Context: an optimization exercise on an open-source flow, tuned for small area and a short achievable clock period. The choices shown serve that exercise and are no tape-out recipe. In this exercise RTL edits were held to simulation tests only and were not proved equivalent to the original. The series may have gaps, and a smaller design here may also do less where the tests do not look. In runs 7 to 9 the design's own scripts or RTL, not TritonCTS, make the clock network. No driver is modelled on the clock port, so clock power and skew are understated where the tree is cut down; a real chip needs a root buffer or a tree. Power is estimated from default activity; no workload was simulated.

Figure 1. Logic cells by family (run 1).
Scale bar: 50 um.
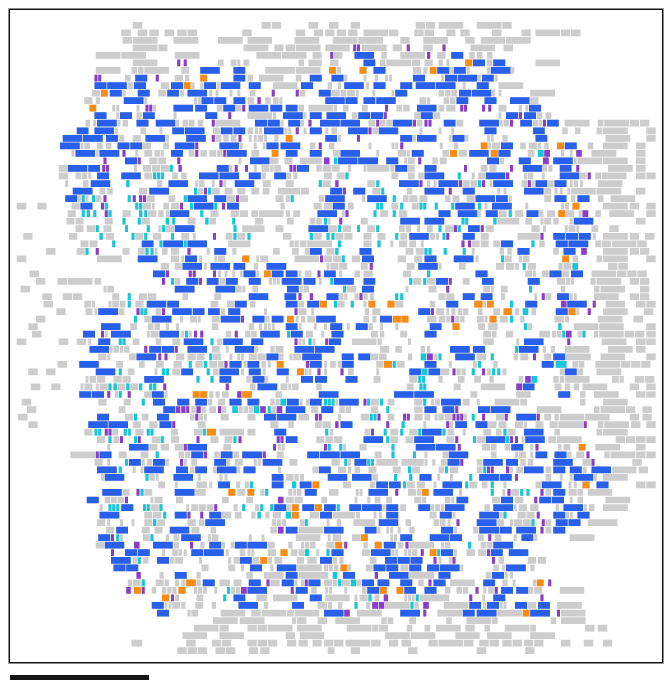
Figure 2. Placed cells, one colour a class (run 1).
Fill, decap, tap and diode cells in grey.
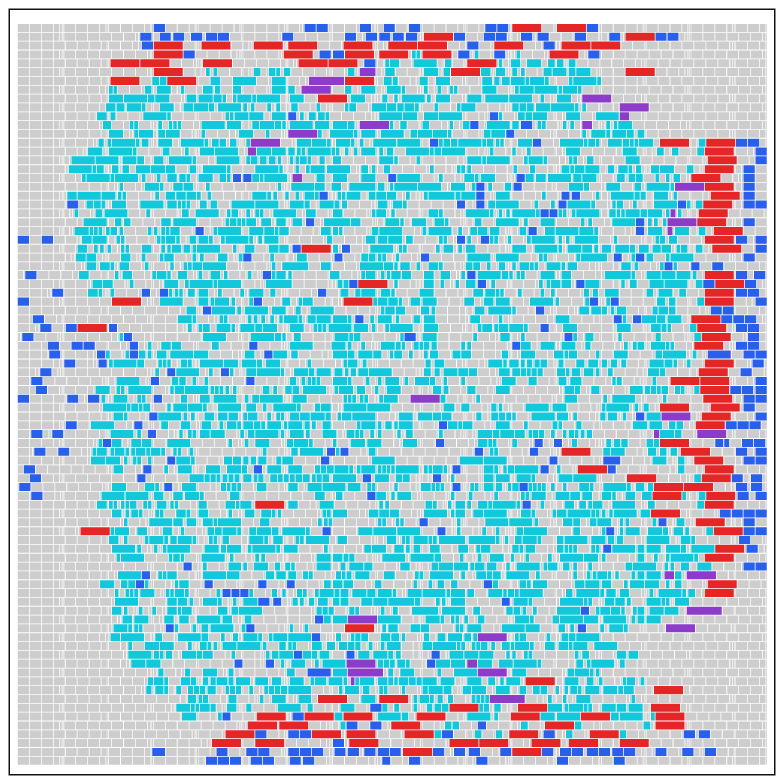
Figure 3. Wire density map (run 1).
Scale bar: 50 um. The die is cut into 24 by 24 equal tiles; dark blue is low, red is high, scaled to the fullest tile. Values are wire area over tile area, all layers added.
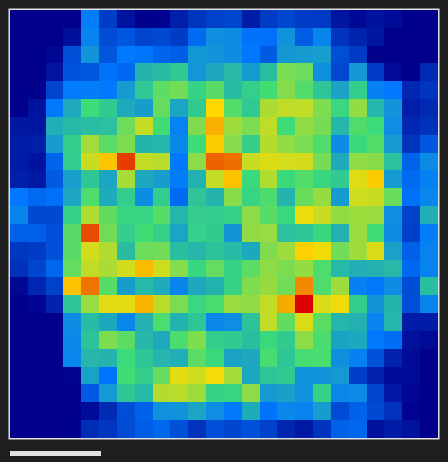
==> flow/config.mk <==
export PLATFORM = sky130hd
export DESIGN_NAME = matrix_alu
export DESIGN_NICKNAME = matrix_alu
export VERILOG_FILES = /design/flow/design.v
export SDC_FILE = /design/flow/constraint.sdc
export NUM_CORES = 4
export LEC_CHECK = 0
export CAP_MARGIN = 20
export CORE_MARGIN = 2
export CORE_UTILIZATION = 40
export SLEW_MARGIN = 20
==> flow/constraint.sdc <==
create_clock -name core_clock -period 6.5 [get_ports {clk}]
set_input_delay 1.3000 -clock core_clock [delete_from_list [all_inputs] [get_ports {clk}]]
set_output_delay 1.3000 -clock core_clock [all_outputs]
set_load 0.01 [all_outputs]
==> flow/design.v <==
module matrix_add_sub #(parameter word_size = 32,
                            parameter Amatrixrownum = 2,
                            parameter Amatrixcolnum = 2,
                            parameter Bmatrixrownum = 2,
                            parameter Bmatrixcolnum = 2)(
    input   wire        op,                            
    input   wire        [(Amatrixcolnum * Amatrixrownum) * word_size - 1 : 0]A,
    input   wire        [(Bmatrixcolnum * Bmatrixrownum) * word_size - 1 : 0]B,
    output  wire        [(Amatrixrownum *Bmatrixcolnum) * word_size - 1 : 0]ASP
);
    wire    [(word_size-1):0] Amatrix [0:Amatrixrownum - 1][0:Amatrixcolnum - 1];
    wire     [(word_size-1):0] Bmatrix [0:Bmatrixrownum - 1][0:Bmatrixcolnum - 1];
    wire    [(word_size-1):0] add_sub_wire[0:Amatrixrownum - 1][0:Bmatrixcolnum - 1];
genvar x, y;
genvar i, j;
genvar Amatrixrowindex, Amatrixcolindex;
genvar Bmatrixrowindex, Bmatrixcolindex;
generate
    for (Amatrixrowindex = 0; Amatrixrowindex < Amatrixrownum; Amatrixrowindex = Amatrixrowindex + 1) begin : add_sub_mat_A_gen_block_1
        for (Amatrixcolindex = 0; Amatrixcolindex < Amatrixcolnum; Amatrixcolindex = Amatrixcolindex + 1) begin : add_sub_mat_A_gen_block_2
                assign Amatrix[Amatrixrowindex][Amatrixcolindex] = A[(Amatrixcolnum * Amatrixrownum) * word_size - 1 - (Amatrixcolnum * Amatrixrowindex + Amatrixcolindex) * word_size : (Amatrixcolnum * Amatrixrownum) * word_size -1 - (Amatrixcolnum * Amatrixrowindex + Amatrixcolindex) * word_size  - (word_size-1)]; 
        end
    end
    for (Bmatrixrowindex = 0; Bmatrixrowindex < Bmatrixrownum; Bmatrixrowindex = Bmatrixrowindex + 1) begin : add_sub_mat_B_gen_block_1
        for (Bmatrixcolindex = 0; Bmatrixcolindex < Bmatrixcolnum; Bmatrixcolindex = Bmatrixcolindex + 1) begin : add_sub_mat_B_gen_block_2
                assign Bmatrix[Bmatrixrowindex][Bmatrixcolindex] = B[(Bmatrixcolnum * Bmatrixrownum) * word_size - 1 - (Bmatrixcolnum * Bmatrixrowindex + Bmatrixcolindex) * word_size : (Bmatrixcolnum * Bmatrixrownum) * word_size -1 - (Bmatrixcolnum * Bmatrixrowindex + Bmatrixcolindex) * word_size  - (word_size-1)];   
        end
    end
    for(x=0; x<Amatrixrownum; x=x+1) begin : add_sub_mat_abb_sub_wire_gen_block_1
        for(y=0; y<Amatrixcolnum; y=y+1) begin : add_sub_mat_abb_sub_wire_gen_block_2
            assign add_sub_wire[x][y] = (op == 1'b0) ? Amatrix[x][y] + Bmatrix[x][y] : Amatrix[x][y] - Bmatrix[x][y];
        end
    end
    for(i=0; i<Amatrixrownum; i=i+1)begin : add_sub_mat_ASP_gen_block_1
        for(j=0; j<Bmatrixcolnum; j=j+1)begin : add_sub_mat_ASP_gen_block_2
                assign ASP[(Amatrixrownum*Bmatrixcolnum*word_size-1)-(Bmatrixcolnum*i+j)*word_size:(Amatrixrownum*Bmatrixcolnum*word_size-1)-(Bmatrixcolnum*i+j) * word_size - (word_size-1)] = add_sub_wire[i][j];
        end
    end
endgenerate
endmodule
module matrix_mul #(parameter word_size = 32,
                        parameter Amatrixrownum = 2,
                        parameter Amatrixcolnum = 2,
                        parameter Bmatrixrownum = 2,
                        parameter Bmatrixcolnum = 1)(
    input   wire        [(Amatrixcolnum * Amatrixrownum) * word_size - 1 : 0]A,
    input   wire        [(Bmatrixcolnum * Bmatrixrownum) * word_size - 1 : 0]B,
    output  wire        [(Amatrixrownum * Bmatrixcolnum) * word_size - 1 : 0]MP
);
    wire    [(word_size-1):0] Amatrix [0:Amatrixrownum - 1][0:Amatrixcolnum - 1];
    wire    [(word_size-1):0] Bmatrix [0:Bmatrixrownum - 1][0:Bmatrixcolnum - 1];
    wire    [(word_size-1):0] matrixproduct_wire[0:Amatrixrownum - 1][0:Bmatrixcolnum - 1];   
genvar i, j;
genvar Amatrixrowindex, Amatrixcolindex;
genvar Bmatrixrowindex, Bmatrixcolindex;
genvar x, y, z, w; 
generate
    for (Amatrixrowindex = 0; Amatrixrowindex < Amatrixrownum; Amatrixrowindex = Amatrixrowindex + 1) begin : mul_mat_A_gen_block_1
        for (Amatrixcolindex = 0; Amatrixcolindex < Amatrixcolnum; Amatrixcolindex = Amatrixcolindex + 1) begin : mul_mat_A_gen_block_2
                assign Amatrix[Amatrixrowindex][Amatrixcolindex] = A[(Amatrixcolnum * Amatrixrownum) * word_size - 1 - (Amatrixcolnum * Amatrixrowindex + Amatrixcolindex) * word_size : (Amatrixcolnum * Amatrixrownum) * word_size -1 - (Amatrixcolnum * Amatrixrowindex + Amatrixcolindex) * word_size  - (word_size-1)]; 
        end
    end
    for (Bmatrixrowindex = 0; Bmatrixrowindex < Bmatrixrownum; Bmatrixrowindex = Bmatrixrowindex + 1) begin : mul_mat_B_gen_block_1
        for (Bmatrixcolindex = 0; Bmatrixcolindex < Bmatrixcolnum; Bmatrixcolindex = Bmatrixcolindex + 1) begin : mul_mat_B_gen_block_2
                assign Bmatrix[Bmatrixrowindex][Bmatrixcolindex] = B[(Bmatrixcolnum * Bmatrixrownum) * word_size - 1 - (Bmatrixcolnum * Bmatrixrowindex + Bmatrixcolindex) * word_size : (Bmatrixcolnum * Bmatrixrownum) * word_size -1 - (Bmatrixcolnum * Bmatrixrowindex + Bmatrixcolindex) * word_size  - (word_size-1)];   
        end
    end
    reg     [word_size-1 : 0] temp_res0 [Amatrixcolnum-1:0][Amatrixrownum*Bmatrixcolnum-1:0];
    wire    [word_size-1 : 0] temp_res1 [Amatrixcolnum-1:0][Amatrixrownum*Bmatrixcolnum-1:0];
    for(x=0; x<Amatrixrownum; x=x+1) begin : mul_mat_matrixproduct_wire_gen_block_1
        for(w=0; w<Bmatrixcolnum; w=w+1)begin : mul_mat_matrixproduct_wire_gen_block_2
            for(y=0; y<Amatrixcolnum; y=y+1) begin : mul_mat_matrixproduct_wire_gen_block_3
                wire    [word_size-1 : 0] temp_res0_w;
                assign temp_res0_w = Amatrix[x][y] * Bmatrix[y][w];
                always@(temp_res0_w) begin
                    temp_res0[y][Bmatrixcolnum*x+w] = temp_res0_w;
                end
            end
            for(z=0; z<Amatrixcolnum-1; z=z+1)begin : mul_mat_matrixproduct_wire_gen_block_4
                if (z == 0) begin : mul_mat_matrixproduct_wire_gen_block_5
                    assign temp_res1[0][Bmatrixcolnum*x+w] = temp_res0[0][Bmatrixcolnum*x+w] + temp_res0[1][Bmatrixcolnum*x+w];
                end else begin : mul_mat_matrixproduct_wire_gen_block_6
                    assign temp_res1[z][Bmatrixcolnum*x+w] = temp_res1[z-1][Bmatrixcolnum*x+w] + temp_res0[z+1][Bmatrixcolnum*x+w];
                end
            end
            assign matrixproduct_wire[x][w] = temp_res1[Amatrixcolnum-2][Bmatrixcolnum*x+w];
        end
    end    
    for(i=0; i<Amatrixrownum; i=i+1)begin : mul_mat_MP_gen_block_1
        for(j=0; j<Bmatrixcolnum; j=j+1)begin : mul_mat_MP_gen_block_2
                assign MP[(Amatrixrownum*Bmatrixcolnum*word_size-1)-(Bmatrixcolnum*i+j)*word_size:(Amatrixrownum*Bmatrixcolnum*word_size-1)-(Bmatrixcolnum*i+j)*word_size - (word_size-1)] = matrixproduct_wire[i][j];
        end
    end
endgenerate
endmodule
module matrix_kronecker #(parameter word_size = 32,
                        parameter Amatrixrownum = 2,
                        parameter Amatrixcolnum = 2,
                        parameter Bmatrixrownum = 2,
                        parameter Bmatrixcolnum = 2)(
    input   wire [(Amatrixcolnum * Amatrixrownum) * word_size - 1 : 0]A,
    input   wire [(Bmatrixcolnum * Bmatrixrownum) * word_size - 1 : 0]B,
    output  wire [(Amatrixcolnum * Amatrixrownum) * (Bmatrixcolnum * Bmatrixrownum) * word_size - 1 : 0]TP
);
    wire    [(word_size-1):0] Amatrix [0:Amatrixrownum - 1][0:Amatrixcolnum - 1];
    wire    [(word_size-1):0] Bmatrix [0:Bmatrixrownum - 1][0:Bmatrixcolnum - 1];
    wire    [(word_size-1):0] tensorproduct[Amatrixrownum * Bmatrixrownum - 1:0][ Bmatrixcolnum * Amatrixcolnum - 1:0];
genvar x, y, z, w;
genvar i, j;
genvar Amatrixrowindex, Amatrixcolindex;
genvar Bmatrixrowindex, Bmatrixcolindex;
generate
    for (Amatrixrowindex = 0; Amatrixrowindex < Amatrixrownum; Amatrixrowindex = Amatrixrowindex + 1) begin : kron_mat_A_gen_block_1
        for (Amatrixcolindex = 0; Amatrixcolindex < Amatrixcolnum; Amatrixcolindex = Amatrixcolindex + 1) begin : kron_mat_A_gen_block_2
                assign Amatrix[Amatrixrowindex][Amatrixcolindex] = A[(Amatrixcolnum * Amatrixrownum) * word_size - 1 - (Amatrixcolnum * Amatrixrowindex + Amatrixcolindex) * word_size : (Amatrixcolnum * Amatrixrownum) * word_size -1 - (Amatrixcolnum * Amatrixrowindex + Amatrixcolindex) * word_size  - (word_size-1)]; 
        end
    end
    for (Bmatrixrowindex = 0; Bmatrixrowindex < Bmatrixrownum; Bmatrixrowindex = Bmatrixrowindex + 1) begin : kron_mat_B_gen_block_1
        for (Bmatrixcolindex = 0; Bmatrixcolindex < Bmatrixcolnum; Bmatrixcolindex = Bmatrixcolindex + 1) begin : kron_mat_B_gen_block_2
                assign Bmatrix[Bmatrixrowindex][Bmatrixcolindex] = B[(Bmatrixcolnum * Bmatrixrownum) * word_size - 1 - (Bmatrixcolnum * Bmatrixrowindex + Bmatrixcolindex) * word_size : (Bmatrixcolnum * Bmatrixrownum) * word_size -1 - (Bmatrixcolnum * Bmatrixrowindex + Bmatrixcolindex) * word_size  - (word_size-1)];   
        end
    end
    for(x=0; x<Amatrixrownum; x=x+1) begin : kron_mat_tensorproduct_gen_block_1
        for(y=0; y<Amatrixcolnum; y=y+1) begin : kron_mat_tensorproduct_gen_block_2
            for(z=0; z<Bmatrixrownum; z=z+1) begin : kron_mat_tensorproduct_gen_block_3
                    for(w=0; w<Bmatrixcolnum; w=w+1)begin : kron_mat_tensorproduct_gen_block_4
                    assign tensorproduct[x*Bmatrixrownum+z][y*Bmatrixcolnum+w] = Amatrix[x][y] * Bmatrix[z][w]; 
                end
            end
        end
    end
    for(i=0; i<Amatrixrownum*Amatrixcolnum; i=i+1)begin : kron_mat_TP_gen_block_1
        for(j=0; j<Bmatrixrownum*Bmatrixcolnum; j=j+1)begin : kron_mat_TP_gen_block_2
            assign TP[(Amatrixcolnum * Bmatrixcolnum * Amatrixcolnum * Bmatrixcolnum * word_size - 1) - (((Amatrixcolnum * Bmatrixcolnum) * i) + j) * word_size : (Amatrixcolnum * Bmatrixcolnum * Amatrixcolnum * Bmatrixcolnum * word_size - 1) - (((Amatrixcolnum * Bmatrixcolnum) * i) + j) * word_size  - (word_size-1)] = tensorproduct[i][j];
        end
    end
endgenerate
endmodule
module matrix_alu #(parameter word_size = 8,
                    parameter Amatrixrownum = 2,
                    parameter Amatrixcolnum = 2,
                    parameter Bmatrixrownum = 2,
                    parameter Bmatrixcolnum = 2)(
input   wire        clk,
input   wire        resetn,                    
input   wire        [(Amatrixcolnum * Amatrixrownum) * word_size - 1 : 0]A,
input   wire        [(Bmatrixcolnum * Bmatrixrownum) * word_size - 1 : 0]B,
input   wire        [1:0] op,
output  wire        [(Amatrixcolnum * Amatrixrownum) * (Bmatrixcolnum * Bmatrixrownum) * word_size - 1 : 0] C 
);
wire    [(Amatrixrownum * Bmatrixcolnum) * word_size - 1 : 0] m_add, m_sub, m_mul;
wire    [(Amatrixcolnum * Amatrixrownum) * (Bmatrixcolnum * Bmatrixrownum) * word_size - 1 : 0] m_kro;
reg     [(Amatrixcolnum * Amatrixrownum) * (Bmatrixcolnum * Bmatrixrownum) * word_size - 1 : 0] C_reg;
always@(posedge clk or negedge resetn)begin
    if(!resetn)begin
        C_reg = 'd0;
    end else begin
        if(op==2'b00) begin
            C_reg = {{(((Amatrixcolnum * Amatrixrownum) * (Bmatrixcolnum * Bmatrixrownum) - 1)* word_size - 1){1'b0}},m_add};
        end else if (op==2'b01) begin
            C_reg = {{(((Amatrixcolnum * Amatrixrownum) * (Bmatrixcolnum * Bmatrixrownum) - 1)* word_size - 1){1'b0}},m_sub};
        end else if (op==2'b10) begin
            C_reg = {{(((Amatrixcolnum * Amatrixrownum) * (Bmatrixcolnum * Bmatrixrownum) - 1)* word_size - 1){1'b0}},m_mul};
        end else if (op==2'b11) begin
            C_reg = m_kro;
        end
    end
end
assign C = C_reg;
matrix_add_sub #(.word_size(word_size),
                 .Amatrixrownum(Amatrixrownum),
                 .Amatrixcolnum(Amatrixcolnum),
                 .Bmatrixrownum(Bmatrixrownum),
                 .Bmatrixcolnum(Bmatrixcolnum))mat_add(
.op(1'b0),                            
.A(A),
.B(B),
.ASP(m_add)
);
matrix_add_sub #(.word_size(word_size),
                 .Amatrixrownum(Amatrixrownum),
                 .Amatrixcolnum(Amatrixcolnum),
                 .Bmatrixrownum(Bmatrixrownum),
                 .Bmatrixcolnum(Bmatrixcolnum))mat_sub(
.op(1'b1),                            
.A(A),
.B(B),
.ASP(m_sub)
);
matrix_mul #(.word_size(word_size),
                 .Amatrixrownum(Amatrixrownum),
                 .Amatrixcolnum(Amatrixcolnum),
                 .Bmatrixrownum(Bmatrixrownum),
                 .Bmatrixcolnum(Bmatrixcolnum))mat_mul(
.A(A),
.B(B),
.MP(m_mul)
);
matrix_kronecker #(.word_size(word_size),
                 .Amatrixrownum(Amatrixrownum),
                 .Amatrixcolnum(Amatrixcolnum),
                 .Bmatrixrownum(Bmatrixrownum),
                 .Bmatrixcolnum(Bmatrixcolnum))mat_kron(
.A(A),
.B(B),
.TP(m_kro)
);                    
endmodule                 
==> flow/run.sh <==
#!/bin/bash
# synth_recipe.tcl (not shown) runs the flow's synth.tcl, then flattens the netlist and writes it again
# the make line also repeats each setting of config.mk as NAME=value (left out here)
make -C /OpenROAD-flow-scripts/flow DESIGN_CONFIG=/design/flow/config.mk WORK_HOME=/design/flow/orfs CLKGATE_MAP_FILE= SYNTH_SCRIPT=/design/flow/synth_recipe.tcl finish
==> run summary, run 1 <==
antenna-violating nets left 0; DR vias/cell 5.145; outcome complete, no violations; Hold WS 0.8343 ns; antenna violations before repair 2; DRT iter0 DRCs between 1k and 1.5k; leading post-synthesis cells by cell area ha_1, fa_1, dfrtp_1, xnor2_1, inv_1; period utilization between 90% and 100%; Req. time, crit path 6.84 ns; # rows 84; Area growth syn-to-layout 18.99%; Setup Crit Path Kind in -> reg; crit-path cells clkdlybuf4s50_1 > buf_4 > nand2_1 > fa_1 > inv_1 > ha_1 > inv_1 > fa_1 > fa_1 > inv_1 > ha_1 > xnor2_1 > ha_1 > a21oi_1 > o21ai_0 > xor2_1 > o21ai_1 > o21ai_1; port bufs 195; cell with the most instances after synthesis inv_1; CTS clk-pin slew, worst paths 0.07 ns; # hold bufs at CTS 0; first-pass GRT wire length 110.5 mm; Yosys reg bits 128; Detailed Route WL 72.11 mm; Post-Route Utilization roughly half; Post-Synthesis Net Count 3106; Initial Util 40.58%; Mean Syn Cell Area 8.585 um^2; Post-CTS Setup Bufs 0; RSZ-0062 raised after global routing no; fraction of layout cells with a size suffix above 1 under 10%; depth of the CTS H-tree 4; Synth Instances 2494; Worst slew margin 34.30%; io pins 196; share of the synthesized area in the top cell type between 10% and 20%; Max-Cap Viols 0; most frequent cells after synthesis inv_1, ha_1, nand2_1; Hold Fails Final Rpt 0; leading area contributor after synthesis ha_1; setup TNS 0 ns; Die Y ~240 um; Post-route DRC 0; maximum vdd drop 0.2041 mV; Core ar. 0.05276 mm^2; FFs w/ async S/R, synth 100.0%; synth warn 5; DPL Wire Length between 50 and 60 mm; # resized after CTS 0; prevailing post-synth register cell dfrtp_1; Clock Tree Root clkbuf_16; CTS Buf Count 17; critical path's largest stage delay 0.72 ns; CP max FO 13; Longest Clk Path Bufs 2; die area 0.05539 mm^2; largest net degree at the start of global routing 96; final net count 3345; register area share after synthesis 14.96%; TritonRoute pass-1 iters 5; Critical Path Start Type input pin; Netlist Area Pre-Place 0.02141 mm^2; vias in the first global route 18.55k; CP arrival 6.24 ns; CTS tree built; fmax between 150 and 200 MHz; Chip Width ~240 um; commonest non-fill, non-tap cells in the layout inv_1, ha_1, nand2_1, nor2_1, xnor2_1; RePlAce Congestion 0.9591; post-synth cell types 42; max-slew violations 0; P_leak 13.08 nW; Power Density 251.9 mW/mm^2; CP Capture Type register; critical path's slowest cell clkdlybuf4s50_1; most common cell after layout, fill and taps aside inv_1; max reg flops 128; fill cell count around 5k; final instance area 0.02548 mm^2; post-layout min period 5.902 ns; hold crit path type in -> async; clock sink count 128; Placed Area 0.02484 mm^2; Finish-stage setup viols 0; Slew @ Worst Pin 0.9855 ns
Back to the opening pictures, Figure 1:
Key: orange = non-inverting ao/oa cells [cells 62]; purple = nor cells [cells 249, where widely spread]; cyan = nand cells [cells 253]; blue = fa/ha/maj cells [cells 544, where widely spread]

Back to the opening pictures, Figure 2:
Key: blue = remaining buffers and delay cells [cells 330, share of their area 12%]; purple = clock drivers and dummy loads [cells 32, share of their area 2.6%]; red = sequential cells [cells 128, share of their area 13%]; cyan = combinational and other logic [cells 2256, share of their area 72%]

Back to the opening pictures, Figure 3:
The densest ninth of the die: middle. 28% of the tiles are over half the peak. The mean over all tiles is 0.21. 11% of the tiles are nearly empty.
Avg WL per Cell: 20.99 um
total track usage: 26.62%
vias: 17.67k

## run 1: routing by layer
| layer | vias up | share of wire (%) | GRT usage, % |
|---|---|---|---|
| li1 | 8189 | - | - |
| met1 | 8779 | 45 | 36.48 |
| met2 | 577 | 45 | 41.79 |
| met3 | 126 | 6.9 | 4.620 |
| met4 | 2 | 3.9 | 10.60 |
| met5 | - | 0.014 | 0 |
## run 1: per-stage QoR
| stage | power, mW | std cells | setup slack [ns] |
|---|---|---|---|
| 3_3_place_gp | 5.275 | 3401 | 0.2034 |
| 4_1_cts | 6.443 | 3434 | 0.6486 |
| 2_1_floorplan | 3.798 | 2494 | 0.8629 |
| 5_1_grt | 6.934 | 3434 | 0.3938 |
| 6_report | 6.416 | 3435 | 0.5976 |
| 3_5_place_dp | 5.335 | 3402 | 0.1437 |
## run 1: kinds of logic (layout without fill, tap and decap cells)
logic type / Yosys count / count (layout) / synth area share [%]
compound gates: 253 / 253 / 7.077
xor+xnor: 295 / 295 / 12.77
mux: 15 / 15 / 0.7422
flops: 128 / 128 / 14.96
simple gates: 753 / 753 / 16.56
other cells: 0 / 1 / 0
buf+inv: 506 / 758 / 8.947
fa+ha+maj: 544 / 544 / 38.94
## run 1: cell type report
type | count | area (um^2) | area share (%)
Antenna cell | 1 | 2.502 | 0.009823
Clock buffer | 19 | 442.9 | 1.739
Clock inverter | 13 | 186.4 | 0.7318
Inverter | 396 | 1486 | 5.835
Timing Repair Buffer | 330 | 2992 | 11.74
Multi-Input combinational cell | 1860 | 16300 | 63.99
Tap cell | 688 | 860.8 | 3.379
Sequential cell | 128 | 3203 | 12.57
## run 1: critical path, delay by kind of cell
| kind | cells | cell delay (ns) |
|---|---|---|
| buf+inv | 5 | 1.19 |
| fa+ha+maj | 6 | 2.40 |
| simple gates | 1 | 0.12 |
| compound gates | 4 | 0.49 |
| xor+xnor | 2 | 0.75 |
## run 1: path summary, 6_finish.rpt
check | start | slack, ns | cells past startpoint | to
worst max-delay path | A[27] | 0.60 | 18 | C_reg[23]
worst min-delay path | resetn | 0.83 | 1 | C_reg[13]
max in group asynchronous | resetn | 4.37 | 2 | C_reg[68]
min in group core_clock | op[0] | 1.37 | 2 | C_reg[58]
## run 1: power by group
group          switching, mW  internal [mW]
Clock                  0.410          0.652
Combinational           2.31           2.02
Sequential            0.0666          0.959
Figure 4. Routing congestion (run 1).
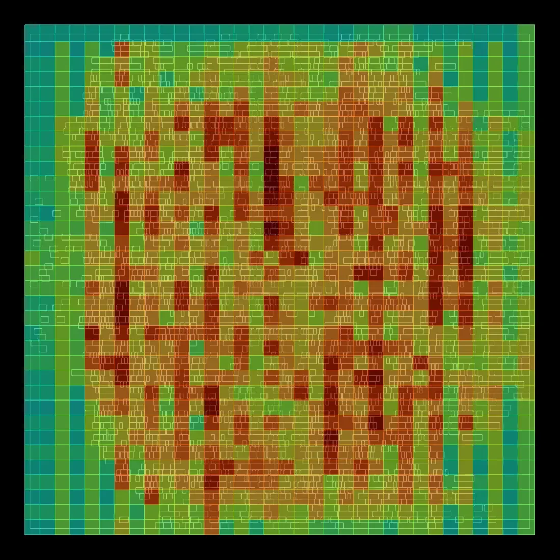

## Run 2: large edit since run 1, in outline
flow/design.v: 208 -> 2084 lines; modules unchanged: 0
  matrix_alu: edited, 70 -> 2051 lines
  fa: new, 4 lines
  ha: new, 4 lines
  xnor2m: new, 3 lines
  or2m: new, 3 lines
  ao22m: new, 3 lines
  aoi21m: new, 3 lines
  add8: new, 13 lines
  removed: matrix_add_sub, matrix_mul, matrix_kronecker
==> module ha as of run 2 <==
module ha (input wire a, input wire b, output wire s, output wire co);
    assign s  = a ^ b;
    assign co = a & b;
endmodule
==> module add8 as of run 2 <==
module add8 (input wire [7:0] x, input wire [7:0] y, output wire [7:0] s);
    wire [7:0] g0 = x & y, p0 = x ^ y;
    wire [7:0] g1, p1, g2, p2, g3;
    assign g1[0] = g0[0]; assign p1[0] = p0[0];
    assign g1[7:1] = g0[7:1] | (p0[7:1] & g0[6:0]);
    assign p1[7:1] = p0[7:1] & p0[6:0];
    assign g2[1:0] = g1[1:0]; assign p2[1:0] = p1[1:0];
    assign g2[7:2] = g1[7:2] | (p1[7:2] & g1[5:0]);
    assign p2[7:2] = p1[7:2] & p1[5:0];
    assign g3[3:0] = g2[3:0];
    assign g3[7:4] = g2[7:4] | (p2[7:4] & g2[3:0]);
    assign s = p0 ^ {g3[6:0], 1'b0};
endmodule
==> module or2m as of run 2 <==
module or2m (input wire a, input wire b, output wire y);
    assign y = a | b;
endmodule
==> module xnor2m as of run 2 <==
module xnor2m (input wire a, input wire b, output wire y);
    assign y = ~(a ^ b);
endmodule
==> module ao22m as of run 2 <==
module ao22m (input wire a1, input wire a2, input wire b1, input wire b2, output wire y);
    assign y = (a1 & a2) | (b1 & b2);
endmodule
==> module aoi21m as of run 2 <==
module aoi21m (input wire a1, input wire a2, input wire b, output wire y);
    assign y = ~((a1 & a2) | b);
endmodule
==> module fa as of run 2 <==
module fa (input wire a, input wire b, input wire ci, output wire s, output wire co);
    assign s  = a ^ b ^ ci;
    assign co = (a & b) | (ci & (a ^ b));
endmodule
==> flow/flow/run.sh (new file) <==
#!/bin/bash
# Own layout flow: the standard ORFS flow (standard synthesis unchanged),
# with small, fast port buffers (buf_2 instead of the default delay buffer).
set -euo pipefail
bash standard.sh BUFFER_PORTS_ARGS="-buffer_cell sky130_fd_sc_hd__buf_2" finish > orfs_flow.log 2>&1
==> flow/standard.sh (new file) <==
#!/bin/bash
# synth_recipe.tcl (not shown) runs the flow's synth.tcl, then flattens the netlist and writes it again
# the make line also repeats each setting of config.mk as NAME=value (left out here)
make -C /OpenROAD-flow-scripts/flow DESIGN_CONFIG=/design/flow/config.mk WORK_HOME=/design/flow/orfs CLKGATE_MAP_FILE= SYNTH_SCRIPT=/design/flow/synth_recipe.tcl "${@:-finish}"
--- a/flow/config.mk
+++ b/flow/config.mk
@@ -9,3 +9,6 @@
 export CORE_MARGIN = 2
 export CORE_UTILIZATION = 40
+export SETUP_SLACK_MARGIN = 1.0
 export SLEW_MARGIN = 20
+export SYNTH_HIERARCHICAL = 1
+export SYNTH_MINIMUM_KEEP_SIZE = 0
removed: flow/run.sh
Figure 5. Routing congestion (run 2).
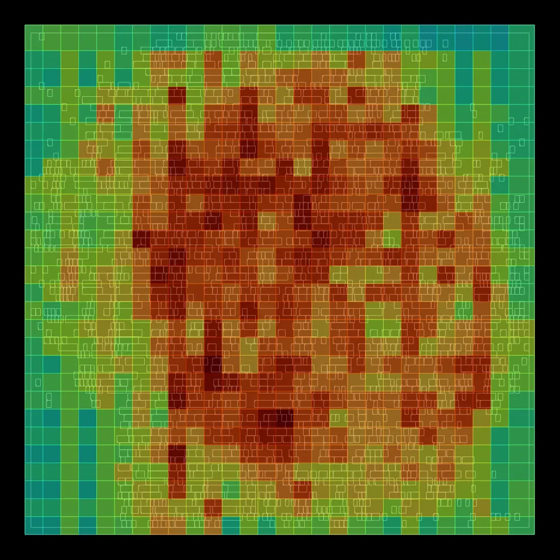
met1 Use GR: 44.96%
Avg WL per Cell: 25.80 um
total track usage: 33.36%
met2 usage in global routing: 49.32%

Figure 6. Logic cells by family (run 2).
Scale bar: 50 um.
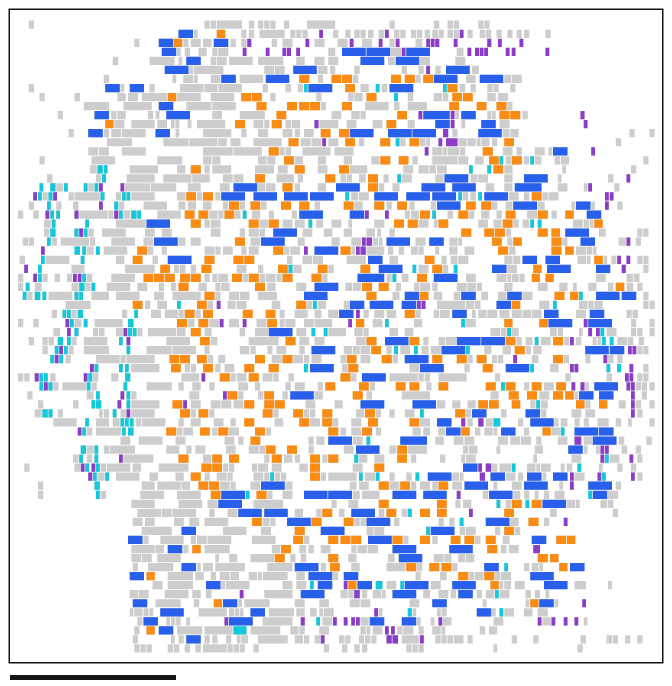
Key: orange = non-inverting ao/oa cells [cells 292]; purple = nor cells [cells 159, where widely spread]; cyan = nand cells [cells 169]; blue = fa/ha/maj cells [cells 188, where widely spread]

==> run 2 against run 1 <==
Critical endpoint is now C[31]. Sequential power fell by 4%. Worst setup slack improved by 0.46 ns. First-iteration DRC count up 44%. Design area fell by 31%. Wire length down 9.4%. Sequential share of layout area increased by 1.2 points.
==> run summary, run 2 <==
outcome complete, no violations (unchanged); depth of the CTS H-tree 3 (was 4); Chip Width 196.2 um (was 235.4 um); Critical Path Start Type register (was input pin); Hold Fails Final Rpt 0 (unchanged); CTS clk-pin slew, worst paths 0.08 ns (was 0.07 ns); number of synthesized flops with an enable pin 0 (unchanged); Synth Instances 1831 (was 2494); largest net degree at the start of global routing 66 (was 96); Post-route DRC 0 (unchanged); final instance area 0.01747 mm^2 (was 0.02548 mm^2); share of the synthesized area in the top cell type 15.17% (was 19.87%); Die Y 196.2 um (was 235.4 um); RePlAce Congestion 1.014 (was 0.9591); Power Density 286.7 mW/mm^2 (was 251.9 mW/mm^2); Setup Crit Path Kind reg -> out (was in -> reg); commonest non-fill, non-tap cells in the layout a21oi_1, a22o_1, buf_2, xnor2_1, nand2_1 (was inv_1, ha_1, nand2_1, nor2_1, xnor2_1); Post-Route Utilization 47.82% (was 48.29%); overall power 5.009 mW (was 6.416 mW); placed cell count 2497 (was 3402); RSZ-0062 raised after global routing yes (was no); Hold WS 0.7417 ns (was 0.8343 ns); maximum vdd drop 0.1555 mV (was 0.2041 mV); clock sink count 112 (was 128); fmax 183.6 MHz (was 169.4 MHz); first-pass GRT wire length 96.67 mm (was 110.5 mm); Clock Tree Root clkbuf_16 (unchanged); antenna-violating nets left 0 (unchanged); post-synth cell types 39 (was 42); Max-Cap Viols 0 (unchanged); CTS tree built (unchanged); post-layout min period 5.445 ns (was 5.902 ns); Yosys reg bits 112 (was 128); Slew @ Worst Pin 0.9826 ns (was 0.9855 ns); critical path's largest stage delay 0.68 ns (was 0.72 ns); Netlist Area Pre-Place 0.01478 mm^2 (was 0.02141 mm^2); CTS Buf Count 9 (was 17); hold crit path type in -> async (unchanged); antenna violations before repair 0 (was 2); most common cell after layout, fill and taps aside a21oi_1 (was inv_1); fraction of layout cells with a size suffix above 1 21.04% (was 6.664%); final net count 2314 (was 3345); Post-Synthesis Net Count 2087 (was 3106); cell with the most instances after synthesis a21oi_1 (was inv_1); max reg flops 32 (was 128); max-slew violations 0 (unchanged); Detailed Route WL 65.30 mm (was 72.11 mm); Mean Syn Cell Area 8.070 um^2 (was 8.585 um^2); # rows 70 (was 84); CP Capture Type output port (was register); Diodes inserted 0 (was 1); most frequent cells after synthesis a21oi_1, a22o_1, xnor2_1 (was inv_1, ha_1, nand2_1); prevailing post-synth register cell dfxtp_1 (was dfrtp_1); leading area contributor after synthesis a22o_1 (was ha_1); DP Worst Slack 0.9097 ns (was 0.1437 ns); io pins 196 (unchanged); Initial Util 40.46% (was 40.58%); final worst slack 1.055 ns (was 0.5976 ns); period utilization 83.77% (was 90.81%); vias 15.75k (was 17.67k); DR vias/cell 6.222 (was 5.145); FFs w/ async S/R, synth 3.571% (was 100.0%); gr ovfl total 0 (unchanged); DRT iter0 DRCs 1742 (was 1211); Core ar. 0.03652 mm^2 (was 0.05276 mm^2); Critical Path Source t_q[1][3] (was A[27]); critical path's slowest cell dfxtp_1 (was clkdlybuf4s50_1); TritonRoute pass-1 iters 6 (was 5); P_leak 7.630 nW (was 13.08 nW); Req. time, crit path 5.20 ns (was 6.84 ns); CP arrival 4.15 ns (was 6.24 ns); register area share after synthesis 15.31% (was 14.96%); setup TNS 0 ns (unchanged); crit-path cells buf_4 > a21oi_1 > fa_1 > fa_1 > or2_1 > xor2_1 > xnor2_1 > xnor2_1 > xor2_1 > xnor2_2 > o221ai_2 > buf_2 (was clkdlybuf4s50_1 > buf_4 > nand2_1 > fa_1 > inv_1 > ha_1 > inv_1 > fa_1 > fa_1 > inv_1 > ha_1 > xnor2_1 > ha_1 > a21oi_1 > o21ai_0 > xor2_1 > o21ai_1 > o21ai_1); Worst slew margin 34.42% (was 34.30%); die area 0.03849 mm^2 (was 0.05539 mm^2); port bufs 195 (unchanged); vias in the first global route 15.40k (was 18.55k); leading post-synthesis cells by cell area a22o_1, fa_1, dfxtp_1, xnor2_1, a21oi_1 (was ha_1, fa_1, dfrtp_1, xnor2_1, inv_1); CP max FO 7 (was 13); Placed Area 0.01668 mm^2 (was 0.02484 mm^2); synth warn 12 (was 5); Area growth syn-to-layout 18.22% (was 18.99%); Finish-stage setup viols 0 (unchanged); Longest Clk Path Bufs 2 (unchanged); final instance count without filler cells 2531 (was 3435); DPL Wire Length 48.20 mm (was 58.22 mm)
## run 2: changes by cell type after synthesis, sizes merged, moves of 124 or more
| cell | delta |
|---|---|
| inv | -278 |
| a21oi | +195 |
| dfrtp | -124 |
| a22o | +256 |
| ha | -264 |
| and2 | -183 |
## run 2: power breakdown
group | total, mW | internal [mW] | switching [mW]
clock | 0.558 | 0.267 | 0.291
combinational | 3.46 | 1.53 | 1.93
sequential | 0.992 | 0.755 | 0.237
## run 2: timing repair
item                       in CTS  in global routing
resized for setup              52                 88
hold buffers                    0                  0
pin swaps                       4                 14
setup endpoints to repair       7                  5
setup buffers                   0                 18
## run 2: critical path, delay by kind of cell (launching register included)
kind / cells / cell delay, ns
flops: 1 / 0.68
buf+inv: 2 / 0.48
xor+xnor: 5 / 1.01
simple gates: 1 / 0.25
fa+ha+maj: 2 / 0.93
compound gates: 2 / 0.41
## run 2: path summary, 6_finish.rpt
kind / endpoint / depth (start not counted)
setup / recovery: C[31] / 12
hold / removal: kro_q / 1
max in group asynchronous: sub_q / 1
min in group core_clock: t_q[3][0] / 1
## run 2: logic make-up (layout without fill, tap and decap cells)
kind of cell | after synthesis | count (layout) | synth area share (%)
flops | 112 | 112 | 15.31
xor+xnor | 224 | 224 | 13.38
fa+ha+maj | 188 | 188 | 21.61
buf+inv | 186 | 418 | 4.878
compound gates | 694 | 694 | 32.01
simple gates | 427 | 427 | 12.81
## run 2: cell type report
cell class                 count  area (um^2)
fill                        3681        19060
tap                          468        585.6
inverter                      94        352.8
multi-input combinational   1533        11930
clock buffer                  10        229.0
timing repair buffer         308         1917
clock inverter                 6        52.55
sequential                   112         2402
## run 2: modules after synthesis, one instance, submodules excluded
module      cells  area, um^2
ao22m           1       8.758
fa              1       20.02
matrix_alu   1383        9891
or2m            1       6.256
xnor2m          1       8.758
## run 2: routing by layer
metal / part of all wire, % / track usage [%]
met1: 41 / 44.96
met3: 13 / 8.974
met2: 41 / 49.32
met5: 0 / 0
met4: 5.4 / 16.19
Figure 7. Placed cells, one colour a class (run 2).
Fill, decap, tap and diode cells in grey.
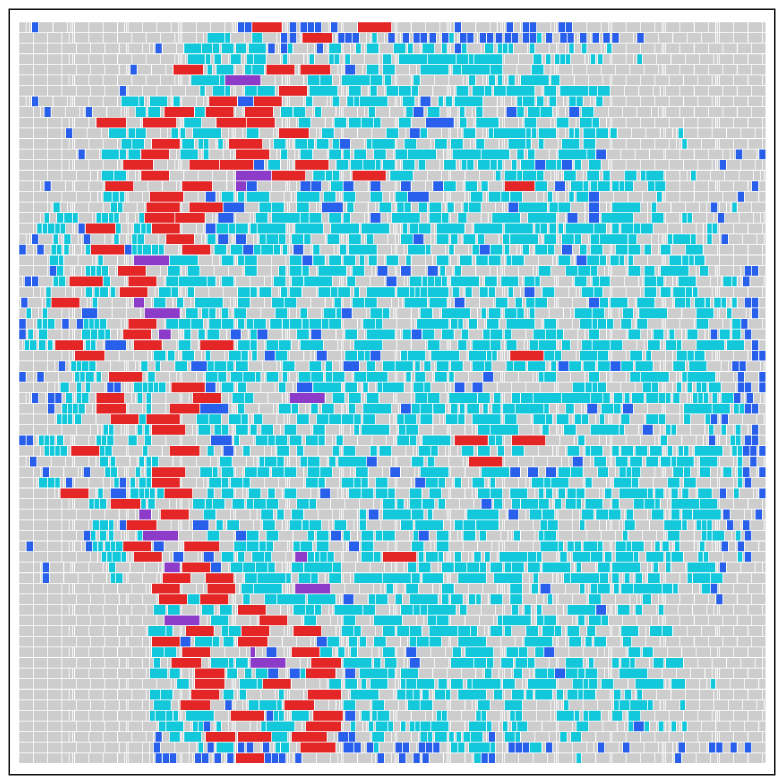

==> run 3: changes to the inputs <==
--- a/flow/config.mk
+++ b/flow/config.mk
@@ -9,5 +9,5 @@
 export CORE_MARGIN = 2
 export CORE_UTILIZATION = 40
-export SETUP_SLACK_MARGIN = 1.0
+export SETUP_SLACK_MARGIN = 1.6
 export SLEW_MARGIN = 20
 export SYNTH_HIERARCHICAL = 1
Figure 8. Placed cells, one colour a class (run 3).
Fill, decap, tap and diode cells in grey.
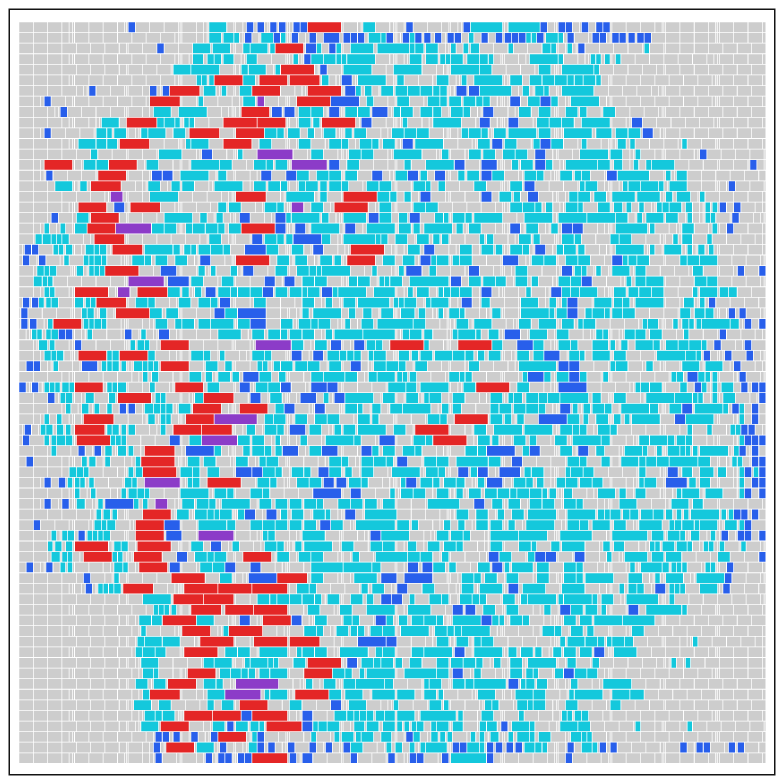
Key: purple = clock drivers and dummy loads [cells 16, share of their area 1.8%]; red = sequential cells [cells 112, share of their area 13%]; blue = remaining buffers and delay cells [cells 383, share of their area 15%]; cyan = combinational and other logic [cells 1627, share of their area 70%]
sequential cell area share: 13.05%
Post-Route Utilization: 51.10%
# rows: 70

Figure 9. Routing congestion (run 3).
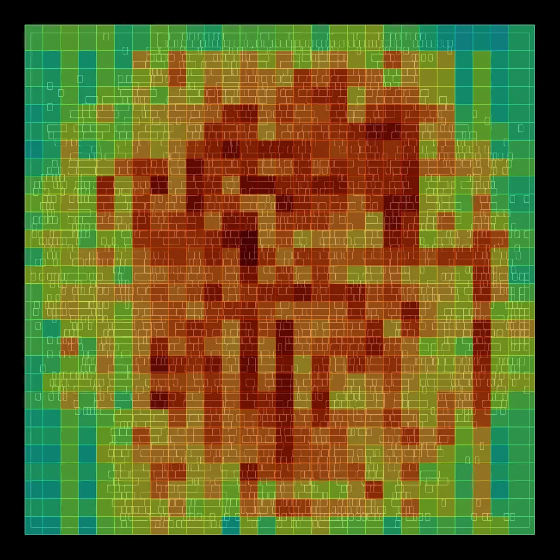
met1 Use GR: 47.56%
total track usage: 34.25%
met2 usage in global routing: 49.70%

==> run 3 against run 2 <==
Still clean. Design area rose by 6.8%. Sequential share of layout area shrank 0.70 points. Flip-flop and latch count stayed put. Die area did not move. Non-clock buffer count rose by 75. Worst setup slack improved by 0.15 ns. Core utilization rose by 3.3 points. Clock power grew 11%. Global-route usage increased by 0.89 points. Wire length up 3.3%. Largest cell class unchanged.
==> run summary, run 3 <==
DR vias/cell 6.218 (was 6.222); critical path's largest stage delay 0.40 ns (was 0.68 ns); Netlist Area Pre-Place 0.01478 mm^2 (unchanged); CP Capture Type output port (unchanged); fill cell count 3535 (was 3681); Placed Area 0.01678 mm^2 (was 0.01668 mm^2); hold crit path type in -> async (unchanged); CP arrival 4.00 ns (was 4.15 ns); crit-path cells buf_6 > a22o_1 > a21oi_1 > or2_1 > fa_1 > or2_1 > fa_2 > xnor2_2 > inv_1 > ha_2 > a2111oi_4 > nor3_2 > xnor2_1 > o221ai_2 > buf_2 (was buf_4 > a21oi_1 > fa_1 > fa_1 > or2_1 > xor2_1 > xnor2_1 > xnor2_1 > xor2_1 > xnor2_2 > o221ai_2 > buf_2); sequential cell fraction of total power 17.3% (was 19.8%); Synth Instances 1831 (unchanged); DRT iter0 DRCs 2153 (was 1742); leading area contributor after synthesis a22o_1 (unchanged); most frequent cells after synthesis a21oi_1, a22o_1, xnor2_1 (unchanged); cell with the most instances after synthesis a21oi_1 (unchanged); Setup Crit Path Kind reg -> out (unchanged); max reg flops 32 (unchanged); antenna violations before repair 1 (was 0); CTS Buf Count 9 (unchanged); Sw Pwr 2.614 mW (was 2.454 mW); # hold bufs at CTS 0 (unchanged); Chip Width 196.2 um (unchanged); TritonRoute pass-1 iters 5 (was 6); vias 16.20k (was 15.75k); fraction of layout cells with a size suffix above 1 27.55% (was 21.04%); largest net degree at the start of global routing 66 (unchanged); DP Worst Slack 0.8758 ns (was 0.9097 ns); outcome complete, no violations (unchanged); fmax 188.8 MHz (was 183.6 MHz); Worst slew margin 32.00% (was 34.42%); commonest non-fill, non-tap cells in the layout a22o_1, a21oi_1, buf_2, xnor2_1, nand2_1 (was a21oi_1, a22o_1, buf_2, xnor2_1, nand2_1); crit-path leading delay family adder cells (was XOR/XNOR gates); gr ovfl total 0 (unchanged); Post-route DRC 0 (unchanged); Slew @ Worst Pin 1.019 ns (was 0.9826 ns); io pins 196 (unchanged); antenna-violating nets left 0 (unchanged); Hold WS 0.7294 ns (was 0.7417 ns); period utilization 81.50% (was 83.77%); Clock Tree Root clkbuf_16 (unchanged); Longest Clk Path Bufs 2 (unchanged); depth of the CTS H-tree 3 (unchanged); Area growth syn-to-layout 26.30% (was 18.22%); number of synthesized flops with an enable pin 0 (unchanged); Max-Cap Viols 0 (unchanged); Hold Fails Final Rpt 0 (unchanged); clock sink count 112 (unchanged); internal power consumption 2.914 mW (was 2.555 mW); CTS clk-pin slew, worst paths 0.08 ns (about the same); max-slew violations 0 (unchanged); Gate power share 71.4% (was 69.0%); Yosys reg bits 112 (unchanged); port bufs 195 (unchanged); Initial Util 40.46% (unchanged); prevailing post-synth register cell dfxtp_1 (unchanged); critical path's slowest cell fa_1 (was dfxtp_1); vias in the first global route 15.48k (was 15.40k); RSZ-0062 raised after global routing yes (unchanged); Clk network pwr share 11.2% (was 11.1%); synth warn 12 (unchanged); final instance count without filler cells 2606 (was 2531); final worst slack 1.202 ns (was 1.055 ns); switching part of the total 47.29% (was 49.00%); share of the synthesized area in the top cell type 15.17% (unchanged); Die Y 196.2 um (unchanged); maximum vdd drop 0.1522 mV (was 0.1555 mV); Detailed Route WL 67.46 mm (was 65.30 mm); Diodes inserted 0 (unchanged); worst path buffer plus inverter count 3 (was 2); placed cell count 2507 (was 2497); Avg WL per Cell 25.89 um (was 25.80 um); leading post-synthesis cells by cell area a22o_1, fa_1, dfxtp_1, xnor2_1, a21oi_1 (unchanged); RePlAce Congestion 1.008 (was 1.014); most frequent CP cell or2_1; Critical Path Start Type register (unchanged); final net count 2389 (was 2314); die area 0.03849 mm^2 (unchanged); most common cell after layout, fill and taps aside a22o_1 (was a21oi_1); Power Density 296.2 mW/mm^2 (was 286.7 mW/mm^2); post-layout min period 5.298 ns (was 5.445 ns); setup TNS 0 ns (unchanged); Finish-stage setup viols 0 (unchanged); FFs w/ async S/R, synth 3.571% (unchanged); P_leak 8.174 nW (was 7.630 nW); Mean Syn Cell Area 8.070 um^2 (unchanged); overall power 5.528 mW (was 5.009 mW); register area share after synthesis 15.31% (unchanged); Req. time, crit path 5.20 ns (about the same); CP max FO 5 (was 7); final instance area 0.01866 mm^2 (was 0.01747 mm^2); Core ar. 0.03652 mm^2 (unchanged); first-pass GRT wire length 98.83 mm (was 96.67 mm); Post-Synthesis Net Count 2087 (unchanged); CTS tree built (unchanged); post-synth cell types 39 (unchanged); DPL Wire Length 49.80 mm (was 48.20 mm)
==> run 3: cell counts after synthesis <==
Identical to the previous run, type by type.
==> run 3: area by class of cell <==
class | count | area (um^2) | area share [%]
tap | 468 | 585.6 | 3.138
clock inverter | 7 | 100.1 | 0.5364
sequential | 112 | 2436 | 13.05
inverter | 94 | 352.8 | 1.891
multi-input combinational | 1533 | 12300 | 65.91
timing repair buffer | 383 | 2663 | 14.27
clock buffer | 9 | 225.2 | 1.207
==> run 3: worst max-delay path by stage <==
stage | end | cells after the start | start | slack [ns]
6_report | C[23] | 15 | d2_q[1][0] | 1.20
5_1_grt | C[31] | 14 | a_q[0][1] | 1.13
4_1_cts | C[23] | 15 | a_q[1][1] | 1.30
3_5_place_dp | C[23] | 13 | d3_q[3][0] | 0.88
3_3_place_gp | C[23] | 13 | d3_q[3][0] | 0.93
2_1_floorplan | C[15] | 14 | d1_q[0][1] | 1.60
==> run 3: metal layers <==
metal	share of wire (%)	wire length, um	track usage [%]	vias up
li1	-	-	-	7094
met1	41	27480	47.56	7700
met2	41	27930	49.70	1204
met3	13	8652	8.922	206
met4	5.0	3391	15.43	0
met5	0	0	0	-
==> run 3: cells by family (layout without fill, tap and decap cells) <==
logic type,count (synthesis),count (layout),share of synthesized area (%)
flip-flops,112,112,15.31
buffers and inverters,186,493,4.878
adder cells (fa/ha/maj),188,188,21.61
XOR/XNOR,224,224,13.38
AND/OR/NAND/NOR,427,427,12.81
AO/OA/AOI/OAI,694,694,32.01
==> run 3: power by group through the flow <==
stage          registers (mW)  clock network [mW]  logic (mW)
2_1_floorplan           0.873                   0        2.32
3_3_place_gp            0.973                   0        3.26
3_5_place_dp            0.969                   0        3.29
4_1_cts                 0.938               0.624        3.65
5_1_grt                 0.952               0.653        4.25
6_report                0.958               0.620        3.95
==> run 3: repair_timing <==
item,4_1_cts,5_1_grt
buffers inserted,66,16
resized for setup,200,64
setup endpoints to repair,26,22
pin swaps,54,44
==> run 3: Yosys stat by module (local to each module, per instance) <==
module	cells inside	area (um^2)	times used
xnor2m	1	8.758	48
fa	1	20.02	96
ao22m	1	8.758	256
matrix_alu	1383	9891	1
or2m	1	6.256	48
Figure 10. Wire density map (run 3).
Scale bar: 50 um. The die is cut into 39 by 39 equal tiles; dark blue is low, red is high, scaled to the fullest tile. Values are wire area over tile area, all layers added.
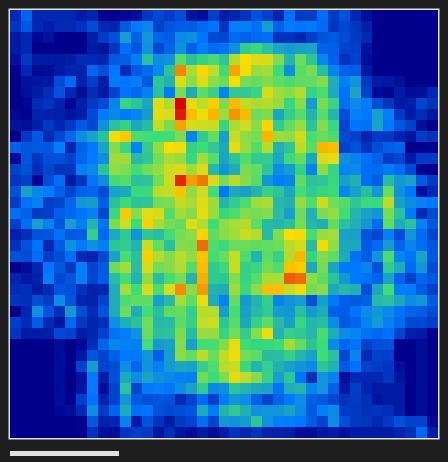

==> run 4: changes to the inputs <==
--- a/flow/design.v
+++ b/flow/design.v
@@ -2025,8 +2025,4 @@
     assign m33_x384 = m33_x383 ^ m33_k378;
     wire [7:0] p33 = {~m33_x384, ~m33_h377, ~m33_s371, ~m33_h367, ~m33_s363, ~m33_h361, ~m33_pp0_1, ~m33_pp0_0};
-    wire [7:0] mm0 = p00 + p12;
-    wire [7:0] mm1 = p01 + p13;
-    wire [7:0] mm2 = p20 + p32;
-    wire [7:0] mm3 = p21 + p33;
     assign C[127:120] = {8{kro_q}} & p00;
     assign C[119:112] = {8{kro_q}} & p01;
@@ -2041,12 +2037,16 @@
     assign C[47:40] = {8{kro_q}} & p30;
     assign C[39:32] = {8{kro_q}} & p31;
-    wire [7:0] s0 = a0 + b0 + {7'd0, sub_q};
-    assign C[31:24] = ({8{as_q}} & s0) | ({8{mul_q}} & mm0) | ({8{kro_q}} & p22);
-    wire [7:0] s1 = a1 + b1 + {7'd0, sub_q};
-    assign C[23:16] = ({8{as_q}} & s1) | ({8{mul_q}} & mm1) | ({8{kro_q}} & p23);
-    wire [7:0] s2 = a2 + b2 + {7'd0, sub_q};
-    assign C[15:8] = ({8{as_q}} & s2) | ({8{mul_q}} & mm2) | ({8{kro_q}} & p32);
-    wire [7:0] s3 = a3 + b3 + {7'd0, sub_q};
-    assign C[7:0] = ({8{as_q}} & s3) | ({8{mul_q}} & mm3) | ({8{kro_q}} & p33);
+    wire [7:0] x0 = ({8{mul_q}} & p00) | ({8{as_q}} & a0);
+    wire [7:0] y0 = ({8{mul_q}} & p12) | ({8{kro_q}} & p22) | ({8{as_q}} & b0);
+    assign C[31:24] = x0 + y0 + {7'd0, sub_q};
+    wire [7:0] x1 = ({8{mul_q}} & p01) | ({8{as_q}} & a1);
+    wire [7:0] y1 = ({8{mul_q}} & p13) | ({8{kro_q}} & p23) | ({8{as_q}} & b1);
+    assign C[23:16] = x1 + y1 + {7'd0, sub_q};
+    wire [7:0] x2 = ({8{mul_q}} & p20) | ({8{as_q}} & a2);
+    wire [7:0] y2 = ({8{mul_q | kro_q}} & p32) | ({8{as_q}} & b2);
+    assign C[15:8] = x2 + y2 + {7'd0, sub_q};
+    wire [7:0] x3 = ({8{mul_q}} & p21) | ({8{as_q}} & a3);
+    wire [7:0] y3 = ({8{mul_q | kro_q}} & p33) | ({8{as_q}} & b3);
+    assign C[7:0] = x3 + y3 + {7'd0, sub_q};
 endmodule
 module fa (input wire a, input wire b, input wire ci, output wire s, output wire co);
--- a/flow/config.mk
+++ b/flow/config.mk
@@ -9,5 +9,5 @@
 export CORE_MARGIN = 2
 export CORE_UTILIZATION = 40
-export SETUP_SLACK_MARGIN = 1.6
+export SETUP_SLACK_MARGIN = 1.0
 export SLEW_MARGIN = 20
 export SYNTH_HIERARCHICAL = 1
Figure 11. Wire density map (run 4).
Scale bar: 50 um. The die is cut into 38 by 38 equal tiles; dark blue is low, red is high, scaled to the fullest tile. Values are wire area over tile area, all layers added.
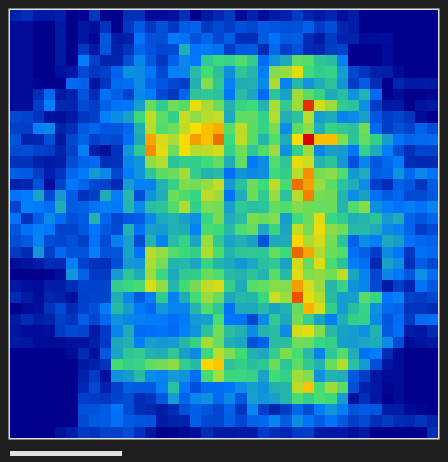
The densest ninth of the die: middle. The fullest tile reaches 1.1. 9.8% of the tiles are nearly empty.

Figure 12. Placed cells, one colour a class (run 4).
Fill, decap, tap and diode cells in grey.
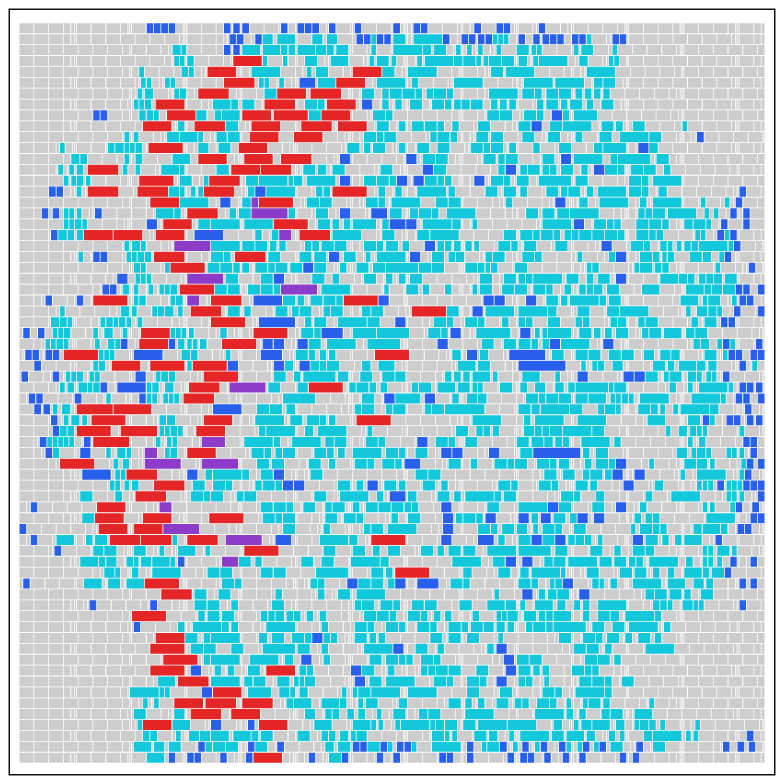
Key: blue = remaining buffers and delay cells [cells 316, share of their area 13%]; purple = clock drivers and dummy loads [cells 16, share of their area 1.8%]; red = sequential cells [cells 112, share of their area 15%]; cyan = combinational and other logic [cells 1515, share of their area 70%]

==> run 4 against run 3 <==
Sequential power grew 8%. Worst hold slack improved by 0.018 ns. Worst setup slack got worse by 0.21 ns. Area after synthesis is 5.4% lower. Critical path depth stayed put. Via count is 6.3% lower. Core utilization shrank 2.3 points. Highest routed layer is now met5.
==> run summary, run 4 <==
sequential cell power 1.03 mW (was 0.958 mW); prevailing post-synth register cell dfxtp_1 (unchanged); overall power 4.278 mW (was 5.528 mW); leading area contributor after synthesis a22o_1 (unchanged); Diodes inserted 0 (unchanged); Longest Clk Path Bufs 2 (unchanged); Netlist Area Pre-Place 0.01397 mm^2 (was 0.01478 mm^2); Max-Cap Viols 0 (unchanged); Mean Syn Cell Area 8.099 um^2 (was 8.070 um^2); first-pass GRT wire length 87.69 mm (was 98.83 mm); Post-CTS Setup Bufs 12 (was 66); antenna violations before repair 1 (unchanged); FFs w/ async S/R, synth 3.571% (unchanged); Area growth syn-to-layout 20.41% (was 26.30%); CTS tree built (unchanged); commonest non-fill, non-tap cells in the layout a21oi_1, a22o_1, buf_2, o21ai_0, nor2_1 (was a22o_1, a21oi_1, buf_2, xnor2_1, nand2_1); largest power group combinational cells (unchanged); register area share after synthesis 16.19% (was 15.31%); maximum vdd drop 0.1624 mV (was 0.1522 mV); Detailed Route WL 60.79 mm (was 67.46 mm); switching part of the total 46.60% (was 47.29%); Sw Pwr 1.993 mW (was 2.614 mW); internal power consumption 2.284 mW (was 2.914 mW); DPL Wire Length 44.09 mm (was 49.80 mm); vias 15.18k (was 16.20k); RSZ-0062 raised after global routing yes (unchanged); leading post-synthesis cells by cell area a22o_1, dfxtp_1, fa_1, a21oi_1, xnor2_1 (was a22o_1, fa_1, dfxtp_1, xnor2_1, a21oi_1); Clock Tree Root clkbuf_16 (unchanged); P_leak 7.074 nW (was 8.174 nW); Yosys reg bits 112 (unchanged); antenna-violating nets left 0 (unchanged); Power Density 254.3 mW/mm^2 (was 296.2 mW/mm^2); Die Y 190.9 um (was 196.2 um); depth of the CTS H-tree 3 (unchanged); gr ovfl total 0 (unchanged); worst path buffer plus inverter count 2 (was 3); CTS clk-pin slew, worst paths 0.08 ns (about the same); largest net degree at the start of global routing 71 (was 66); # hold bufs at CTS 0 (unchanged); Core ar. 0.03446 mm^2 (was 0.03652 mm^2); DRT iter0 DRCs 2208 (was 2153); vias in the first global route 14.04k (was 15.48k); crit-path leading delay family adder cells (unchanged); Clk. pwr 0.562 mW (was 0.620 mW); final net count 2178 (was 2389); # resized after CTS 68 (was 200); Avg WL per Cell 25.18 um (was 25.89 um); share of the synthesized area in the top cell type 16.30% (was 15.17%); Req. time, crit path 5.20 ns (about the same); outcome complete, no violations (unchanged); Initial Util 40.54% (was 40.46%); Chip Width 190.9 um (was 196.2 um); total track usage 31.99% (was 34.25%); clock sink count 112 (unchanged); critical path's slowest cell fa_1 (unchanged); CP Capture Type output port (unchanged); TritonRoute pass-1 iters 6 (was 5); max-slew violations 0 (unchanged); post-layout min period 5.505 ns (was 5.298 ns); crit-path cells buf_8 > a22o_1 > a21oi_2 > fa_1 > or2_1 > fa_2 > or2_1 > xor2_1 > xnor2_1 > xnor3_1 > and2_4 > a2111o_1 > nand3_4 > xnor2_4 > buf_2 (was buf_6 > a22o_1 > a21oi_1 > or2_1 > fa_1 > or2_1 > fa_2 > xnor2_2 > inv_1 > ha_2 > a2111oi_4 > nor3_2 > xnor2_1 > o221ai_2 > buf_2); die area 0.03644 mm^2 (was 0.03849 mm^2); io pins 196 (unchanged)
-- run 4: changes by cell type after synthesis, moves of 7 or more --
cell / before / now
nand2_1: 151 / 123
a21o_1: 32 / 22
buf_2: 4 / 12
or2_2: 24 / 4
o21ai_0: 50 / 156
nor2_1: 147 / 129
inv_1: 93 / 49
xnor2_1: 175 / 129
a22oi_1: 14 / 1
a21oi_1: 288 / 280
xnor3_1: 0 / 10
o21bai_1: 20 / 10
clkbuf_1: 67 / 60
ha_1: 76 / 48
-- run 4: layer usage --
metal / GRT usage, % / vias to the layer above / share of wire, %
met3: 9.455 / 201 / 14
li1: - / 6688 / -
met2: 45.40 / 1102 / 41
met1: 44.81 / 7190 / 41
met5: 0 / - / 0.018
met4: 13.48 / 2 / 4.5
-- run 4: kinds of logic (layout without fill, tap and decap cells) --
group / count (synthesis) / after routing / synth area share [%]
flip-flops: 112 / 112 / 16.19
AO/OA/AOI/OAI: 755 / 755 / 35.38
XOR/XNOR: 182 / 182 / 12.39
buffers and inverters: 147 / 381 / 4.191
adder cells (fa/ha/maj): 156 / 156 / 19.77
AND/OR/NAND/NOR: 373 / 373 / 12.07
-- run 4: final cells by class --
type                            count  area (um^2)
Inverter                           49        183.9
Clock buffer                        9        225.2
Fill cell                        3452        17640
Tap cell                          455        569.3
Multi-Input combinational cell   1466        11260
Clock inverter                      7        67.56
Sequential cell                   112         2427
Timing Repair Buffer              316         2093
-- run 4: per-stage QoR --
step / instance area [um^2] / hold slack (ns) / std cells / util (%) / setup WS, ns
5_1_grt: 16820 / 0.7348 / 2414 / 48.82 / 0.9135
3_5_place_dp: 15760 / 1.112 / 2358 / 45.74 / 0.7707
4_1_cts: 16330 / 0.7371 / 2388 / 47.40 / 0.9969
2_1_floorplan: 13970 / 1.004 / 1725 / - / 1.377
6_report: 16820 / 0.7471 / 2414 / 48.82 / 0.9950
3_3_place_gp: 15760 / 1.112 / 2358 / 45.74 / 0.8521
-- run 4: path summary, 6_finish.rpt --
path | from | endpoint | slack (ns) | depth (start not counted)
min | resetn | kro_q | 0.75 | 1
max in group asynchronous | resetn | as_q | 5.62 | 1
max | d2_q[3][0] | C[23] | 1.0 | 15
min in group core_clock | A[7] | a_q[3][7] | 1.07 | 1
Figure 13. Routing congestion (run 4).
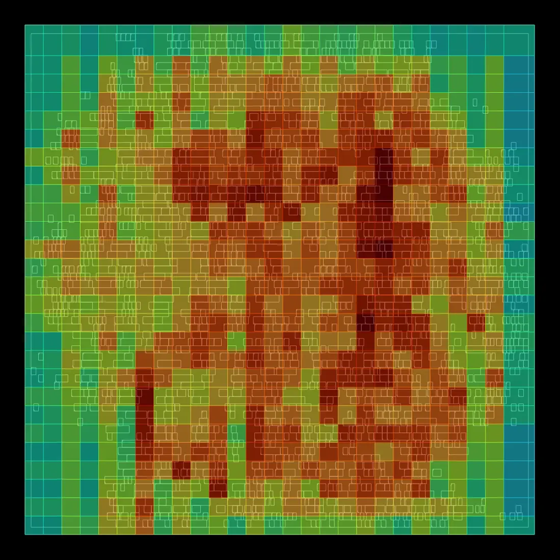

==> run 5: changes to the inputs <==
--- a/flow/design.v
+++ b/flow/design.v
@@ -2039,14 +2039,122 @@
     wire [7:0] x0 = ({8{mul_q}} & p00) | ({8{as_q}} & a0);
     wire [7:0] y0 = ({8{mul_q}} & p12) | ({8{kro_q}} & p22) | ({8{as_q}} & b0);
-    assign C[31:24] = x0 + y0 + {7'd0, sub_q};
+    wire [7:0] rh0;
+    wire [7:0] rg0 = x0 & y0;
+    wire [8:0] rc0;
+    assign rc0[0] = sub_q;
+    xor2m u_rh0_0 (.a(x0[0]), .b(y0[0]), .y(rh0[0]));
+    assign rc0[1] = rg0[0] | (rh0[0] & rc0[0]);
+    xor2m u_rh0_1 (.a(x0[1]), .b(y0[1]), .y(rh0[1]));
+    assign rc0[2] = rg0[1] | (rh0[1] & rc0[1]);
+    xor2m u_rh0_2 (.a(x0[2]), .b(y0[2]), .y(rh0[2]));
+    assign rc0[3] = rg0[2] | (rh0[2] & rc0[2]);
+    xor2m u_rh0_3 (.a(x0[3]), .b(y0[3]), .y(rh0[3]));
+    assign rc0[4] = rg0[3] | (rh0[3] & rc0[3]);
+    xor2m u_rh0_4 (.a(x0[4]), .b(y0[4]), .y(rh0[4]));
+    assign rc0[5] = rg0[4] | (rh0[4] & rc0[4]);
+    xor2m u_rh0_5 (.a(x0[5]), .b(y0[5]), .y(rh0[5]));
+    assign rc0[6] = rg0[5] | (rh0[5] & rc0[5]);
+    xor2m u_rh0_6 (.a(x0[6]), .b(y0[6]), .y(rh0[6]));
+    assign rc0[7] = rg0[6] | (rh0[6] & rc0[6]);
+    xor2m u_rh0_7 (.a(x0[7]), .b(y0[7]), .y(rh0[7]));
+    assign rc0[8] = rg0[7] | (rh0[7] & rc0[7]);
+    xor2m u_rs0_0 (.a(rh0[0]), .b(rc0[0]), .y(C[24]));
+    xor2m u_rs0_1 (.a(rh0[1]), .b(rc0[1]), .y(C[25]));
+    xor2m u_rs0_2 (.a(rh0[2]), .b(rc0[2]), .y(C[26]));
+    xor2m u_rs0_3 (.a(rh0[3]), .b(rc0[3]), .y(C[27]));
+    xor2m u_rs0_4 (.a(rh0[4]), .b(rc0[4]), .y(C[28]));
+    xor2m u_rs0_5 (.a(rh0[5]), .b(rc0[5]), .y(C[29]));
+    xor2m u_rs0_6 (.a(rh0[6]), .b(rc0[6]), .y(C[30]));
+    xor2m u_rs0_7 (.a(rh0[7]), .b(rc0[7]), .y(C[31]));
     wire [7:0] x1 = ({8{mul_q}} & p01) | ({8{as_q}} & a1);
     wire [7:0] y1 = ({8{mul_q}} & p13) | ({8{kro_q}} & p23) | ({8{as_q}} & b1);
-    assign C[23:16] = x1 + y1 + {7'd0, sub_q};
+    wire [7:0] rh1;
+    wire [7:0] rg1 = x1 & y1;
+    wire [8:0] rc1;
+    assign rc1[0] = sub_q;
+    xor2m u_rh1_0 (.a(x1[0]), .b(y1[0]), .y(rh1[0]));
+    assign rc1[1] = rg1[0] | (rh1[0] & rc1[0]);
+    xor2m u_rh1_1 (.a(x1[1]), .b(y1[1]), .y(rh1[1]));
+    assign rc1[2] = rg1[1] | (rh1[1] & rc1[1]);
+    xor2m u_rh1_2 (.a(x1[2]), .b(y1[2]), .y(rh1[2]));
+    assign rc1[3] = rg1[2] | (rh1[2] & rc1[2]);
+    xor2m u_rh1_3 (.a(x1[3]), .b(y1[3]), .y(rh1[3]));
+    assign rc1[4] = rg1[3] | (rh1[3] & rc1[3]);
+    xor2m u_rh1_4 (.a(x1[4]), .b(y1[4]), .y(rh1[4]));
+    assign rc1[5] = rg1[4] | (rh1[4] & rc1[4]);
+    xor2m u_rh1_5 (.a(x1[5]), .b(y1[5]), .y(rh1[5]));
+    assign rc1[6] = rg1[5] | (rh1[5] & rc1[5]);
+    xor2m u_rh1_6 (.a(x1[6]), .b(y1[6]), .y(rh1[6]));
+    assign rc1[7] = rg1[6] | (rh1[6] & rc1[6]);
+    xor2m u_rh1_7 (.a(x1[7]), .b(y1[7]), .y(rh1[7]));
+    assign rc1[8] = rg1[7] | (rh1[7] & rc1[7]);
+    xor2m u_rs1_0 (.a(rh1[0]), .b(rc1[0]), .y(C[16]));
+    xor2m u_rs1_1 (.a(rh1[1]), .b(rc1[1]), .y(C[17]));
+    xor2m u_rs1_2 (.a(rh1[2]), .b(rc1[2]), .y(C[18]));
+    xor2m u_rs1_3 (.a(rh1[3]), .b(rc1[3]), .y(C[19]));
+    xor2m u_rs1_4 (.a(rh1[4]), .b(rc1[4]), .y(C[20]));
+    xor2m u_rs1_5 (.a(rh1[5]), .b(rc1[5]), .y(C[21]));
+    xor2m u_rs1_6 (.a(rh1[6]), .b(rc1[6]), .y(C[22]));
+    xor2m u_rs1_7 (.a(rh1[7]), .b(rc1[7]), .y(C[23]));
     wire [7:0] x2 = ({8{mul_q}} & p20) | ({8{as_q}} & a2);
     wire [7:0] y2 = ({8{mul_q | kro_q}} & p32) | ({8{as_q}} & b2);
-    assign C[15:8] = x2 + y2 + {7'd0, sub_q};
+    wire [7:0] rh2;
+    wire [7:0] rg2 = x2 & y2;
+    wire [8:0] rc2;
+    assign rc2[0] = sub_q;
+    xor2m u_rh2_0 (.a(x2[0]), .b(y2[0]), .y(rh2[0]));
+    assign rc2[1] = rg2[0] | (rh2[0] & rc2[0]);
+    xor2m u_rh2_1 (.a(x2[1]), .b(y2[1]), .y(rh2[1]));
+    assign rc2[2] = rg2[1] | (rh2[1] & rc2[1]);
+    xor2m u_rh2_2 (.a(x2[2]), .b(y2[2]), .y(rh2[2]));
+    assign rc2[3] = rg2[2] | (rh2[2] & rc2[2]);
+    xor2m u_rh2_3 (.a(x2[3]), .b(y2[3]), .y(rh2[3]));
+    assign rc2[4] = rg2[3] | (rh2[3] & rc2[3]);
+    xor2m u_rh2_4 (.a(x2[4]), .b(y2[4]), .y(rh2[4]));
+    assign rc2[5] = rg2[4] | (rh2[4] & rc2[4]);
+    xor2m u_rh2_5 (.a(x2[5]), .b(y2[5]), .y(rh2[5]));
+    assign rc2[6] = rg2[5] | (rh2[5] & rc2[5]);
+    xor2m u_rh2_6 (.a(x2[6]), .b(y2[6]), .y(rh2[6]));
+    assign rc2[7] = rg2[6] | (rh2[6] & rc2[6]);
+    xor2m u_rh2_7 (.a(x2[7]), .b(y2[7]), .y(rh2[7]));
+    assign rc2[8] = rg2[7] | (rh2[7] & rc2[7]);
+    xor2m u_rs2_0 (.a(rh2[0]), .b(rc2[0]), .y(C[8]));
+    xor2m u_rs2_1 (.a(rh2[1]), .b(rc2[1]), .y(C[9]));
+    xor2m u_rs2_2 (.a(rh2[2]), .b(rc2[2]), .y(C[10]));
+    xor2m u_rs2_3 (.a(rh2[3]), .b(rc2[3]), .y(C[11]));
+    xor2m u_rs2_4 (.a(rh2[4]), .b(rc2[4]), .y(C[12]));
+    xor2m u_rs2_5 (.a(rh2[5]), .b(rc2[5]), .y(C[13]));
+    xor2m u_rs2_6 (.a(rh2[6]), .b(rc2[6]), .y(C[14]));
+    xor2m u_rs2_7 (.a(rh2[7]), .b(rc2[7]), .y(C[15]));
     wire [7:0] x3 = ({8{mul_q}} & p21) | ({8{as_q}} & a3);
     wire [7:0] y3 = ({8{mul_q | kro_q}} & p33) | ({8{as_q}} & b3);
-    assign C[7:0] = x3 + y3 + {7'd0, sub_q};
+    wire [7:0] rh3;
+    wire [7:0] rg3 = x3 & y3;
+    wire [8:0] rc3;
+    assign rc3[0] = sub_q;
+    xor2m u_rh3_0 (.a(x3[0]), .b(y3[0]), .y(rh3[0]));
+    assign rc3[1] = rg3[0] | (rh3[0] & rc3[0]);
+    xor2m u_rh3_1 (.a(x3[1]), .b(y3[1]), .y(rh3[1]));
+    assign rc3[2] = rg3[1] | (rh3[1] & rc3[1]);
+    xor2m u_rh3_2 (.a(x3[2]), .b(y3[2]), .y(rh3[2]));
+    assign rc3[3] = rg3[2] | (rh3[2] & rc3[2]);
+    xor2m u_rh3_3 (.a(x3[3]), .b(y3[3]), .y(rh3[3]));
+    assign rc3[4] = rg3[3] | (rh3[3] & rc3[3]);
+    xor2m u_rh3_4 (.a(x3[4]), .b(y3[4]), .y(rh3[4]));
+    assign rc3[5] = rg3[4] | (rh3[4] & rc3[4]);
+    xor2m u_rh3_5 (.a(x3[5]), .b(y3[5]), .y(rh3[5]));
+    assign rc3[6] = rg3[5] | (rh3[5] & rc3[5]);
+    xor2m u_rh3_6 (.a(x3[6]), .b(y3[6]), .y(rh3[6]));
+    assign rc3[7] = rg3[6] | (rh3[6] & rc3[6]);
+    xor2m u_rh3_7 (.a(x3[7]), .b(y3[7]), .y(rh3[7]));
+    assign rc3[8] = rg3[7] | (rh3[7] & rc3[7]);
+    xor2m u_rs3_0 (.a(rh3[0]), .b(rc3[0]), .y(C[0]));
+    xor2m u_rs3_1 (.a(rh3[1]), .b(rc3[1]), .y(C[1]));
+    xor2m u_rs3_2 (.a(rh3[2]), .b(rc3[2]), .y(C[2]));
+    xor2m u_rs3_3 (.a(rh3[3]), .b(rc3[3]), .y(C[3]));
+    xor2m u_rs3_4 (.a(rh3[4]), .b(rc3[4]), .y(C[4]));
+    xor2m u_rs3_5 (.a(rh3[5]), .b(rc3[5]), .y(C[5]));
+    xor2m u_rs3_6 (.a(rh3[6]), .b(rc3[6]), .y(C[6]));
+    xor2m u_rs3_7 (.a(rh3[7]), .b(rc3[7]), .y(C[7]));
 endmodule
 module fa (input wire a, input wire b, input wire ci, output wire s, output wire co);
@@ -2058,4 +2166,7 @@
     assign co = a & b;
 endmodule
+module xor2m (input wire a, input wire b, output wire y);
+    assign y = a ^ b;
+endmodule
 module xnor2m (input wire a, input wire b, output wire y);
     assign y = ~(a ^ b);
Figure 14. Routing congestion (run 5).
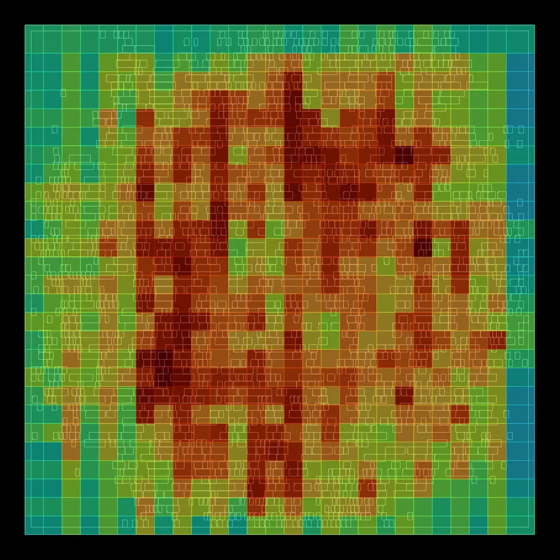
gr busiest metal: met2
Avg WL per Cell: 24.17 um
Post-Route Utilization: 47.17%

Figure 15. Placed cells, one colour a class (run 5).
Fill, decap, tap and diode cells in grey.
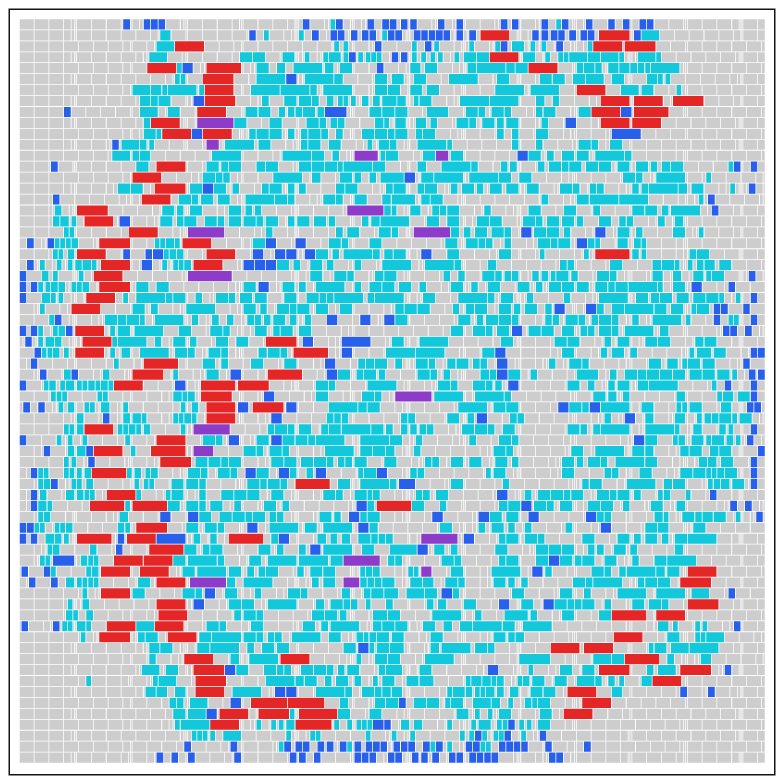
Key: cyan = combinational and other logic [cells 1509, share of their area 72%]; purple = clock drivers and dummy loads [cells 16, share of their area 2.1%]; blue = remaining buffers and delay cells [cells 291, share of their area 11%]; red = sequential cells [cells 112, share of their area 15%]

==> run 5 against run 4 <==
Core utilization down 1.6 points. Total power fell by 3.9%. Via count shrank 1.8%. Count of clock-buffer cells in the layout rose by 1. Combinational power is 8.2% lower. Still clean. First-iteration DRC count down 25%. Critical endpoint is now C[7]. Clock power rose by 13%. Sequential power about the same. Design area fell by 3.9%. Wire length decreased by 5.2%. Non-clock buffer count fell by 25. Global-route usage down 0.85 points.
==> run summary, run 5 <==
Diodes inserted 0 (unchanged); Synth Instances 1718 (was 1725); cell with the most instances after synthesis a21oi_1 (unchanged); TritonRoute pass-1 iters 6 (unchanged); switching part of the total 47.10% (was 46.60%); fill cell count 3403 (was 3452); most frequent cells after synthesis a21oi_1, a22o_1, xnor2_1 (was a21oi_1, a22o_1, o21ai_0); gr ovfl total 0 (unchanged); sequential cell fraction of total power 24.4% (was 24.1%); Max-Cap Viols 0 (unchanged); depth of the CTS H-tree 3 (unchanged); Clock Tree Root clkbuf_16 (unchanged); P_leak 6.729 nW (was 7.074 nW); clock sink count 112 (unchanged); most common cell after layout, fill and taps aside a21oi_1 (unchanged); period utilization 84.00% (was 84.69%); Sw Pwr 1.935 mW (was 1.993 mW); RSZ-0062 raised after global routing yes (unchanged); RePlAce Congestion 0.9548 (was 0.9417); Post-Synthesis Net Count 1910 (was 1949); number of synthesized flops with an enable pin 0 (unchanged); # rows 68 (unchanged); antenna violations before repair 0 (was 1); register area share after synthesis 16.36% (was 16.19%); Die Y 189.9 um (was 190.9 um); max-slew violations 0 (unchanged); Slew @ Worst Pin 0.8678 ns (was 0.7970 ns); Gate power share 60.2% (was 62.8%); vias 14.91k (was 15.18k); max reg flops 32 (unchanged); Area growth syn-to-layout 17.00% (was 20.41%); CP max FO 12 (was 8); share of the synthesized area in the top cell type 17.23% (was 16.30%); Mean Syn Cell Area 8.047 um^2 (was 8.099 um^2); fmax 183.2 MHz (was 181.7 MHz); final net count 2115 (was 2178); Core ar. 0.03429 mm^2 (was 0.03446 mm^2); Setup Crit Path Kind reg -> out (unchanged); post-synth cell types 52 (was 43); prevailing post-synth register cell dfxtp_1 (unchanged); DPL Wire Length 41.78 mm (was 44.09 mm); DRT iter0 DRCs 1659 (was 2208); leading area contributor after synthesis a22o_1 (unchanged); CTS clk-pin slew, worst paths 0.09 ns (was 0.08 ns); Post-route DRC 0 (unchanged); CP Capture Type output port (unchanged); internal power consumption 2.174 mW (was 2.284 mW); final worst slack 1.040 ns (was 0.9950 ns); DR vias/cell 6.256 (was 6.290); Initial Util 40.32% (was 40.54%); Hold Fails Final Rpt 0 (unchanged); Yosys reg bits 112 (unchanged); Netlist Area Pre-Place 0.01382 mm^2 (was 0.01397 mm^2); FFs w/ async S/R, synth 3.571% (unchanged); hold crit path type in -> async (unchanged); io pins 196 (unchanged); Reg area 0.002361 mm^2 (was 0.002427 mm^2); largest net degree at the start of global routing 66 (was 71); CP arrival 4.16 ns (was 4.20 ns); Req. time, crit path 5.20 ns (about the same); post-layout min period 5.460 ns (was 5.505 ns); fraction of layout cells with a size suffix above 1 19.14% (was 22.26%); area of the multi-input gates 0.01102 mm^2 (was 0.01126 mm^2); Detailed Route WL 57.61 mm (was 60.79 mm); final instance count without filler cells 2383 (was 2414); commonest non-fill, non-tap cells in the layout a21oi_1, a22o_1, buf_2, xnor2_1, o21ai_0 (was a21oi_1, a22o_1, buf_2, o21ai_0, nor2_1); maximum vdd drop 0.1424 mV (was 0.1624 mV); Clk network pwr share 15.4% (was 13.1%); setup TNS 0 ns (unchanged); die area 0.03606 mm^2 (was 0.03644 mm^2); DP Worst Slack 1.084 ns (was 0.7707 ns); Chip Width 189.9 um (was 190.9 um); CTS Buf Count 9 (unchanged); vias in the first global route 14.02k (was 14.04k); antenna-violating nets left 0 (unchanged); placed cell count 2355 (was 2358); synth warn 12 (unchanged); outcome complete, no violations (unchanged); leading post-synthesis cells by cell area a22o_1, dfxtp_1, fa_1, a21oi_1, xnor2_1 (unchanged); Longest Clk Path Bufs 2 (unchanged); CTS tree built (unchanged); Power Density 254.1 mW/mm^2 (was 254.3 mW/mm^2); Hold WS 0.6982 ns (was 0.7471 ns); first-pass GRT wire length 85.39 mm (was 87.69 mm); Critical Path Start Type register (unchanged); port bufs 195 (unchanged); total track usage 31.14% (was 31.99%); Worst slew margin 42.07% (was 46.86%); Finish-stage setup viols 0 (unchanged)
==> run 5: routing by layer <==
layer	share of wire [%]	GRT usage, %
met1	40	41.17
met2	44	47.64
met3	11	6.844
met4	5.1	16.16
met5	0	0
==> run 5: critical path: stages (launching register included) <==
cell,delay [ns]
dfxtp_1,0.80
o21ai_0,0.24
fa_1,0.50
or2_1,0.24
fa_1,0.44
o21ai_1,0.24
xor2_1,0.16
and4_1,0.23
a221o_1,0.33
a22o_1,0.20
xor2_1,0.22
buf_2,0.17
==> run 5: kinds of logic (layout without fill, tap and decap cells) <==
kind of cell | after synthesis | after routing | share of synthesized area, %
AO/OA/AOI/OAI | 758 | 758 | 36.58
AND/OR/NAND/NOR | 356 | 356 | 11.56
XOR/XNOR | 232 | 232 | 14.70
buffers and inverters | 136 | 346 | 4.145
adder cells (fa/ha/maj) | 124 | 124 | 16.65
flip-flops | 112 | 112 | 16.36
==> run 5: worst paths after layout <==
| kind | start | endpoint | slack (ns) |
|---|---|---|---|
| max in group asynchronous | resetn | as_q | 5.68 |
| worst max-delay path | d3_q[3][2] | C[7] | 1.04 |
| min in group core_clock | A[23] | a_q[1][7] | 1.03 |
| worst min-delay path | resetn | kro_q | 0.70 |
==> run 5: repair_timing <==
action	CTS	global route
endpoints found under the setup margin	9	8
pin swaps	0	2
gates resized for setup	29	48
gates cloned	0	0
hold buffers	0	0
setup buffers	0	11
==> run 5: per-stage QoR <==
step	cell area (um^2)	total power, mW	util, %
final	16170	4.109	47.17
after global routing	16170	4.345	47.17
after CTS	15950	4.038	46.52
after detailed placement	15590	3.402	45.48
after global placement	15590	3.376	45.48
after floorplan	13820	2.580	-
==> run 5: area by class of cell <==
type	count	share of cell area, %
clock buffers	10	1.478
well taps	455	3.520
multi-input cells	1470	68.12
flip-flops and latches	112	14.60
clock inverters	6	0.5106
inverters	39	0.9360
repair buffers	291	10.84
==> run 5: power by group through the flow <==
stage | sequential [mW] | combinational, mW | clock (mW)
6_report | 1.00 | 2.47 | 0.634
5_1_grt | 1.00 | 2.68 | 0.665
4_1_cts | 0.991 | 2.41 | 0.639
3_5_place_dp | 1.00 | 2.40 | 0
3_3_place_gp | 1.00 | 2.37 | 0
2_1_floorplan | 0.871 | 1.71 | 0
Figure 16. The metal 2 layer (run 5).
Scale bar: 50 um. Cells faint in the background.
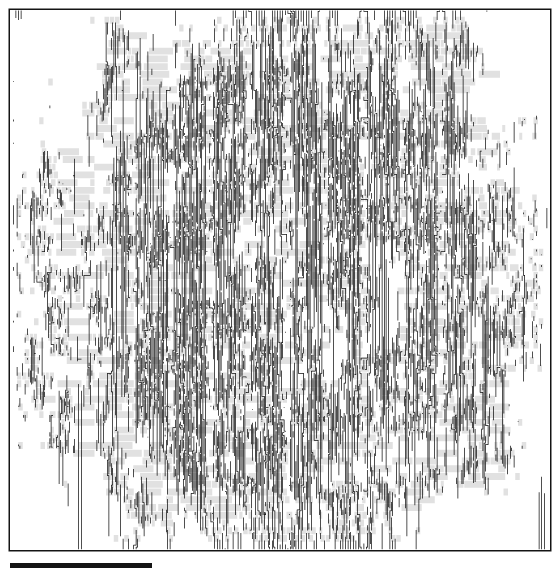

==> run 6: changes to the inputs <==
--- a/flow/config.mk
+++ b/flow/config.mk
@@ -9,5 +9,5 @@
 export CORE_MARGIN = 2
 export CORE_UTILIZATION = 40
-export SETUP_SLACK_MARGIN = 1.0
+export SETUP_SLACK_MARGIN = 0.7
 export SLEW_MARGIN = 20
 export SYNTH_HIERARCHICAL = 1
Figure 17. The metal 2 layer (run 6).
Scale bar: 50 um. Cells faint in the background.
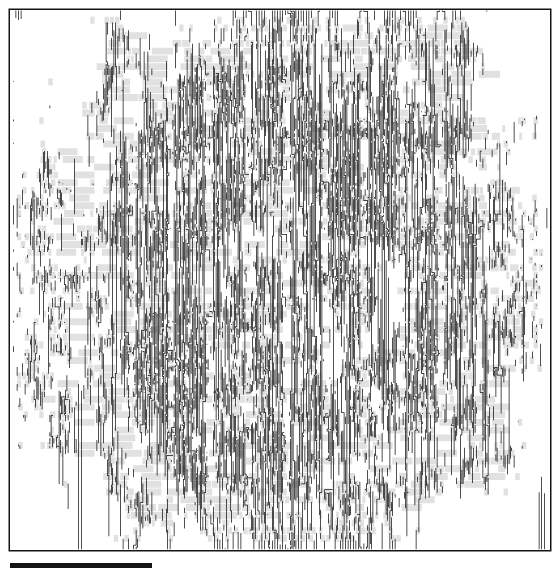
The layer carries 25.1 mm of wire. 1672 nets have wire on it.
Detailed Route WL: 57.39 mm
vias: 14.81k
met2 usage in global routing: 47.57%

Figure 18. Placed cells, one colour a class (run 6).
Fill, decap, tap and diode cells in grey.
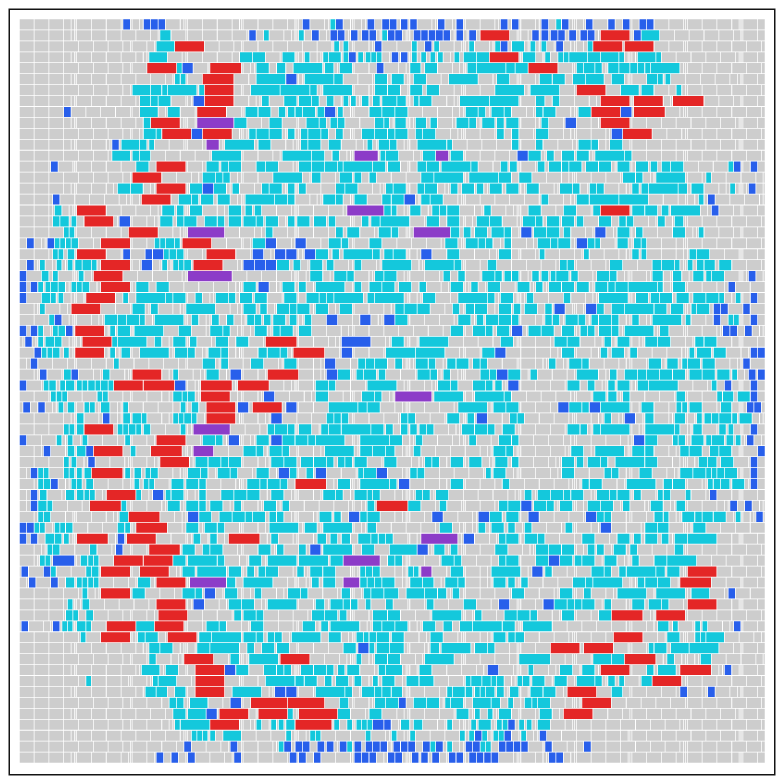
final instance area: 0.01596 mm^2
sequential cell area share: 14.37%
Post-Route Utilization: 46.54%

==> run 6 against run 5 <==
Still clean on timing, DRC and antenna. First-iteration DRC count fell by 6.4%. Count of clock-buffer cells in the layout unchanged. Combinational power hardly changed. Core utilization shrank 0.63 points. Final cell count decreased by 0.46%. Flip-flop and latch count unchanged. Critical path type unchanged. Critical endpoint unchanged. Largest cell class unchanged.
==> run summary, run 6 <==
antenna-violating nets left 0 (unchanged); CP max FO 13 (was 12); Clk. pwr 0.634 mW (about the same); antenna violations before repair 0 (unchanged); CTS clk-pin slew, worst paths 0.09 ns (about the same); Gate power share 59.7% (was 60.2%); Hold WS 0.6952 ns (was 0.6982 ns); largest net degree at the start of global routing 66 (unchanged); Post-CTS Setup Bufs 0 (unchanged); period utilization 89.02% (was 84.00%); fraction of layout cells with a size suffix above 1 17.53% (was 19.14%); DR vias/cell 6.242 (was 6.256); vias in the first global route 14.00k (was 14.02k); setup TNS 0 ns (unchanged); Longest Clk Path Bufs 2 (unchanged); maximum vdd drop 0.1430 mV (was 0.1424 mV); clock sink count 112 (unchanged); CP arrival 4.49 ns (was 4.16 ns); number of synthesized flops with an enable pin 0 (unchanged); fmax 172.8 MHz (was 183.2 MHz); sequential cell power 1.01 mW (was 1.00 mW); Avg WL per Cell 24.19 um (was 24.17 um); RSZ-0062 raised after global routing yes (unchanged); Diodes inserted 0 (unchanged); Clk network pwr share 15.5% (was 15.4%); Worst slew margin 35.58% (was 42.07%); DRT iter0 DRCs 1553 (was 1659); CTS Buf Count 9 (unchanged); largest power group combinational cells (unchanged); most frequent cells after synthesis a21oi_1, a22o_1, xnor2_1 (unchanged); final instance count without filler cells 2372 (was 2383); Max-Cap Viols 0 (unchanged); prevailing post-synth register cell dfxtp_1 (unchanged); P_leak 6.645 nW (was 6.729 nW); leading area contributor after synthesis a22o_1 (unchanged); Netlist Area Pre-Place 0.01382 mm^2 (unchanged); Chip Width 189.9 um (unchanged); sequential cell fraction of total power 24.8% (was 24.4%); Die Y 189.9 um (unchanged); final net count 2104 (was 2115); max-slew violations 0 (unchanged); first-pass GRT wire length 85.39 mm (unchanged); post-layout min period 5.786 ns (was 5.460 ns); # hold bufs at CTS 0 (unchanged); RePlAce Congestion 0.9548 (unchanged); cell with the most instances after synthesis a21oi_1 (unchanged); Req. time, crit path 5.20 ns (about the same); CP Capture Type output port (unchanged); Slew @ Worst Pin 0.9649 ns (was 0.8678 ns); switching part of the total 47.16% (was 47.10%); most common cell after layout, fill and taps aside a21oi_1 (unchanged); max reg flops 32 (unchanged); io pins 196 (unchanged); internal power consumption 2.156 mW (was 2.174 mW); Yosys reg bits 112 (unchanged); Clock Tree Root clkbuf_16 (unchanged); port bufs 195 (unchanged); Initial Util 40.32% (unchanged); # rows 68 (unchanged); share of the synthesized area in the top cell type 17.23% (unchanged); Hold Fails Final Rpt 0 (unchanged); hold crit path type in -> async (unchanged); Finish-stage setup viols 0 (unchanged); outcome complete, no violations (unchanged); Mean Syn Cell Area 8.047 um^2 (unchanged); Setup Crit Path Kind reg -> out (unchanged); placed cell count 2355 (unchanged); post-synth cell types 52 (unchanged); combinational group power 2.44 mW (was 2.47 mW); gr ovfl total 0 (unchanged); leading post-synthesis cells by cell area a22o_1, dfxtp_1, fa_1, a21oi_1, xnor2_1 (unchanged); Sw Pwr 1.924 mW (was 1.935 mW)
run 6: cell counts after synthesis:
No cell type changed its count.
run 6: Yosys stat by module (local to each module, per instance):
module,flops+latches,copies in the design
ao22m,0,256
matrix_alu,112,1
or2m,0,48
xor2m,0,64
xnor2m,0,48
fa,0,96
run 6: layout make-up:
cell class | count | area (um^2)
Fill cell | 3429 | 18330
Clock buffer | 10 | 239.0
Clock inverter | 6 | 82.58
Inverter | 39 | 151.4
Sequential cell | 112 | 2293
Timing Repair Buffer | 280 | 1634
Tap cell | 455 | 569.3
Multi-Input combinational cell | 1470 | 10990
run 6: worst max path at each step:
| stage | start | endpoint |
|---|---|---|
| after floorplan | t_q[2][0] | C[7] |
| after global placement | d1_q[1][0] | C[7] |
| after detailed placement | d1_q[1][0] | C[7] |
| after CTS | d2_q[3][0] | C[7] |
| after global routing | d1_q[1][0] | C[23] |
| final | d1_q[1][2] | C[7] |
run 6: critical path: stages (launching register included):
cell     delay, ns
dfxtp_1       0.87
o21ai_0       0.30
fa_1          0.53
or2_1         0.24
fa_1          0.40
or2_1         0.25
xor2_1        0.16
xnor2_1       0.14
xnor2_1       0.36
a22o_1        0.21
xor2_1        0.24
xor2_1        0.24
buf_2         0.17
run 6: timing repair:
action / CTS / global route
endpoints found under the hold margin: 0 / 0
resized for setup: 3 / 21
pin swaps: 0 / 0
setup endpoints to repair: 2 / 7
run 6: layer usage:
layer,track usage [%],vias to the layer above,wire (um)
li1,-,6589,-
met1,41.20,7032,23350
met2,47.57,985,25130
met3,6.844,200,6100
met4,16.25,0,2799
met5,0,-,0
run 6: stage by stage:
stage	area [um^2]	power (mW)	util [%]	setup slack, ns
2_1_floorplan	13820	2.580	-	1.483
3_3_place_gp	15590	3.376	45.48	1.064
3_5_place_dp	15590	3.402	45.48	1.084
4_1_cts	15920	4.036	46.42	0.7149
5_1_grt	15960	4.317	46.54	0.6918
6_report	15960	4.080	46.54	0.7137
run 6: cell families (layout without fill, tap and decap cells):
family,after synthesis,count (layout),synth area share [%]
compound gates,758,758,36.58
fa+ha+maj,124,124,16.65
flops,112,112,16.36
simple gates,356,356,11.56
buf+inv,136,335,4.145
xor+xnor,232,232,14.70
Figure 19. Routing congestion (run 6).
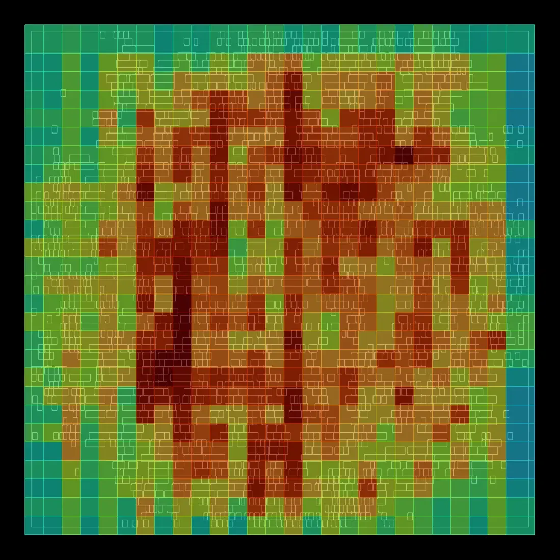

==> run 7: changes to the inputs <==
==> flow/flow/run.sh (replaced) <==
#!/bin/bash
# Own layout flow: the standard ORFS flow (standard synthesis unchanged),
# with small, fast port buffers (buf_2 instead of the default delay buffer),
# after CTS a one-level clock tree (flow/clock_tree.tcl), and clock nets
# routed on met3 and up.
set -euo pipefail
bash standard.sh BUFFER_PORTS_ARGS="-buffer_cell sky130_fd_sc_hd__buf_2" \
  POST_CTS_TCL="$PWD/flow/clock_tree.tcl" MIN_CLK_ROUTING_LAYER=met3 \
  finish > orfs_flow.log 2>&1
==> flow/flow/clock_tree.tcl (new file) <==
# POST_CTS hook: replace the clock tree that CTS built with a single level of
# buffers: the clock port drives NBUF clkbuf_16 cells, each placed at the
# centre of its group of registers and driving that group directly. Every
# register gets the same one-buffer clock path, so the tree adds less
# insertion delay than the two-level tree.
set nbuf 4
if { [info exists ::env(CLK_NBUF)] } { set nbuf $::env(CLK_NBUF) }
set block [ord::get_db_block]
set clk_port_net [[$block findBTerm clk] getNet]

# registers: every instance with a CLK pin
set sinks {}
foreach inst [$block getInsts] {
  set it [$inst findITerm CLK]
  if { $it != "NULL" && $it != "" } { lappend sinks $it }
}
# old tree: clock nets other than the port net, and the cells driving them
set old_insts {}
set old_nets {}
foreach net [$block getNets] {
  if { [$net getSigType] != "CLOCK" } { continue }
  if { $net == $clk_port_net } { continue }
  lappend old_nets $net
}
foreach net $old_nets {
  foreach it [$net getITerms] {
    set inst [$it getInst]
    if { [[$inst getMaster] getName] ne "" && [$inst findITerm CLK] == "NULL" } {
      if { [lsearch $old_insts $inst] < 0 } { lappend old_insts $inst }
    }
  }
}
foreach it [$clk_port_net getITerms] {
  set inst [$it getInst]
  if { [$inst findITerm CLK] == "NULL" && [lsearch $old_insts $inst] < 0 } { lappend old_insts $inst }
}
puts "clock_tree: [llength $sinks] registers, removing [llength $old_insts] cells and [llength $old_nets] nets"
foreach it $sinks { $it disconnect }
foreach inst $old_insts { odb::dbInst_destroy $inst }
foreach net $old_nets { odb::dbNet_destroy $net }

# group registers by x into nbuf equal slices, sorted by x then y
set pts {}
foreach it $sinks {
  set bb [[$it getInst] getBBox]
  lappend pts [list [expr {([$bb xMin] + [$bb xMax]) / 2}] [expr {([$bb yMin] + [$bb yMax]) / 2}] $it]
}
# recursive bisection: split each group in half along its wider side
proc split_groups { pts parts } {
  if { $parts <= 1 } { return [list $pts] }
  set xs {}; set ys {}
  foreach p $pts { lappend xs [lindex $p 0]; lappend ys [lindex $p 1] }
  set xs [lsort -integer $xs]; set ys [lsort -integer $ys]
  set dx [expr { [lindex $xs end] - [lindex $xs 0] }]
  set dy [expr { [lindex $ys end] - [lindex $ys 0] }]
  set idx [expr { $dx >= $dy ? 0 : 1 }]
  set pts [lsort -integer -index $idx $pts]
  set h [expr { [llength $pts] / 2 }]
  set k [expr { $parts / 2 }]
  return [concat [split_groups [lrange $pts 0 [expr {$h - 1}]] $k] \
                 [split_groups [lrange $pts $h end] $k]]
}
set groups [split_groups $pts $nbuf]
set master [[ord::get_db] findMaster sky130_fd_sc_hd__clkbuf_16]
set g 0
foreach grp $groups {
  set sx 0; set sy 0
  foreach p $grp { incr sx [lindex $p 0]; incr sy [lindex $p 1] }
  set cx [expr { $sx / [llength $grp] }]
  set cy [expr { $sy / [llength $grp] }]
  set inst [odb::dbInst_create $block $master clkbuf_one_$g]
  $inst setLocation $cx $cy
  $inst setPlacementStatus PLACED
  set net [odb::dbNet_create $block clknet_one_$g]
  $net setSigType CLOCK
  [$inst findITerm A] connect $clk_port_net
  [$inst findITerm X] connect $net
  foreach p $grp { [lindex $p 2] connect $net }
  incr g
}
detailed_placement
check_placement -verbose
estimate_parasitics -placement
global_connect
report_clock_skew
report_worst_slack
report_check_types -max_slew -max_capacitance
--- a/flow/config.mk
+++ b/flow/config.mk
@@ -8,6 +8,6 @@
 export CAP_MARGIN = 20
 export CORE_MARGIN = 2
-export CORE_UTILIZATION = 40
-export SETUP_SLACK_MARGIN = 0.7
+export CORE_UTILIZATION = 55
+export SETUP_SLACK_MARGIN = 1.0
 export SLEW_MARGIN = 20
 export SYNTH_HIERARCHICAL = 1
Figure 20. Routing congestion (run 7).
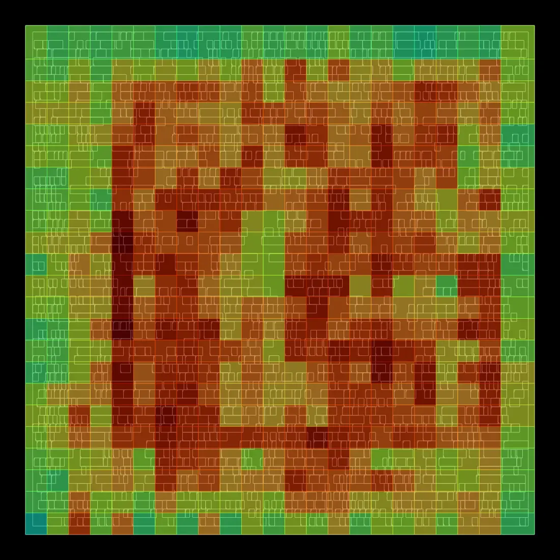
total track usage: 39.84%
met1 Use GR: 53.14%
Post-Route Utilization: 62.36%
met3 Usage GRT: 10.82%

Figure 21. The metal 2 layer (run 7).
Scale bar: 50 um. Cells faint in the background.
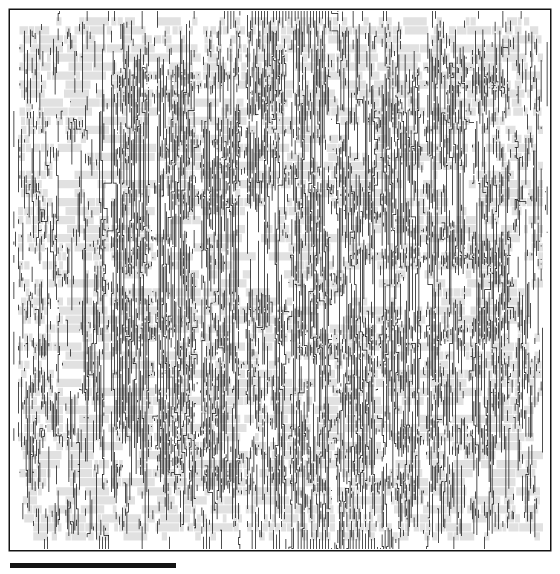
The wires run mostly vertical. The longest straight run is 63.7 um. The layer carries 22.9 mm of wire. 1715 nets have wire on it.
Detailed Route WL: 54.09 mm
met2 usage in global routing: 59.48%
vias: 14.90k

==> run 7 against run 6 <==
Sequential power barely moved. Fmax is 7.6% higher. Worst hold slack gained 0.20 ns. Clock power down 52%. Sequential share of layout area up 0.46 points. Combinational power fell by 2%. Critical path depth rose by 2. Core utilization is 16 points higher. Total power shrank 8.9%. First-iteration DRC count rose by 35%.
==> run summary, run 7 <==
Req. time, crit path 5.20 ns (about the same); Reg area 0.002308 mm^2 (was 0.002293 mm^2); Chip Width 162.5 um (was 189.9 um); gr ovfl total 0 (unchanged); setup TNS 0 ns (unchanged); area of the multi-input gates 0.01099 mm^2 (about the same); period utilization 82.75% (was 89.02%); Yosys reg bits 112 (unchanged); first-pass GRT wire length 80.62 mm (was 85.39 mm); outcome complete, no violations (unchanged); Initial Util 55.38% (was 40.32%); fraction of layout cells with a size suffix above 1 17.01% (was 17.53%); most frequent cells after synthesis a21oi_1, a22o_1, xnor2_1 (unchanged); TritonRoute pass-1 iters 9 (was 6); most common cell after layout, fill and taps aside a21oi_1 (unchanged); most frequent CP cell xnor2_1 (was xor2_1); post-synthesis mux area share 0% (unchanged); RePlAce Congestion 0.9862 (was 0.9548); antenna violations before repair 0 (unchanged); Synth Area in Simple Gates 11.56% (unchanged); CP Capture Type output port (unchanged); post-layout min period 5.379 ns (was 5.786 ns); placed cell count 2224 (was 2355); Critical Path Start Type register (unchanged); Post-route DRC 0 (unchanged); FFs w/ async S/R, synth 3.571% (unchanged); register area share after synthesis 16.36% (unchanged); Synth Instances 1718 (unchanged); port bufs 195 (unchanged); Power Density 238.8 mW/mm^2 (was 255.6 mW/mm^2); Synth Area in Adders 16.65% (unchanged); Netlist Area Pre-Place 0.01382 mm^2 (unchanged); Avg WL per Cell 24.26 um (was 24.19 um); leading area contributor after synthesis a22o_1 (unchanged); Post-Synthesis Net Count 1910 (unchanged); crit-path cells buf_4 > a22o_1 > a21oi_1 > fa_1 > or2_1 > fa_1 > or2_1 > xnor2_1 > xnor2_1 > xnor2_1 > o21ai_0 > xor2_1 > xor2_1 > buf_2 (was o21ai_0 > fa_1 > or2_1 > fa_1 > or2_1 > xor2_1 > xnor2_1 > xnor2_1 > a22o_1 > xor2_1 > xor2_1 > buf_2); Compound-Gate Fraction of Synth Area 36.58% (unchanged); critical path's slowest cell dfxtp_1 (unchanged); max reg flops 32 (unchanged); DRT iter0 DRCs 2090 (was 1553); Area growth syn-to-layout 12.62% (was 15.44%); final net count 2093 (was 2104); Top Metal Used met4 (unchanged); largest family of logic cells by synthesized area compound AO/OA/AOI/OAI gates (unchanged); io pins 196 (unchanged); fmax 185.9 MHz (was 172.8 MHz); clock sink count 112 (unchanged); Core ar. 0.02496 mm^2 (was 0.03429 mm^2); cell with the most instances after synthesis a21oi_1 (unchanged); P_leak 6.518 nW (was 6.645 nW); Hold WS 0.8944 ns (was 0.6952 ns); final instance count without filler cells 2230 (was 2372); max-slew violations 0 (unchanged); synth warn 12 (unchanged); antenna-violating nets left 0 (unchanged); wire length on met2 22.89 mm (was 25.13 mm); RSZ-0062 raised after global routing yes (unchanged); vias in the first global route 13.88k (was 14.00k); prevailing post-synth register cell dfxtp_1 (unchanged); fill cell count 2292 (was 3429); critical path's largest stage delay 0.51 ns (was 0.87 ns); Slew @ Worst Pin 0.8892 ns (was 0.9649 ns); # rows 58 (was 68); crit-path leading delay family XOR/XNOR gates (unchanged); Mean Syn Cell Area 8.047 um^2 (unchanged); post-synth cell types 52 (unchanged); share of the synthesized area in the top cell type 17.23% (unchanged); Setup Crit Path Kind reg -> out (unchanged); number of synthesized flops with an enable pin 0 (unchanged); met3 routed WL 6.923 mm (was 6.100 mm); Worst slew margin 40.64% (was 35.58%); maximum vdd drop 0.2275 mV (was 0.1430 mV); Die Y 162.5 um (was 189.9 um); worst path buffer plus inverter count 2 (was 1); DPL Wire Length 39.20 mm (was 41.78 mm); Hold Fails Final Rpt 0 (unchanged); commonest non-fill, non-tap cells in the layout a21oi_1, a22o_1, buf_2, xnor2_1, o21ai_0 (unchanged); largest net degree at the start of global routing 66 (unchanged); Finish-stage setup viols 0 (unchanged); CTS clk-pin slew, worst paths 0.12 ns (was 0.09 ns); post-synthesis xor/xnor area fraction 14.70% (unchanged); M1 WL 21.03 mm (was 23.35 mm); CP arrival 4.08 ns (was 4.49 ns); Max-Cap Viols 0 (unchanged); overall power 3.717 mW (was 4.080 mW); CP max FO 27 (was 13); hold crit path type in -> async (unchanged); leading post-synthesis cells by cell area a22o_1, dfxtp_1, fa_1, a21oi_1, xnor2_1 (unchanged); die area 0.02642 mm^2 (was 0.03606 mm^2); DR vias/cell 6.680 (was 6.242); Levels on crit path 14 (was 12)
run 7: cell counts after synthesis:
Identical to the previous run, type by type.
run 7: area by class of cell:
type,instances,share of cell area [%]
antenna,1,0.01607
buffer,4,0.6429
inverter,39,0.9724
multi-input combinational,1470,70.60
sequential,112,14.83
tap,330,2.652
timing repair buffer,274,10.29
run 7: per-layer routing:
layer | GRT usage [%] | vias to the layer above
li1 | - | 6578
met1 | 53.14 | 6970
met4 | 19.99 | 0
met3 | 10.82 | 249
met5 | 0 | -
met2 | 59.48 | 1099
run 7: power by group:
part | switching, mW | internal (mW) | total (mW)
Clock | 0.190 | 0.115 | 0.305
Combinational | 1.32 | 1.08 | 2.40
Sequential | 0.259 | 0.755 | 1.01
Total | 1.77 | 1.95 | 3.72
run 7: through the flow:
| step | worst slack, ns | instance area [um^2] | util [%] |
|---|---|---|---|
| finish | 1.121 | 15570 | 62.36 |
| global route | 0.9972 | 15570 | 62.35 |
| detailed placement | 1.080 | 15400 | 61.71 |
| global placement | 1.165 | 15400 | 61.71 |
| floorplan | 1.483 | 13820 | - |
run 7: kinds of logic (layout without fill, tap and decap cells):
| family | after synthesis | in the layout |
|---|---|---|
| other | 0 | 1 |
| flip-flops | 112 | 112 |
| XOR/XNOR | 232 | 232 |
| buffers and inverters | 136 | 317 |
| AO/OA/AOI/OAI | 758 | 758 |
| adder cells (fa/ha/maj) | 124 | 124 |
| AND/OR/NAND/NOR | 356 | 356 |
run 7: per-module statistics from Yosys, one instance, submodules excluded:
| module | cells | flops+latches |
|---|---|---|
| ao22m | 1 | 0 |
| fa | 1 | 0 |
| matrix_alu | 1206 | 112 |
| or2m | 1 | 0 |
| xnor2m | 1 | 0 |
| xor2m | 1 | 0 |
run 7: worst max-delay path by stage:
| stage | startpoint | end | slack [ns] |
|---|---|---|---|
| 3_5_place_dp | d1_q[3][1] | C[7] | 1.08 |
| 6_report | t_q[3][0] | C[15] | 1.12 |
| 5_1_grt | a_q[1][2] | C[31] | 1.0 |
| 2_1_floorplan | t_q[2][0] | C[7] | 1.48 |
| 3_3_place_gp | d1_q[3][1] | C[7] | 1.16 |
Figure 22. Wire density map (run 7).
Scale bar: 50 um. The die is cut into 33 by 33 equal tiles; dark blue is low, red is high, scaled to the fullest tile. Values are wire area over tile area, all layers added.
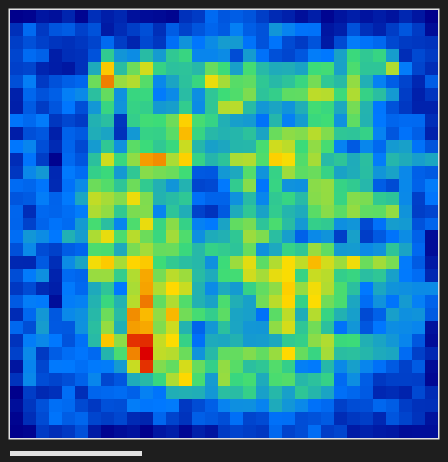

==> run 8: changes to the inputs <==
==> flow/flow/run.sh (replaced) <==
#!/bin/bash
# Own layout flow: the standard ORFS flow (standard synthesis unchanged),
# with small, fast port buffers (buf_2 instead of the default delay buffer),
# after CTS a two-level clock tree of 4 root and 8 leaf buffers
# (flow/clock_tree.tcl), and clock nets routed on met3 and up.
set -euo pipefail
export CLK_NBUF=4 CLK_LEVELS=2
bash standard.sh BUFFER_PORTS_ARGS="-buffer_cell sky130_fd_sc_hd__buf_2" \
  POST_CTS_TCL="$PWD/flow/clock_tree.tcl" MIN_CLK_ROUTING_LAYER=met3 \
  finish > orfs_flow.log 2>&1
--- a/flow/flow/clock_tree.tcl
+++ b/flow/flow/clock_tree.tcl
@@ -6,4 +6,6 @@
 set nbuf 4
 if { [info exists ::env(CLK_NBUF)] } { set nbuf $::env(CLK_NBUF) }
+set levels 1
+if { [info exists ::env(CLK_LEVELS)] } { set levels $::env(CLK_LEVELS) }
 set block [ord::get_db_block]
 set clk_port_net [[$block findBTerm clk] getNet]
@@ -63,4 +65,10 @@
 set groups [split_groups $pts $nbuf]
 set master [[ord::get_db] findMaster sky130_fd_sc_hd__clkbuf_16]
+# nleaf groups of registers, each driven by a leaf buffer at its centre;
+# with two levels, the port drives nbuf buffers that each drive
+# nleaf/nbuf leaf buffers
+set nleaf [expr { $nbuf * $levels }]
+set groups [split_groups $pts $nleaf]
+set leaves {}
 set g 0
 foreach grp $groups {
@@ -69,13 +77,31 @@
   set cx [expr { $sx / [llength $grp] }]
   set cy [expr { $sy / [llength $grp] }]
-  set inst [odb::dbInst_create $block $master clkbuf_one_$g]
+  set inst [odb::dbInst_create $block $master clkbuf_leaf_$g]
   $inst setLocation $cx $cy
   $inst setPlacementStatus PLACED
-  set net [odb::dbNet_create $block clknet_one_$g]
+  set net [odb::dbNet_create $block clknet_leaf_$g]
   $net setSigType CLOCK
-  [$inst findITerm A] connect $clk_port_net
   [$inst findITerm X] connect $net
   foreach p $grp { [lindex $p 2] connect $net }
+  lappend leaves [list $cx $cy $inst]
   incr g
+}
+if { $levels == 1 } {
+  foreach l $leaves { [[lindex $l 2] findITerm A] connect $clk_port_net }
+} else {
+  set g 0
+  foreach grp [split_groups $leaves $nbuf] {
+    set sx 0; set sy 0
+    foreach p $grp { incr sx [lindex $p 0]; incr sy [lindex $p 1] }
+    set inst [odb::dbInst_create $block $master clkbuf_root_$g]
+    $inst setLocation [expr { $sx / [llength $grp] }] [expr { $sy / [llength $grp] }]
+    $inst setPlacementStatus PLACED
+    set net [odb::dbNet_create $block clknet_root_$g]
+    $net setSigType CLOCK
+    [$inst findITerm A] connect $clk_port_net
+    [$inst findITerm X] connect $net
+    foreach p $grp { [[lindex $p 2] findITerm A] connect $net }
+    incr g
+  }
 }
 detailed_placement
Figure 23. Wire density map (run 8).
Scale bar: 50 um. The die is cut into 33 by 33 equal tiles; dark blue is low, red is high, scaled to the fullest tile. Values are wire area over tile area, all layers added.
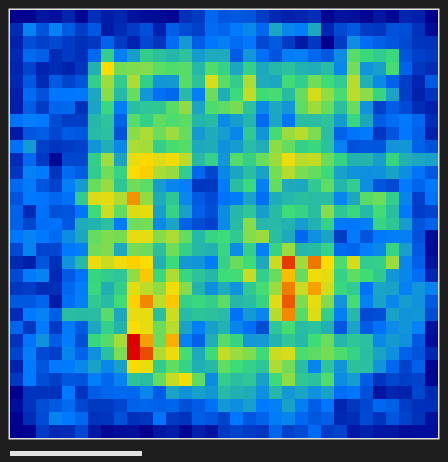
21% of the tiles are over half the peak. The fullest tile reaches 1.1. The mean over all tiles is 0.37. 1.7% of the tiles are nearly empty.
Detailed Route WL: 54.29 mm
vias: 14.97k

Figure 24. The metal 2 layer (run 8).
Scale bar: 50 um. Cells faint in the background.
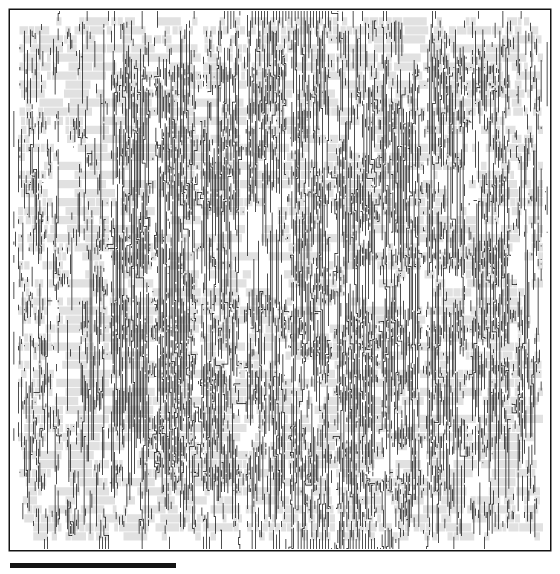
The longest straight run is 82.4 um. The layer holds 43% of the routed length. The wires run mostly vertical.

==> run 8 against run 7 <==
Fmax down 1.0%. Via count increased by 0.47%. Largest power group unchanged. Combinational power about the same.
==> run summary, run 8 <==
outcome complete, no violations (unchanged); overall power 3.993 mW (was 3.717 mW); DP Worst Slack 1.080 ns (unchanged); CP max FO 12 (was 27); commonest non-fill, non-tap cells in the layout a21oi_1, a22o_1, buf_2, xnor2_1, o21ai_0 (unchanged); vias in the first global route 13.90k (was 13.88k); Netlist Area Pre-Place 0.01382 mm^2 (unchanged); CTS clk-pin slew, worst paths 0.08 ns (was 0.12 ns); antenna-violating nets left 0 (unchanged); Worst slew margin 31.85% (was 40.64%); CP arrival 4.13 ns (was 4.08 ns); DPL Wire Length 39.20 mm (unchanged); critical path's largest stage delay 0.83 ns (was 0.51 ns); total track usage 40.07% (was 39.84%); leading area contributor after synthesis a22o_1 (unchanged); period utilization 83.60% (was 82.75%); register area share after synthesis 16.36% (unchanged); most common cell after layout, fill and taps aside a21oi_1 (unchanged); setup TNS 0 ns (unchanged); fmax 184.0 MHz (was 185.9 MHz); Initial Util 55.38% (unchanged); hold crit path type in -> async (unchanged); cell with the most instances after synthesis a21oi_1 (unchanged); Reg area 0.002318 mm^2 (was 0.002308 mm^2); DRT iter0 DRCs 2057 (was 2090); Chip Width 162.5 um (unchanged); P_leak 6.615 nW (was 6.518 nW); Finish-stage setup viols 0 (unchanged); DR vias/cell 6.690 (was 6.680); Critical Path Start Type register (unchanged); clock sink count 112 (unchanged); RePlAce Congestion 0.9862 (unchanged); # rows 58 (unchanged); TritonRoute pass-1 iters 6 (was 9); crit-path cells o21ai_0 > fa_1 > or2_1 > fa_1 > o21ai_0 > xor2_1 > and4_1 > a221o_1 > a22o_1 > xor2_1 > buf_2 (was buf_4 > a22o_1 > a21oi_1 > fa_1 > or2_1 > fa_1 > or2_1 > xnor2_1 > xnor2_1 > xnor2_1 > o21ai_0 > xor2_1 > xor2_1 > buf_2); Slew @ Worst Pin 1.021 ns (was 0.8892 ns); Setup Crit Path Kind reg -> out (unchanged); Yosys reg bits 112 (unchanged); Die Y 162.5 um (unchanged); final worst slack 1.066 ns (was 1.121 ns); leading post-synthesis cells by cell area a22o_1, dfxtp_1, fa_1, a21oi_1, xnor2_1 (unchanged); io pins 196 (unchanged); Area growth syn-to-layout 14.18% (was 12.62%); Synth Instances 1718 (unchanged); Critical Path Source d3_q[1][2] (was t_q[3][0]); die area 0.02642 mm^2 (unchanged); Core ar. 0.02496 mm^2 (unchanged); largest net degree at the start of global routing 66 (unchanged); Max-Cap Viols 0 (unchanged); Avg WL per Cell 24.27 um (was 24.26 um); number of synthesized flops with an enable pin 0 (unchanged); gr ovfl total 0 (unchanged); final net count 2100 (was 2093); Placed Area 0.01540 mm^2 (unchanged); area of the multi-input gates 0.01100 mm^2 (was 0.01099 mm^2); Power Density 253.0 mW/mm^2 (was 238.8 mW/mm^2); Req. time, crit path 5.20 ns (about the same); RSZ-0062 raised after global routing yes (unchanged); prevailing post-synth register cell dfxtp_1 (unchanged); fill cell count 2264 (was 2292); final instance area 0.01579 mm^2 (was 0.01557 mm^2); Post-Synthesis Net Count 1910 (unchanged); Hold Fails Final Rpt 0 (unchanged); share of the synthesized area in the top cell type 17.23% (unchanged); fraction of layout cells with a size suffix above 1 17.63% (was 17.01%); post-layout min period 5.434 ns (was 5.379 ns); Post-route DRC 0 (unchanged); max-slew violations 0 (unchanged); port bufs 195 (unchanged); most frequent cells after synthesis a21oi_1, a22o_1, xnor2_1 (unchanged); max reg flops 32 (unchanged); CP Capture Type output port (unchanged); critical path's slowest cell dfxtp_1 (unchanged); post-synth cell types 52 (unchanged); synth warn 12 (unchanged); first-pass GRT wire length 81.01 mm (was 80.62 mm); Mean Syn Cell Area 8.047 um^2 (unchanged); FFs w/ async S/R, synth 3.571% (unchanged); antenna violations before repair 1 (was 0); maximum vdd drop 0.1901 mV (was 0.2275 mV)
## run 8: layout make-up
class	count	share of cell area (%)
Multi-Input combinational cell	1470	69.70
Buffer	12	1.902
Sequential cell	112	14.69
Timing Repair Buffer	273	10.12
Antenna cell	1	0.01585
Inverter	39	0.9591
Tap cell	330	2.616
## run 8: cell families after synthesis
family | count (synthesis) | share of synthesized area [%]
AO/OA/AOI/OAI | 758 | 36.58
XOR/XNOR | 232 | 14.70
adder cells (fa/ha/maj) | 124 | 16.65
buffers and inverters | 136 | 4.145
flip-flops | 112 | 16.36
AND/OR/NAND/NOR | 356 | 11.56
## run 8: worst max-delay path: cells and delay by family (launching register included)
family | cells | cell delay, ns
DFF | 1 | 0.83
xor gates and xnor gates | 2 | 0.32
AOI/OAI and AO/OA | 4 | 1.08
adders and majority gates | 2 | 1.00
and+or+nand+nor | 2 | 0.47
buffers and inverters | 1 | 0.15
## run 8: stage by stage
stage               std cells  hold slack (ns)  util, %
finish                   2237           0.7922    63.23
global route             2236           0.7921    63.22
detailed placement       2224            1.114    61.71
global placement         2224            1.108    61.71
floorplan                1718            1.004        -
## run 8: layer usage
layer,GRT usage [%],share of wire (%),wire length (um)
met1,52.97,39,20900
met3,11.64,13,7130
met2,59.25,43,23100
met4,21.28,5.8,3159
met5,0,0,0
## run 8: worst max-delay path by stage
stage	slack, ns	endpoint	cells after the start
finish	1.07	C[7]	11
global route	0.99	C[31]	15
detailed placement	1.08	C[7]	12
global placement	1.16	C[7]	12
floorplan	1.48	C[7]	12
## run 8: where the power goes
group | total, mW | switching [mW] | internal (mW)
registers | 1.01 | 0.258 | 0.756
clock network | 0.572 | 0.245 | 0.327
logic | 2.41 | 1.33 | 1.08
## run 8: Yosys stat by module (local to each module, per instance)
module | area [um^2] | copies in the design | cells inside | flip-flops and latches
xnor2m | 8.758 | 48 | 1 | 0
or2m | 6.256 | 48 | 1 | 0
fa | 20.02 | 96 | 1 | 0
xor2m | 8.758 | 64 | 1 | 0
matrix_alu | 8379 | 1 | 1206 | 112
ao22m | 8.758 | 256 | 1 | 0
Figure 25. Placed cells, one colour a class (run 8).
Fill, decap, tap and diode cells in grey.
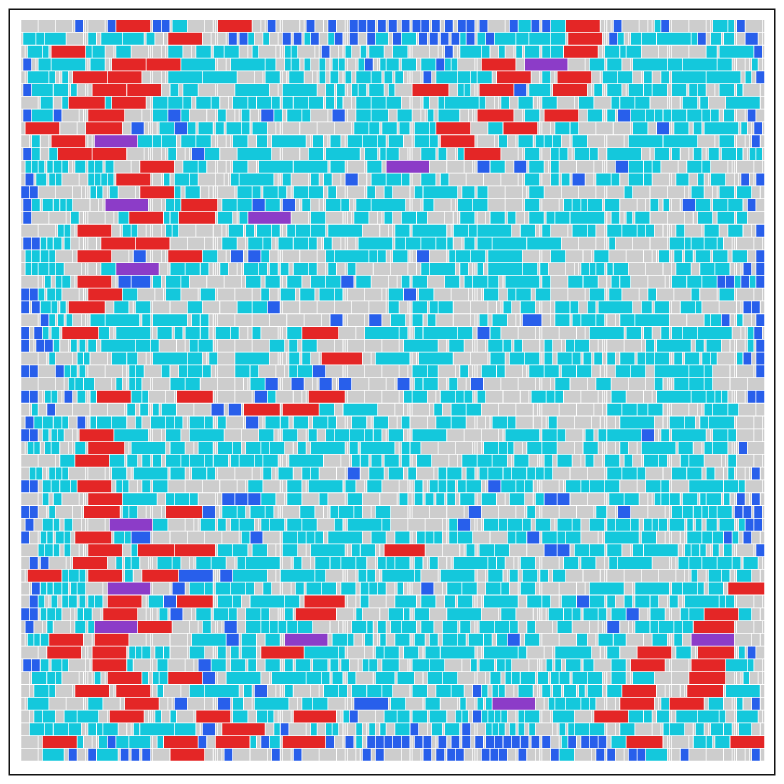

==> run 9: changes to the inputs <==
--- a/flow/config.mk
+++ b/flow/config.mk
@@ -8,5 +8,5 @@
 export CAP_MARGIN = 20
 export CORE_MARGIN = 2
-export CORE_UTILIZATION = 55
+export CORE_UTILIZATION = 65
 export SETUP_SLACK_MARGIN = 1.0
 export SLEW_MARGIN = 20
Figure 26. Placed cells, one colour a class (run 9).
Fill, decap, tap and diode cells in grey.
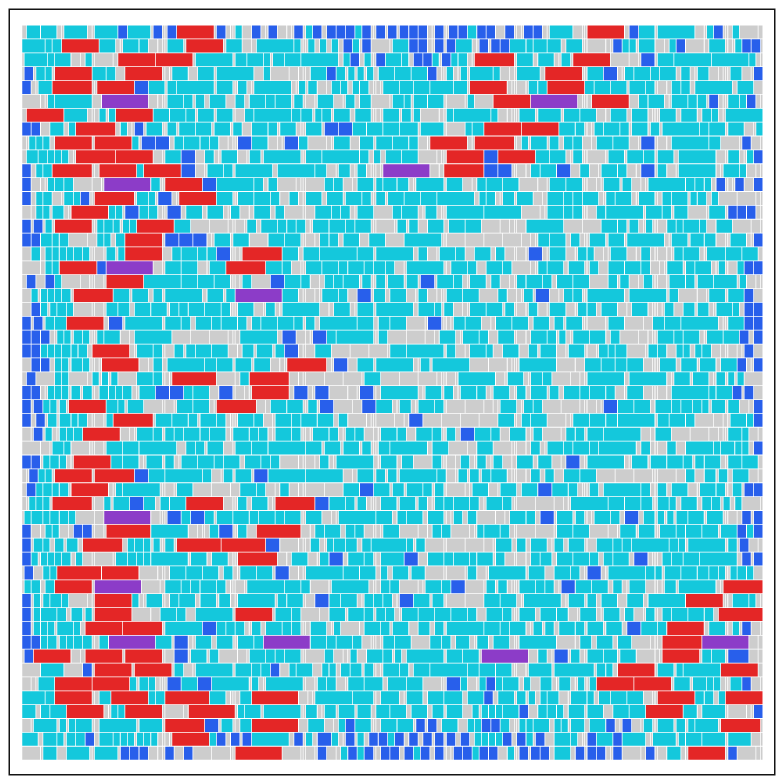
Key: blue = remaining buffers and delay cells [cells 275, share of their area 10%]; purple = clock drivers [cells 12, share of their area 2.0%]; red = sequential cells [cells 112, share of their area 15%]; cyan = combinational and other logic [cells 1509, share of their area 73%]

Figure 27. Logic cells by family (run 9).
Scale bar: 50 um.
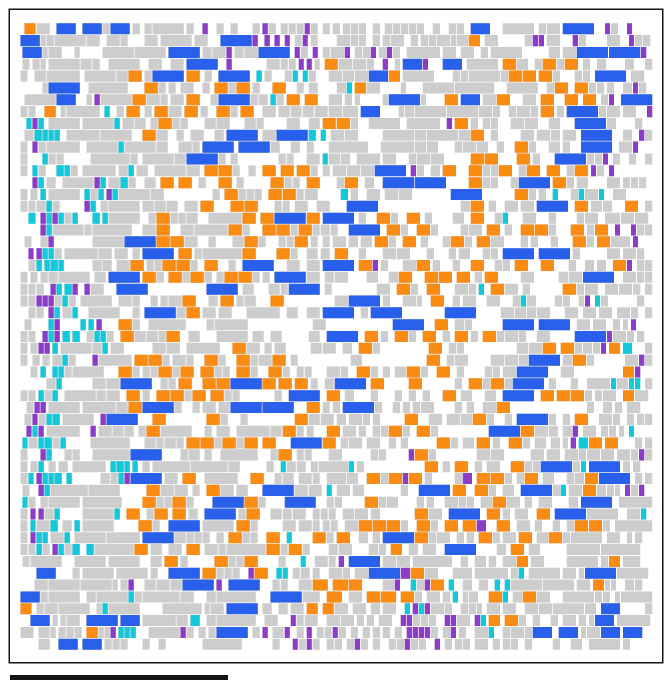
Key: blue = fa/ha/maj cells [cells 124, where widely spread]; cyan = nand cells [cells 140, where widely spread]; purple = nor cells [cells 129, where widely spread]; orange = non-inverting ao/oa cells [cells 296, where widely spread]
multi-input combinational area share: 70.06%
final instance count without filler cells: 2184
most common cell after layout, fill and taps aside: a21oi_1

==> run 9 against run 8 <==
Final cell count down 2.4%. Clock power about the same. Fmax up 0.23%. Design area down 0.51%. Sequential share of layout area up 0.11 points. Core utilization up 12 points. First-iteration DRC count up 32%. Via count up 4.4%. Global-route usage up 7.5 points. Area after synthesis unchanged. Synthesized cell count unchanged. Flip-flop and latch count unchanged.
==> run summary, run 9 <==
antenna-violating nets left 0 (unchanged); max-slew violations 0 (unchanged); Setup Crit Path Kind reg -> out (unchanged); maximum vdd drop 0.1910 mV (was 0.1901 mV); P_leak 6.616 nW (was 6.615 nW); gr ovfl total 0 (unchanged); met2 usage in global routing 69.43% (was 59.25%); DRT iter0 DRCs 2713 (was 2057); outcome complete, no violations (unchanged); register area share after synthesis 16.36% (unchanged); commonest non-fill, non-tap cells in the layout a21oi_1, a22o_1, buf_2, xnor2_1, o21ai_0 (unchanged); FFs w/ async S/R, synth 3.571% (unchanged); die area 0.02245 mm^2 (was 0.02642 mm^2); Sw Pwr 1.878 mW (was 1.830 mW); Chip Width 149.8 um (was 162.5 um); most frequent CP cell xnor2_1; CP Capture Type output port (unchanged); Slew @ Worst Pin 1.041 ns (was 1.021 ns); Hold Fails Final Rpt 0 (unchanged); TritonRoute pass-1 iters 8 (was 6); worst path buffer plus inverter count 2 (was 1); Levels on crit path 14 (was 11); critical path's largest stage delay 0.60 ns (was 0.83 ns); prevailing post-synth register cell dfxtp_1 (unchanged); CTS clk-pin slew, worst paths 0.08 ns (about the same); crit-path cells buf_4 > a22o_1 > a21oi_1 > fa_1 > or2_1 > fa_1 > or2_1 > xnor2_1 > xnor2_1 > xnor2_1 > o21ai_0 > xor2_1 > xor2_1 > buf_2 (was o21ai_0 > fa_1 > or2_1 > fa_1 > o21ai_0 > xor2_1 > and4_1 > a221o_1 > a22o_1 > xor2_1 > buf_2); share of the synthesized area in the top cell type 17.23% (unchanged); number of synthesized flops with an enable pin 0 (unchanged); Mean Syn Cell Area 8.047 um^2 (unchanged); largest net degree at the start of global routing 66 (unchanged); Critical Path Start Type register (unchanged); Detailed Route WL 54.80 mm (was 54.29 mm); sequential cell fraction of total power 25.3% (was 25.4%); met1 Use GR 59.19% (was 52.97%); Max-Cap Viols 0 (unchanged); CP arrival 4.12 ns (was 4.13 ns); Power Density 257.5 mW/mm^2 (was 253.0 mW/mm^2); RSZ-0062 raised after global routing yes (unchanged); Area growth syn-to-layout 13.60% (was 14.18%); switching part of the total 46.42% (was 45.83%); leading area contributor after synthesis a22o_1 (unchanged); period utilization 83.41% (was 83.60%); vias in the first global route 14.99k (was 13.90k); clock sink count 112 (unchanged); fmax 184.5 MHz (was 184.0 MHz); post-synth cell types 52 (unchanged); CP max FO 13 (was 12); DP Worst Slack 1.113 ns (was 1.080 ns); antenna violations before repair 1 (unchanged); Worst slew margin 30.52% (was 31.85%); Post-Synthesis Net Count 1910 (unchanged); hold crit path type in -> async (unchanged); Clk network pwr share 14.2% (was 14.3%); fraction of layout cells with a size suffix above 1 17.71% (was 17.63%); leading post-synthesis cells by cell area a22o_1, dfxtp_1, fa_1, a21oi_1, xnor2_1 (unchanged); Synth Instances 1718 (unchanged); DR vias/cell 7.154 (was 6.690); synth warn 12 (unchanged); RePlAce Congestion 1.019 (was 0.9862); first-pass GRT wire length 82.21 mm (was 81.01 mm); Core ar. 0.02096 mm^2 (was 0.02496 mm^2); Finish-stage setup viols 0 (unchanged); most frequent cells after synthesis a21oi_1, a22o_1, xnor2_1 (unchanged); Netlist Area Pre-Place 0.01382 mm^2 (unchanged); Req. time, crit path 5.20 ns (about the same); max reg flops 32 (unchanged); Avg WL per Cell 25.09 um (was 24.27 um); vias 15.62k (was 14.97k); final worst slack 1.079 ns (was 1.066 ns); Die Y 149.8 um (was 162.5 um); Initial Util 65.97% (was 55.38%); Yosys reg bits 112 (unchanged); met3 Usage GRT 16.83% (was 11.64%); cell with the most instances after synthesis a21oi_1 (unchanged); Post-route DRC 0 (unchanged); post-layout min period 5.421 ns (was 5.434 ns); final net count 2102 (was 2100); internal power consumption 2.167 mW (was 2.163 mW); setup TNS 0 ns (unchanged); crit-path leading delay family adder cells (was compound AO/OA/AOI/OAI gates); Gate power share 60.5% (was 60.3%); DPL Wire Length 38.28 mm (was 39.20 mm); io pins 196 (unchanged); total track usage 47.55% (was 40.07%); port bufs 195 (unchanged); gr busiest metal met2 (unchanged); # rows 53 (was 58); critical path's slowest cell dfxtp_1 (unchanged)
[run 9: cells by family after synthesis]
logic type / share of synthesized area [%]
AOI/OAI and AO/OA: 36.58
xor gates and xnor gates: 14.70
adders and majority gates: 16.65
buffers and inverters: 4.145
DFF: 16.36
and+or+nand+nor: 11.56
[run 9: worst max-delay path by stage]
stage / startpoint / to / slack (ns)
2_1_floorplan: t_q[2][0] / C[7] / 1.48
3_3_place_gp: d1_q[3][1] / C[7] / 1.19
3_5_place_dp: d1_q[3][1] / C[23] / 1.11
5_1_grt: d2_q[2][1] / C[31] / 0.98
6_report: d2_q[2][1] / C[15] / 1.08
[run 9: layout make-up]
cell class / instances / area (um^2)
sequential: 112 / 2323
multi-input combinational: 1470 / 11000
fill: 1680 / 5250
antenna: 1 / 2.502
tap: 275 / 344.1
inverter: 39 / 151.4
timing repair buffer: 275 / 1580
buffer: 12 / 300.3
[run 9: Yosys stat by module, one instance, submodules excluded]
| module | cells | times used | area [um^2] | flops+latches |
|---|---|---|---|---|
| ao22m | 1 | 256 | 8.758 | 0 |
| fa | 1 | 96 | 20.02 | 0 |
| matrix_alu | 1206 | 1 | 8379 | 112 |
| or2m | 1 | 48 | 6.256 | 0 |
| xnor2m | 1 | 48 | 8.758 | 0 |
| xor2m | 1 | 64 | 8.758 | 0 |
[run 9: power groups by stage]
stage | Clock [mW] | Sequential, mW | Combinational, mW
2_1_floorplan | 0 | 0.871 | 1.71
6_report | 0.575 | 1.02 | 2.45
3_5_place_dp | 0 | 1.00 | 2.35
3_3_place_gp | 0 | 1.00 | 2.30
5_1_grt | 0.589 | 1.01 | 2.63
[run 9: per-stage QoR]
step	hold slack, ns	total power [mW]	instance area, um^2	std cells	utilization, %
after floorplan	1.004	2.580	13820	1718	-
after global placement	1.105	3.298	15330	2171	73.14
after detailed placement	1.111	3.354	15330	2171	73.14
after global routing	0.8081	4.225	15700	2183	74.93
final	0.7968	4.045	15710	2184	74.95
[run 9: routing by layer]
layer | up-vias | part of all wire, %
li1 | 6586 | -
met5 | - | 0.18
met4 | 4 | 7.8
met3 | 437 | 16
met1 | 7160 | 34
met2 | 1437 | 42

what the ideal ports hide:
How much do the figures lean on ideal ports? The routed layouts below were timed once more, with nothing changed but the port constraints. Step 1, drivers: a clkbuf_16 drives clk and a buf_2 each remaining input, both assumed. Step 2, shift: input delay + t, output delay - t, t = (earliest + latest rising clock arrival at the registers) / 2. This alone moves slack from input paths to output paths. a / b / c = no drivers / after step 1 / after step 2; a / b = the first two.
run	shift t [ns]	slack for setup (ns)	clock arrival spread, ns
run 1	0.524	0.598 / 0.615 / 0.091	0.030 / 0.030
run 2	0.416	1.055 / 1.004 / 1.420	0.018 / 0.018
run 3	0.407	1.202 / 1.155 / 1.563	0.021 / 0.021
run 4	0.392	0.995 / 0.949 / 1.341	0.014 / 0.014
run 5	0.427	1.040 / 0.988 / 1.416	0.022 / 0.021
run 6	0.429	0.714 / 0.662 / 1.091	0.019 / 0.020
run 7	0.273	1.121 / 1.019 / 1.292	0.028 / 0.028
run 8	0.379	1.066 / 0.962 / 1.341	0.044 / 0.044
run 9	0.374	1.079 / 0.978 / 1.352	0.038 / 0.038
After both steps setup and hold are still met in every run listed. For run 1, which loses most, drivers alone change the setup slack by +0.017 ns; drivers and shift together by -0.507 ns.
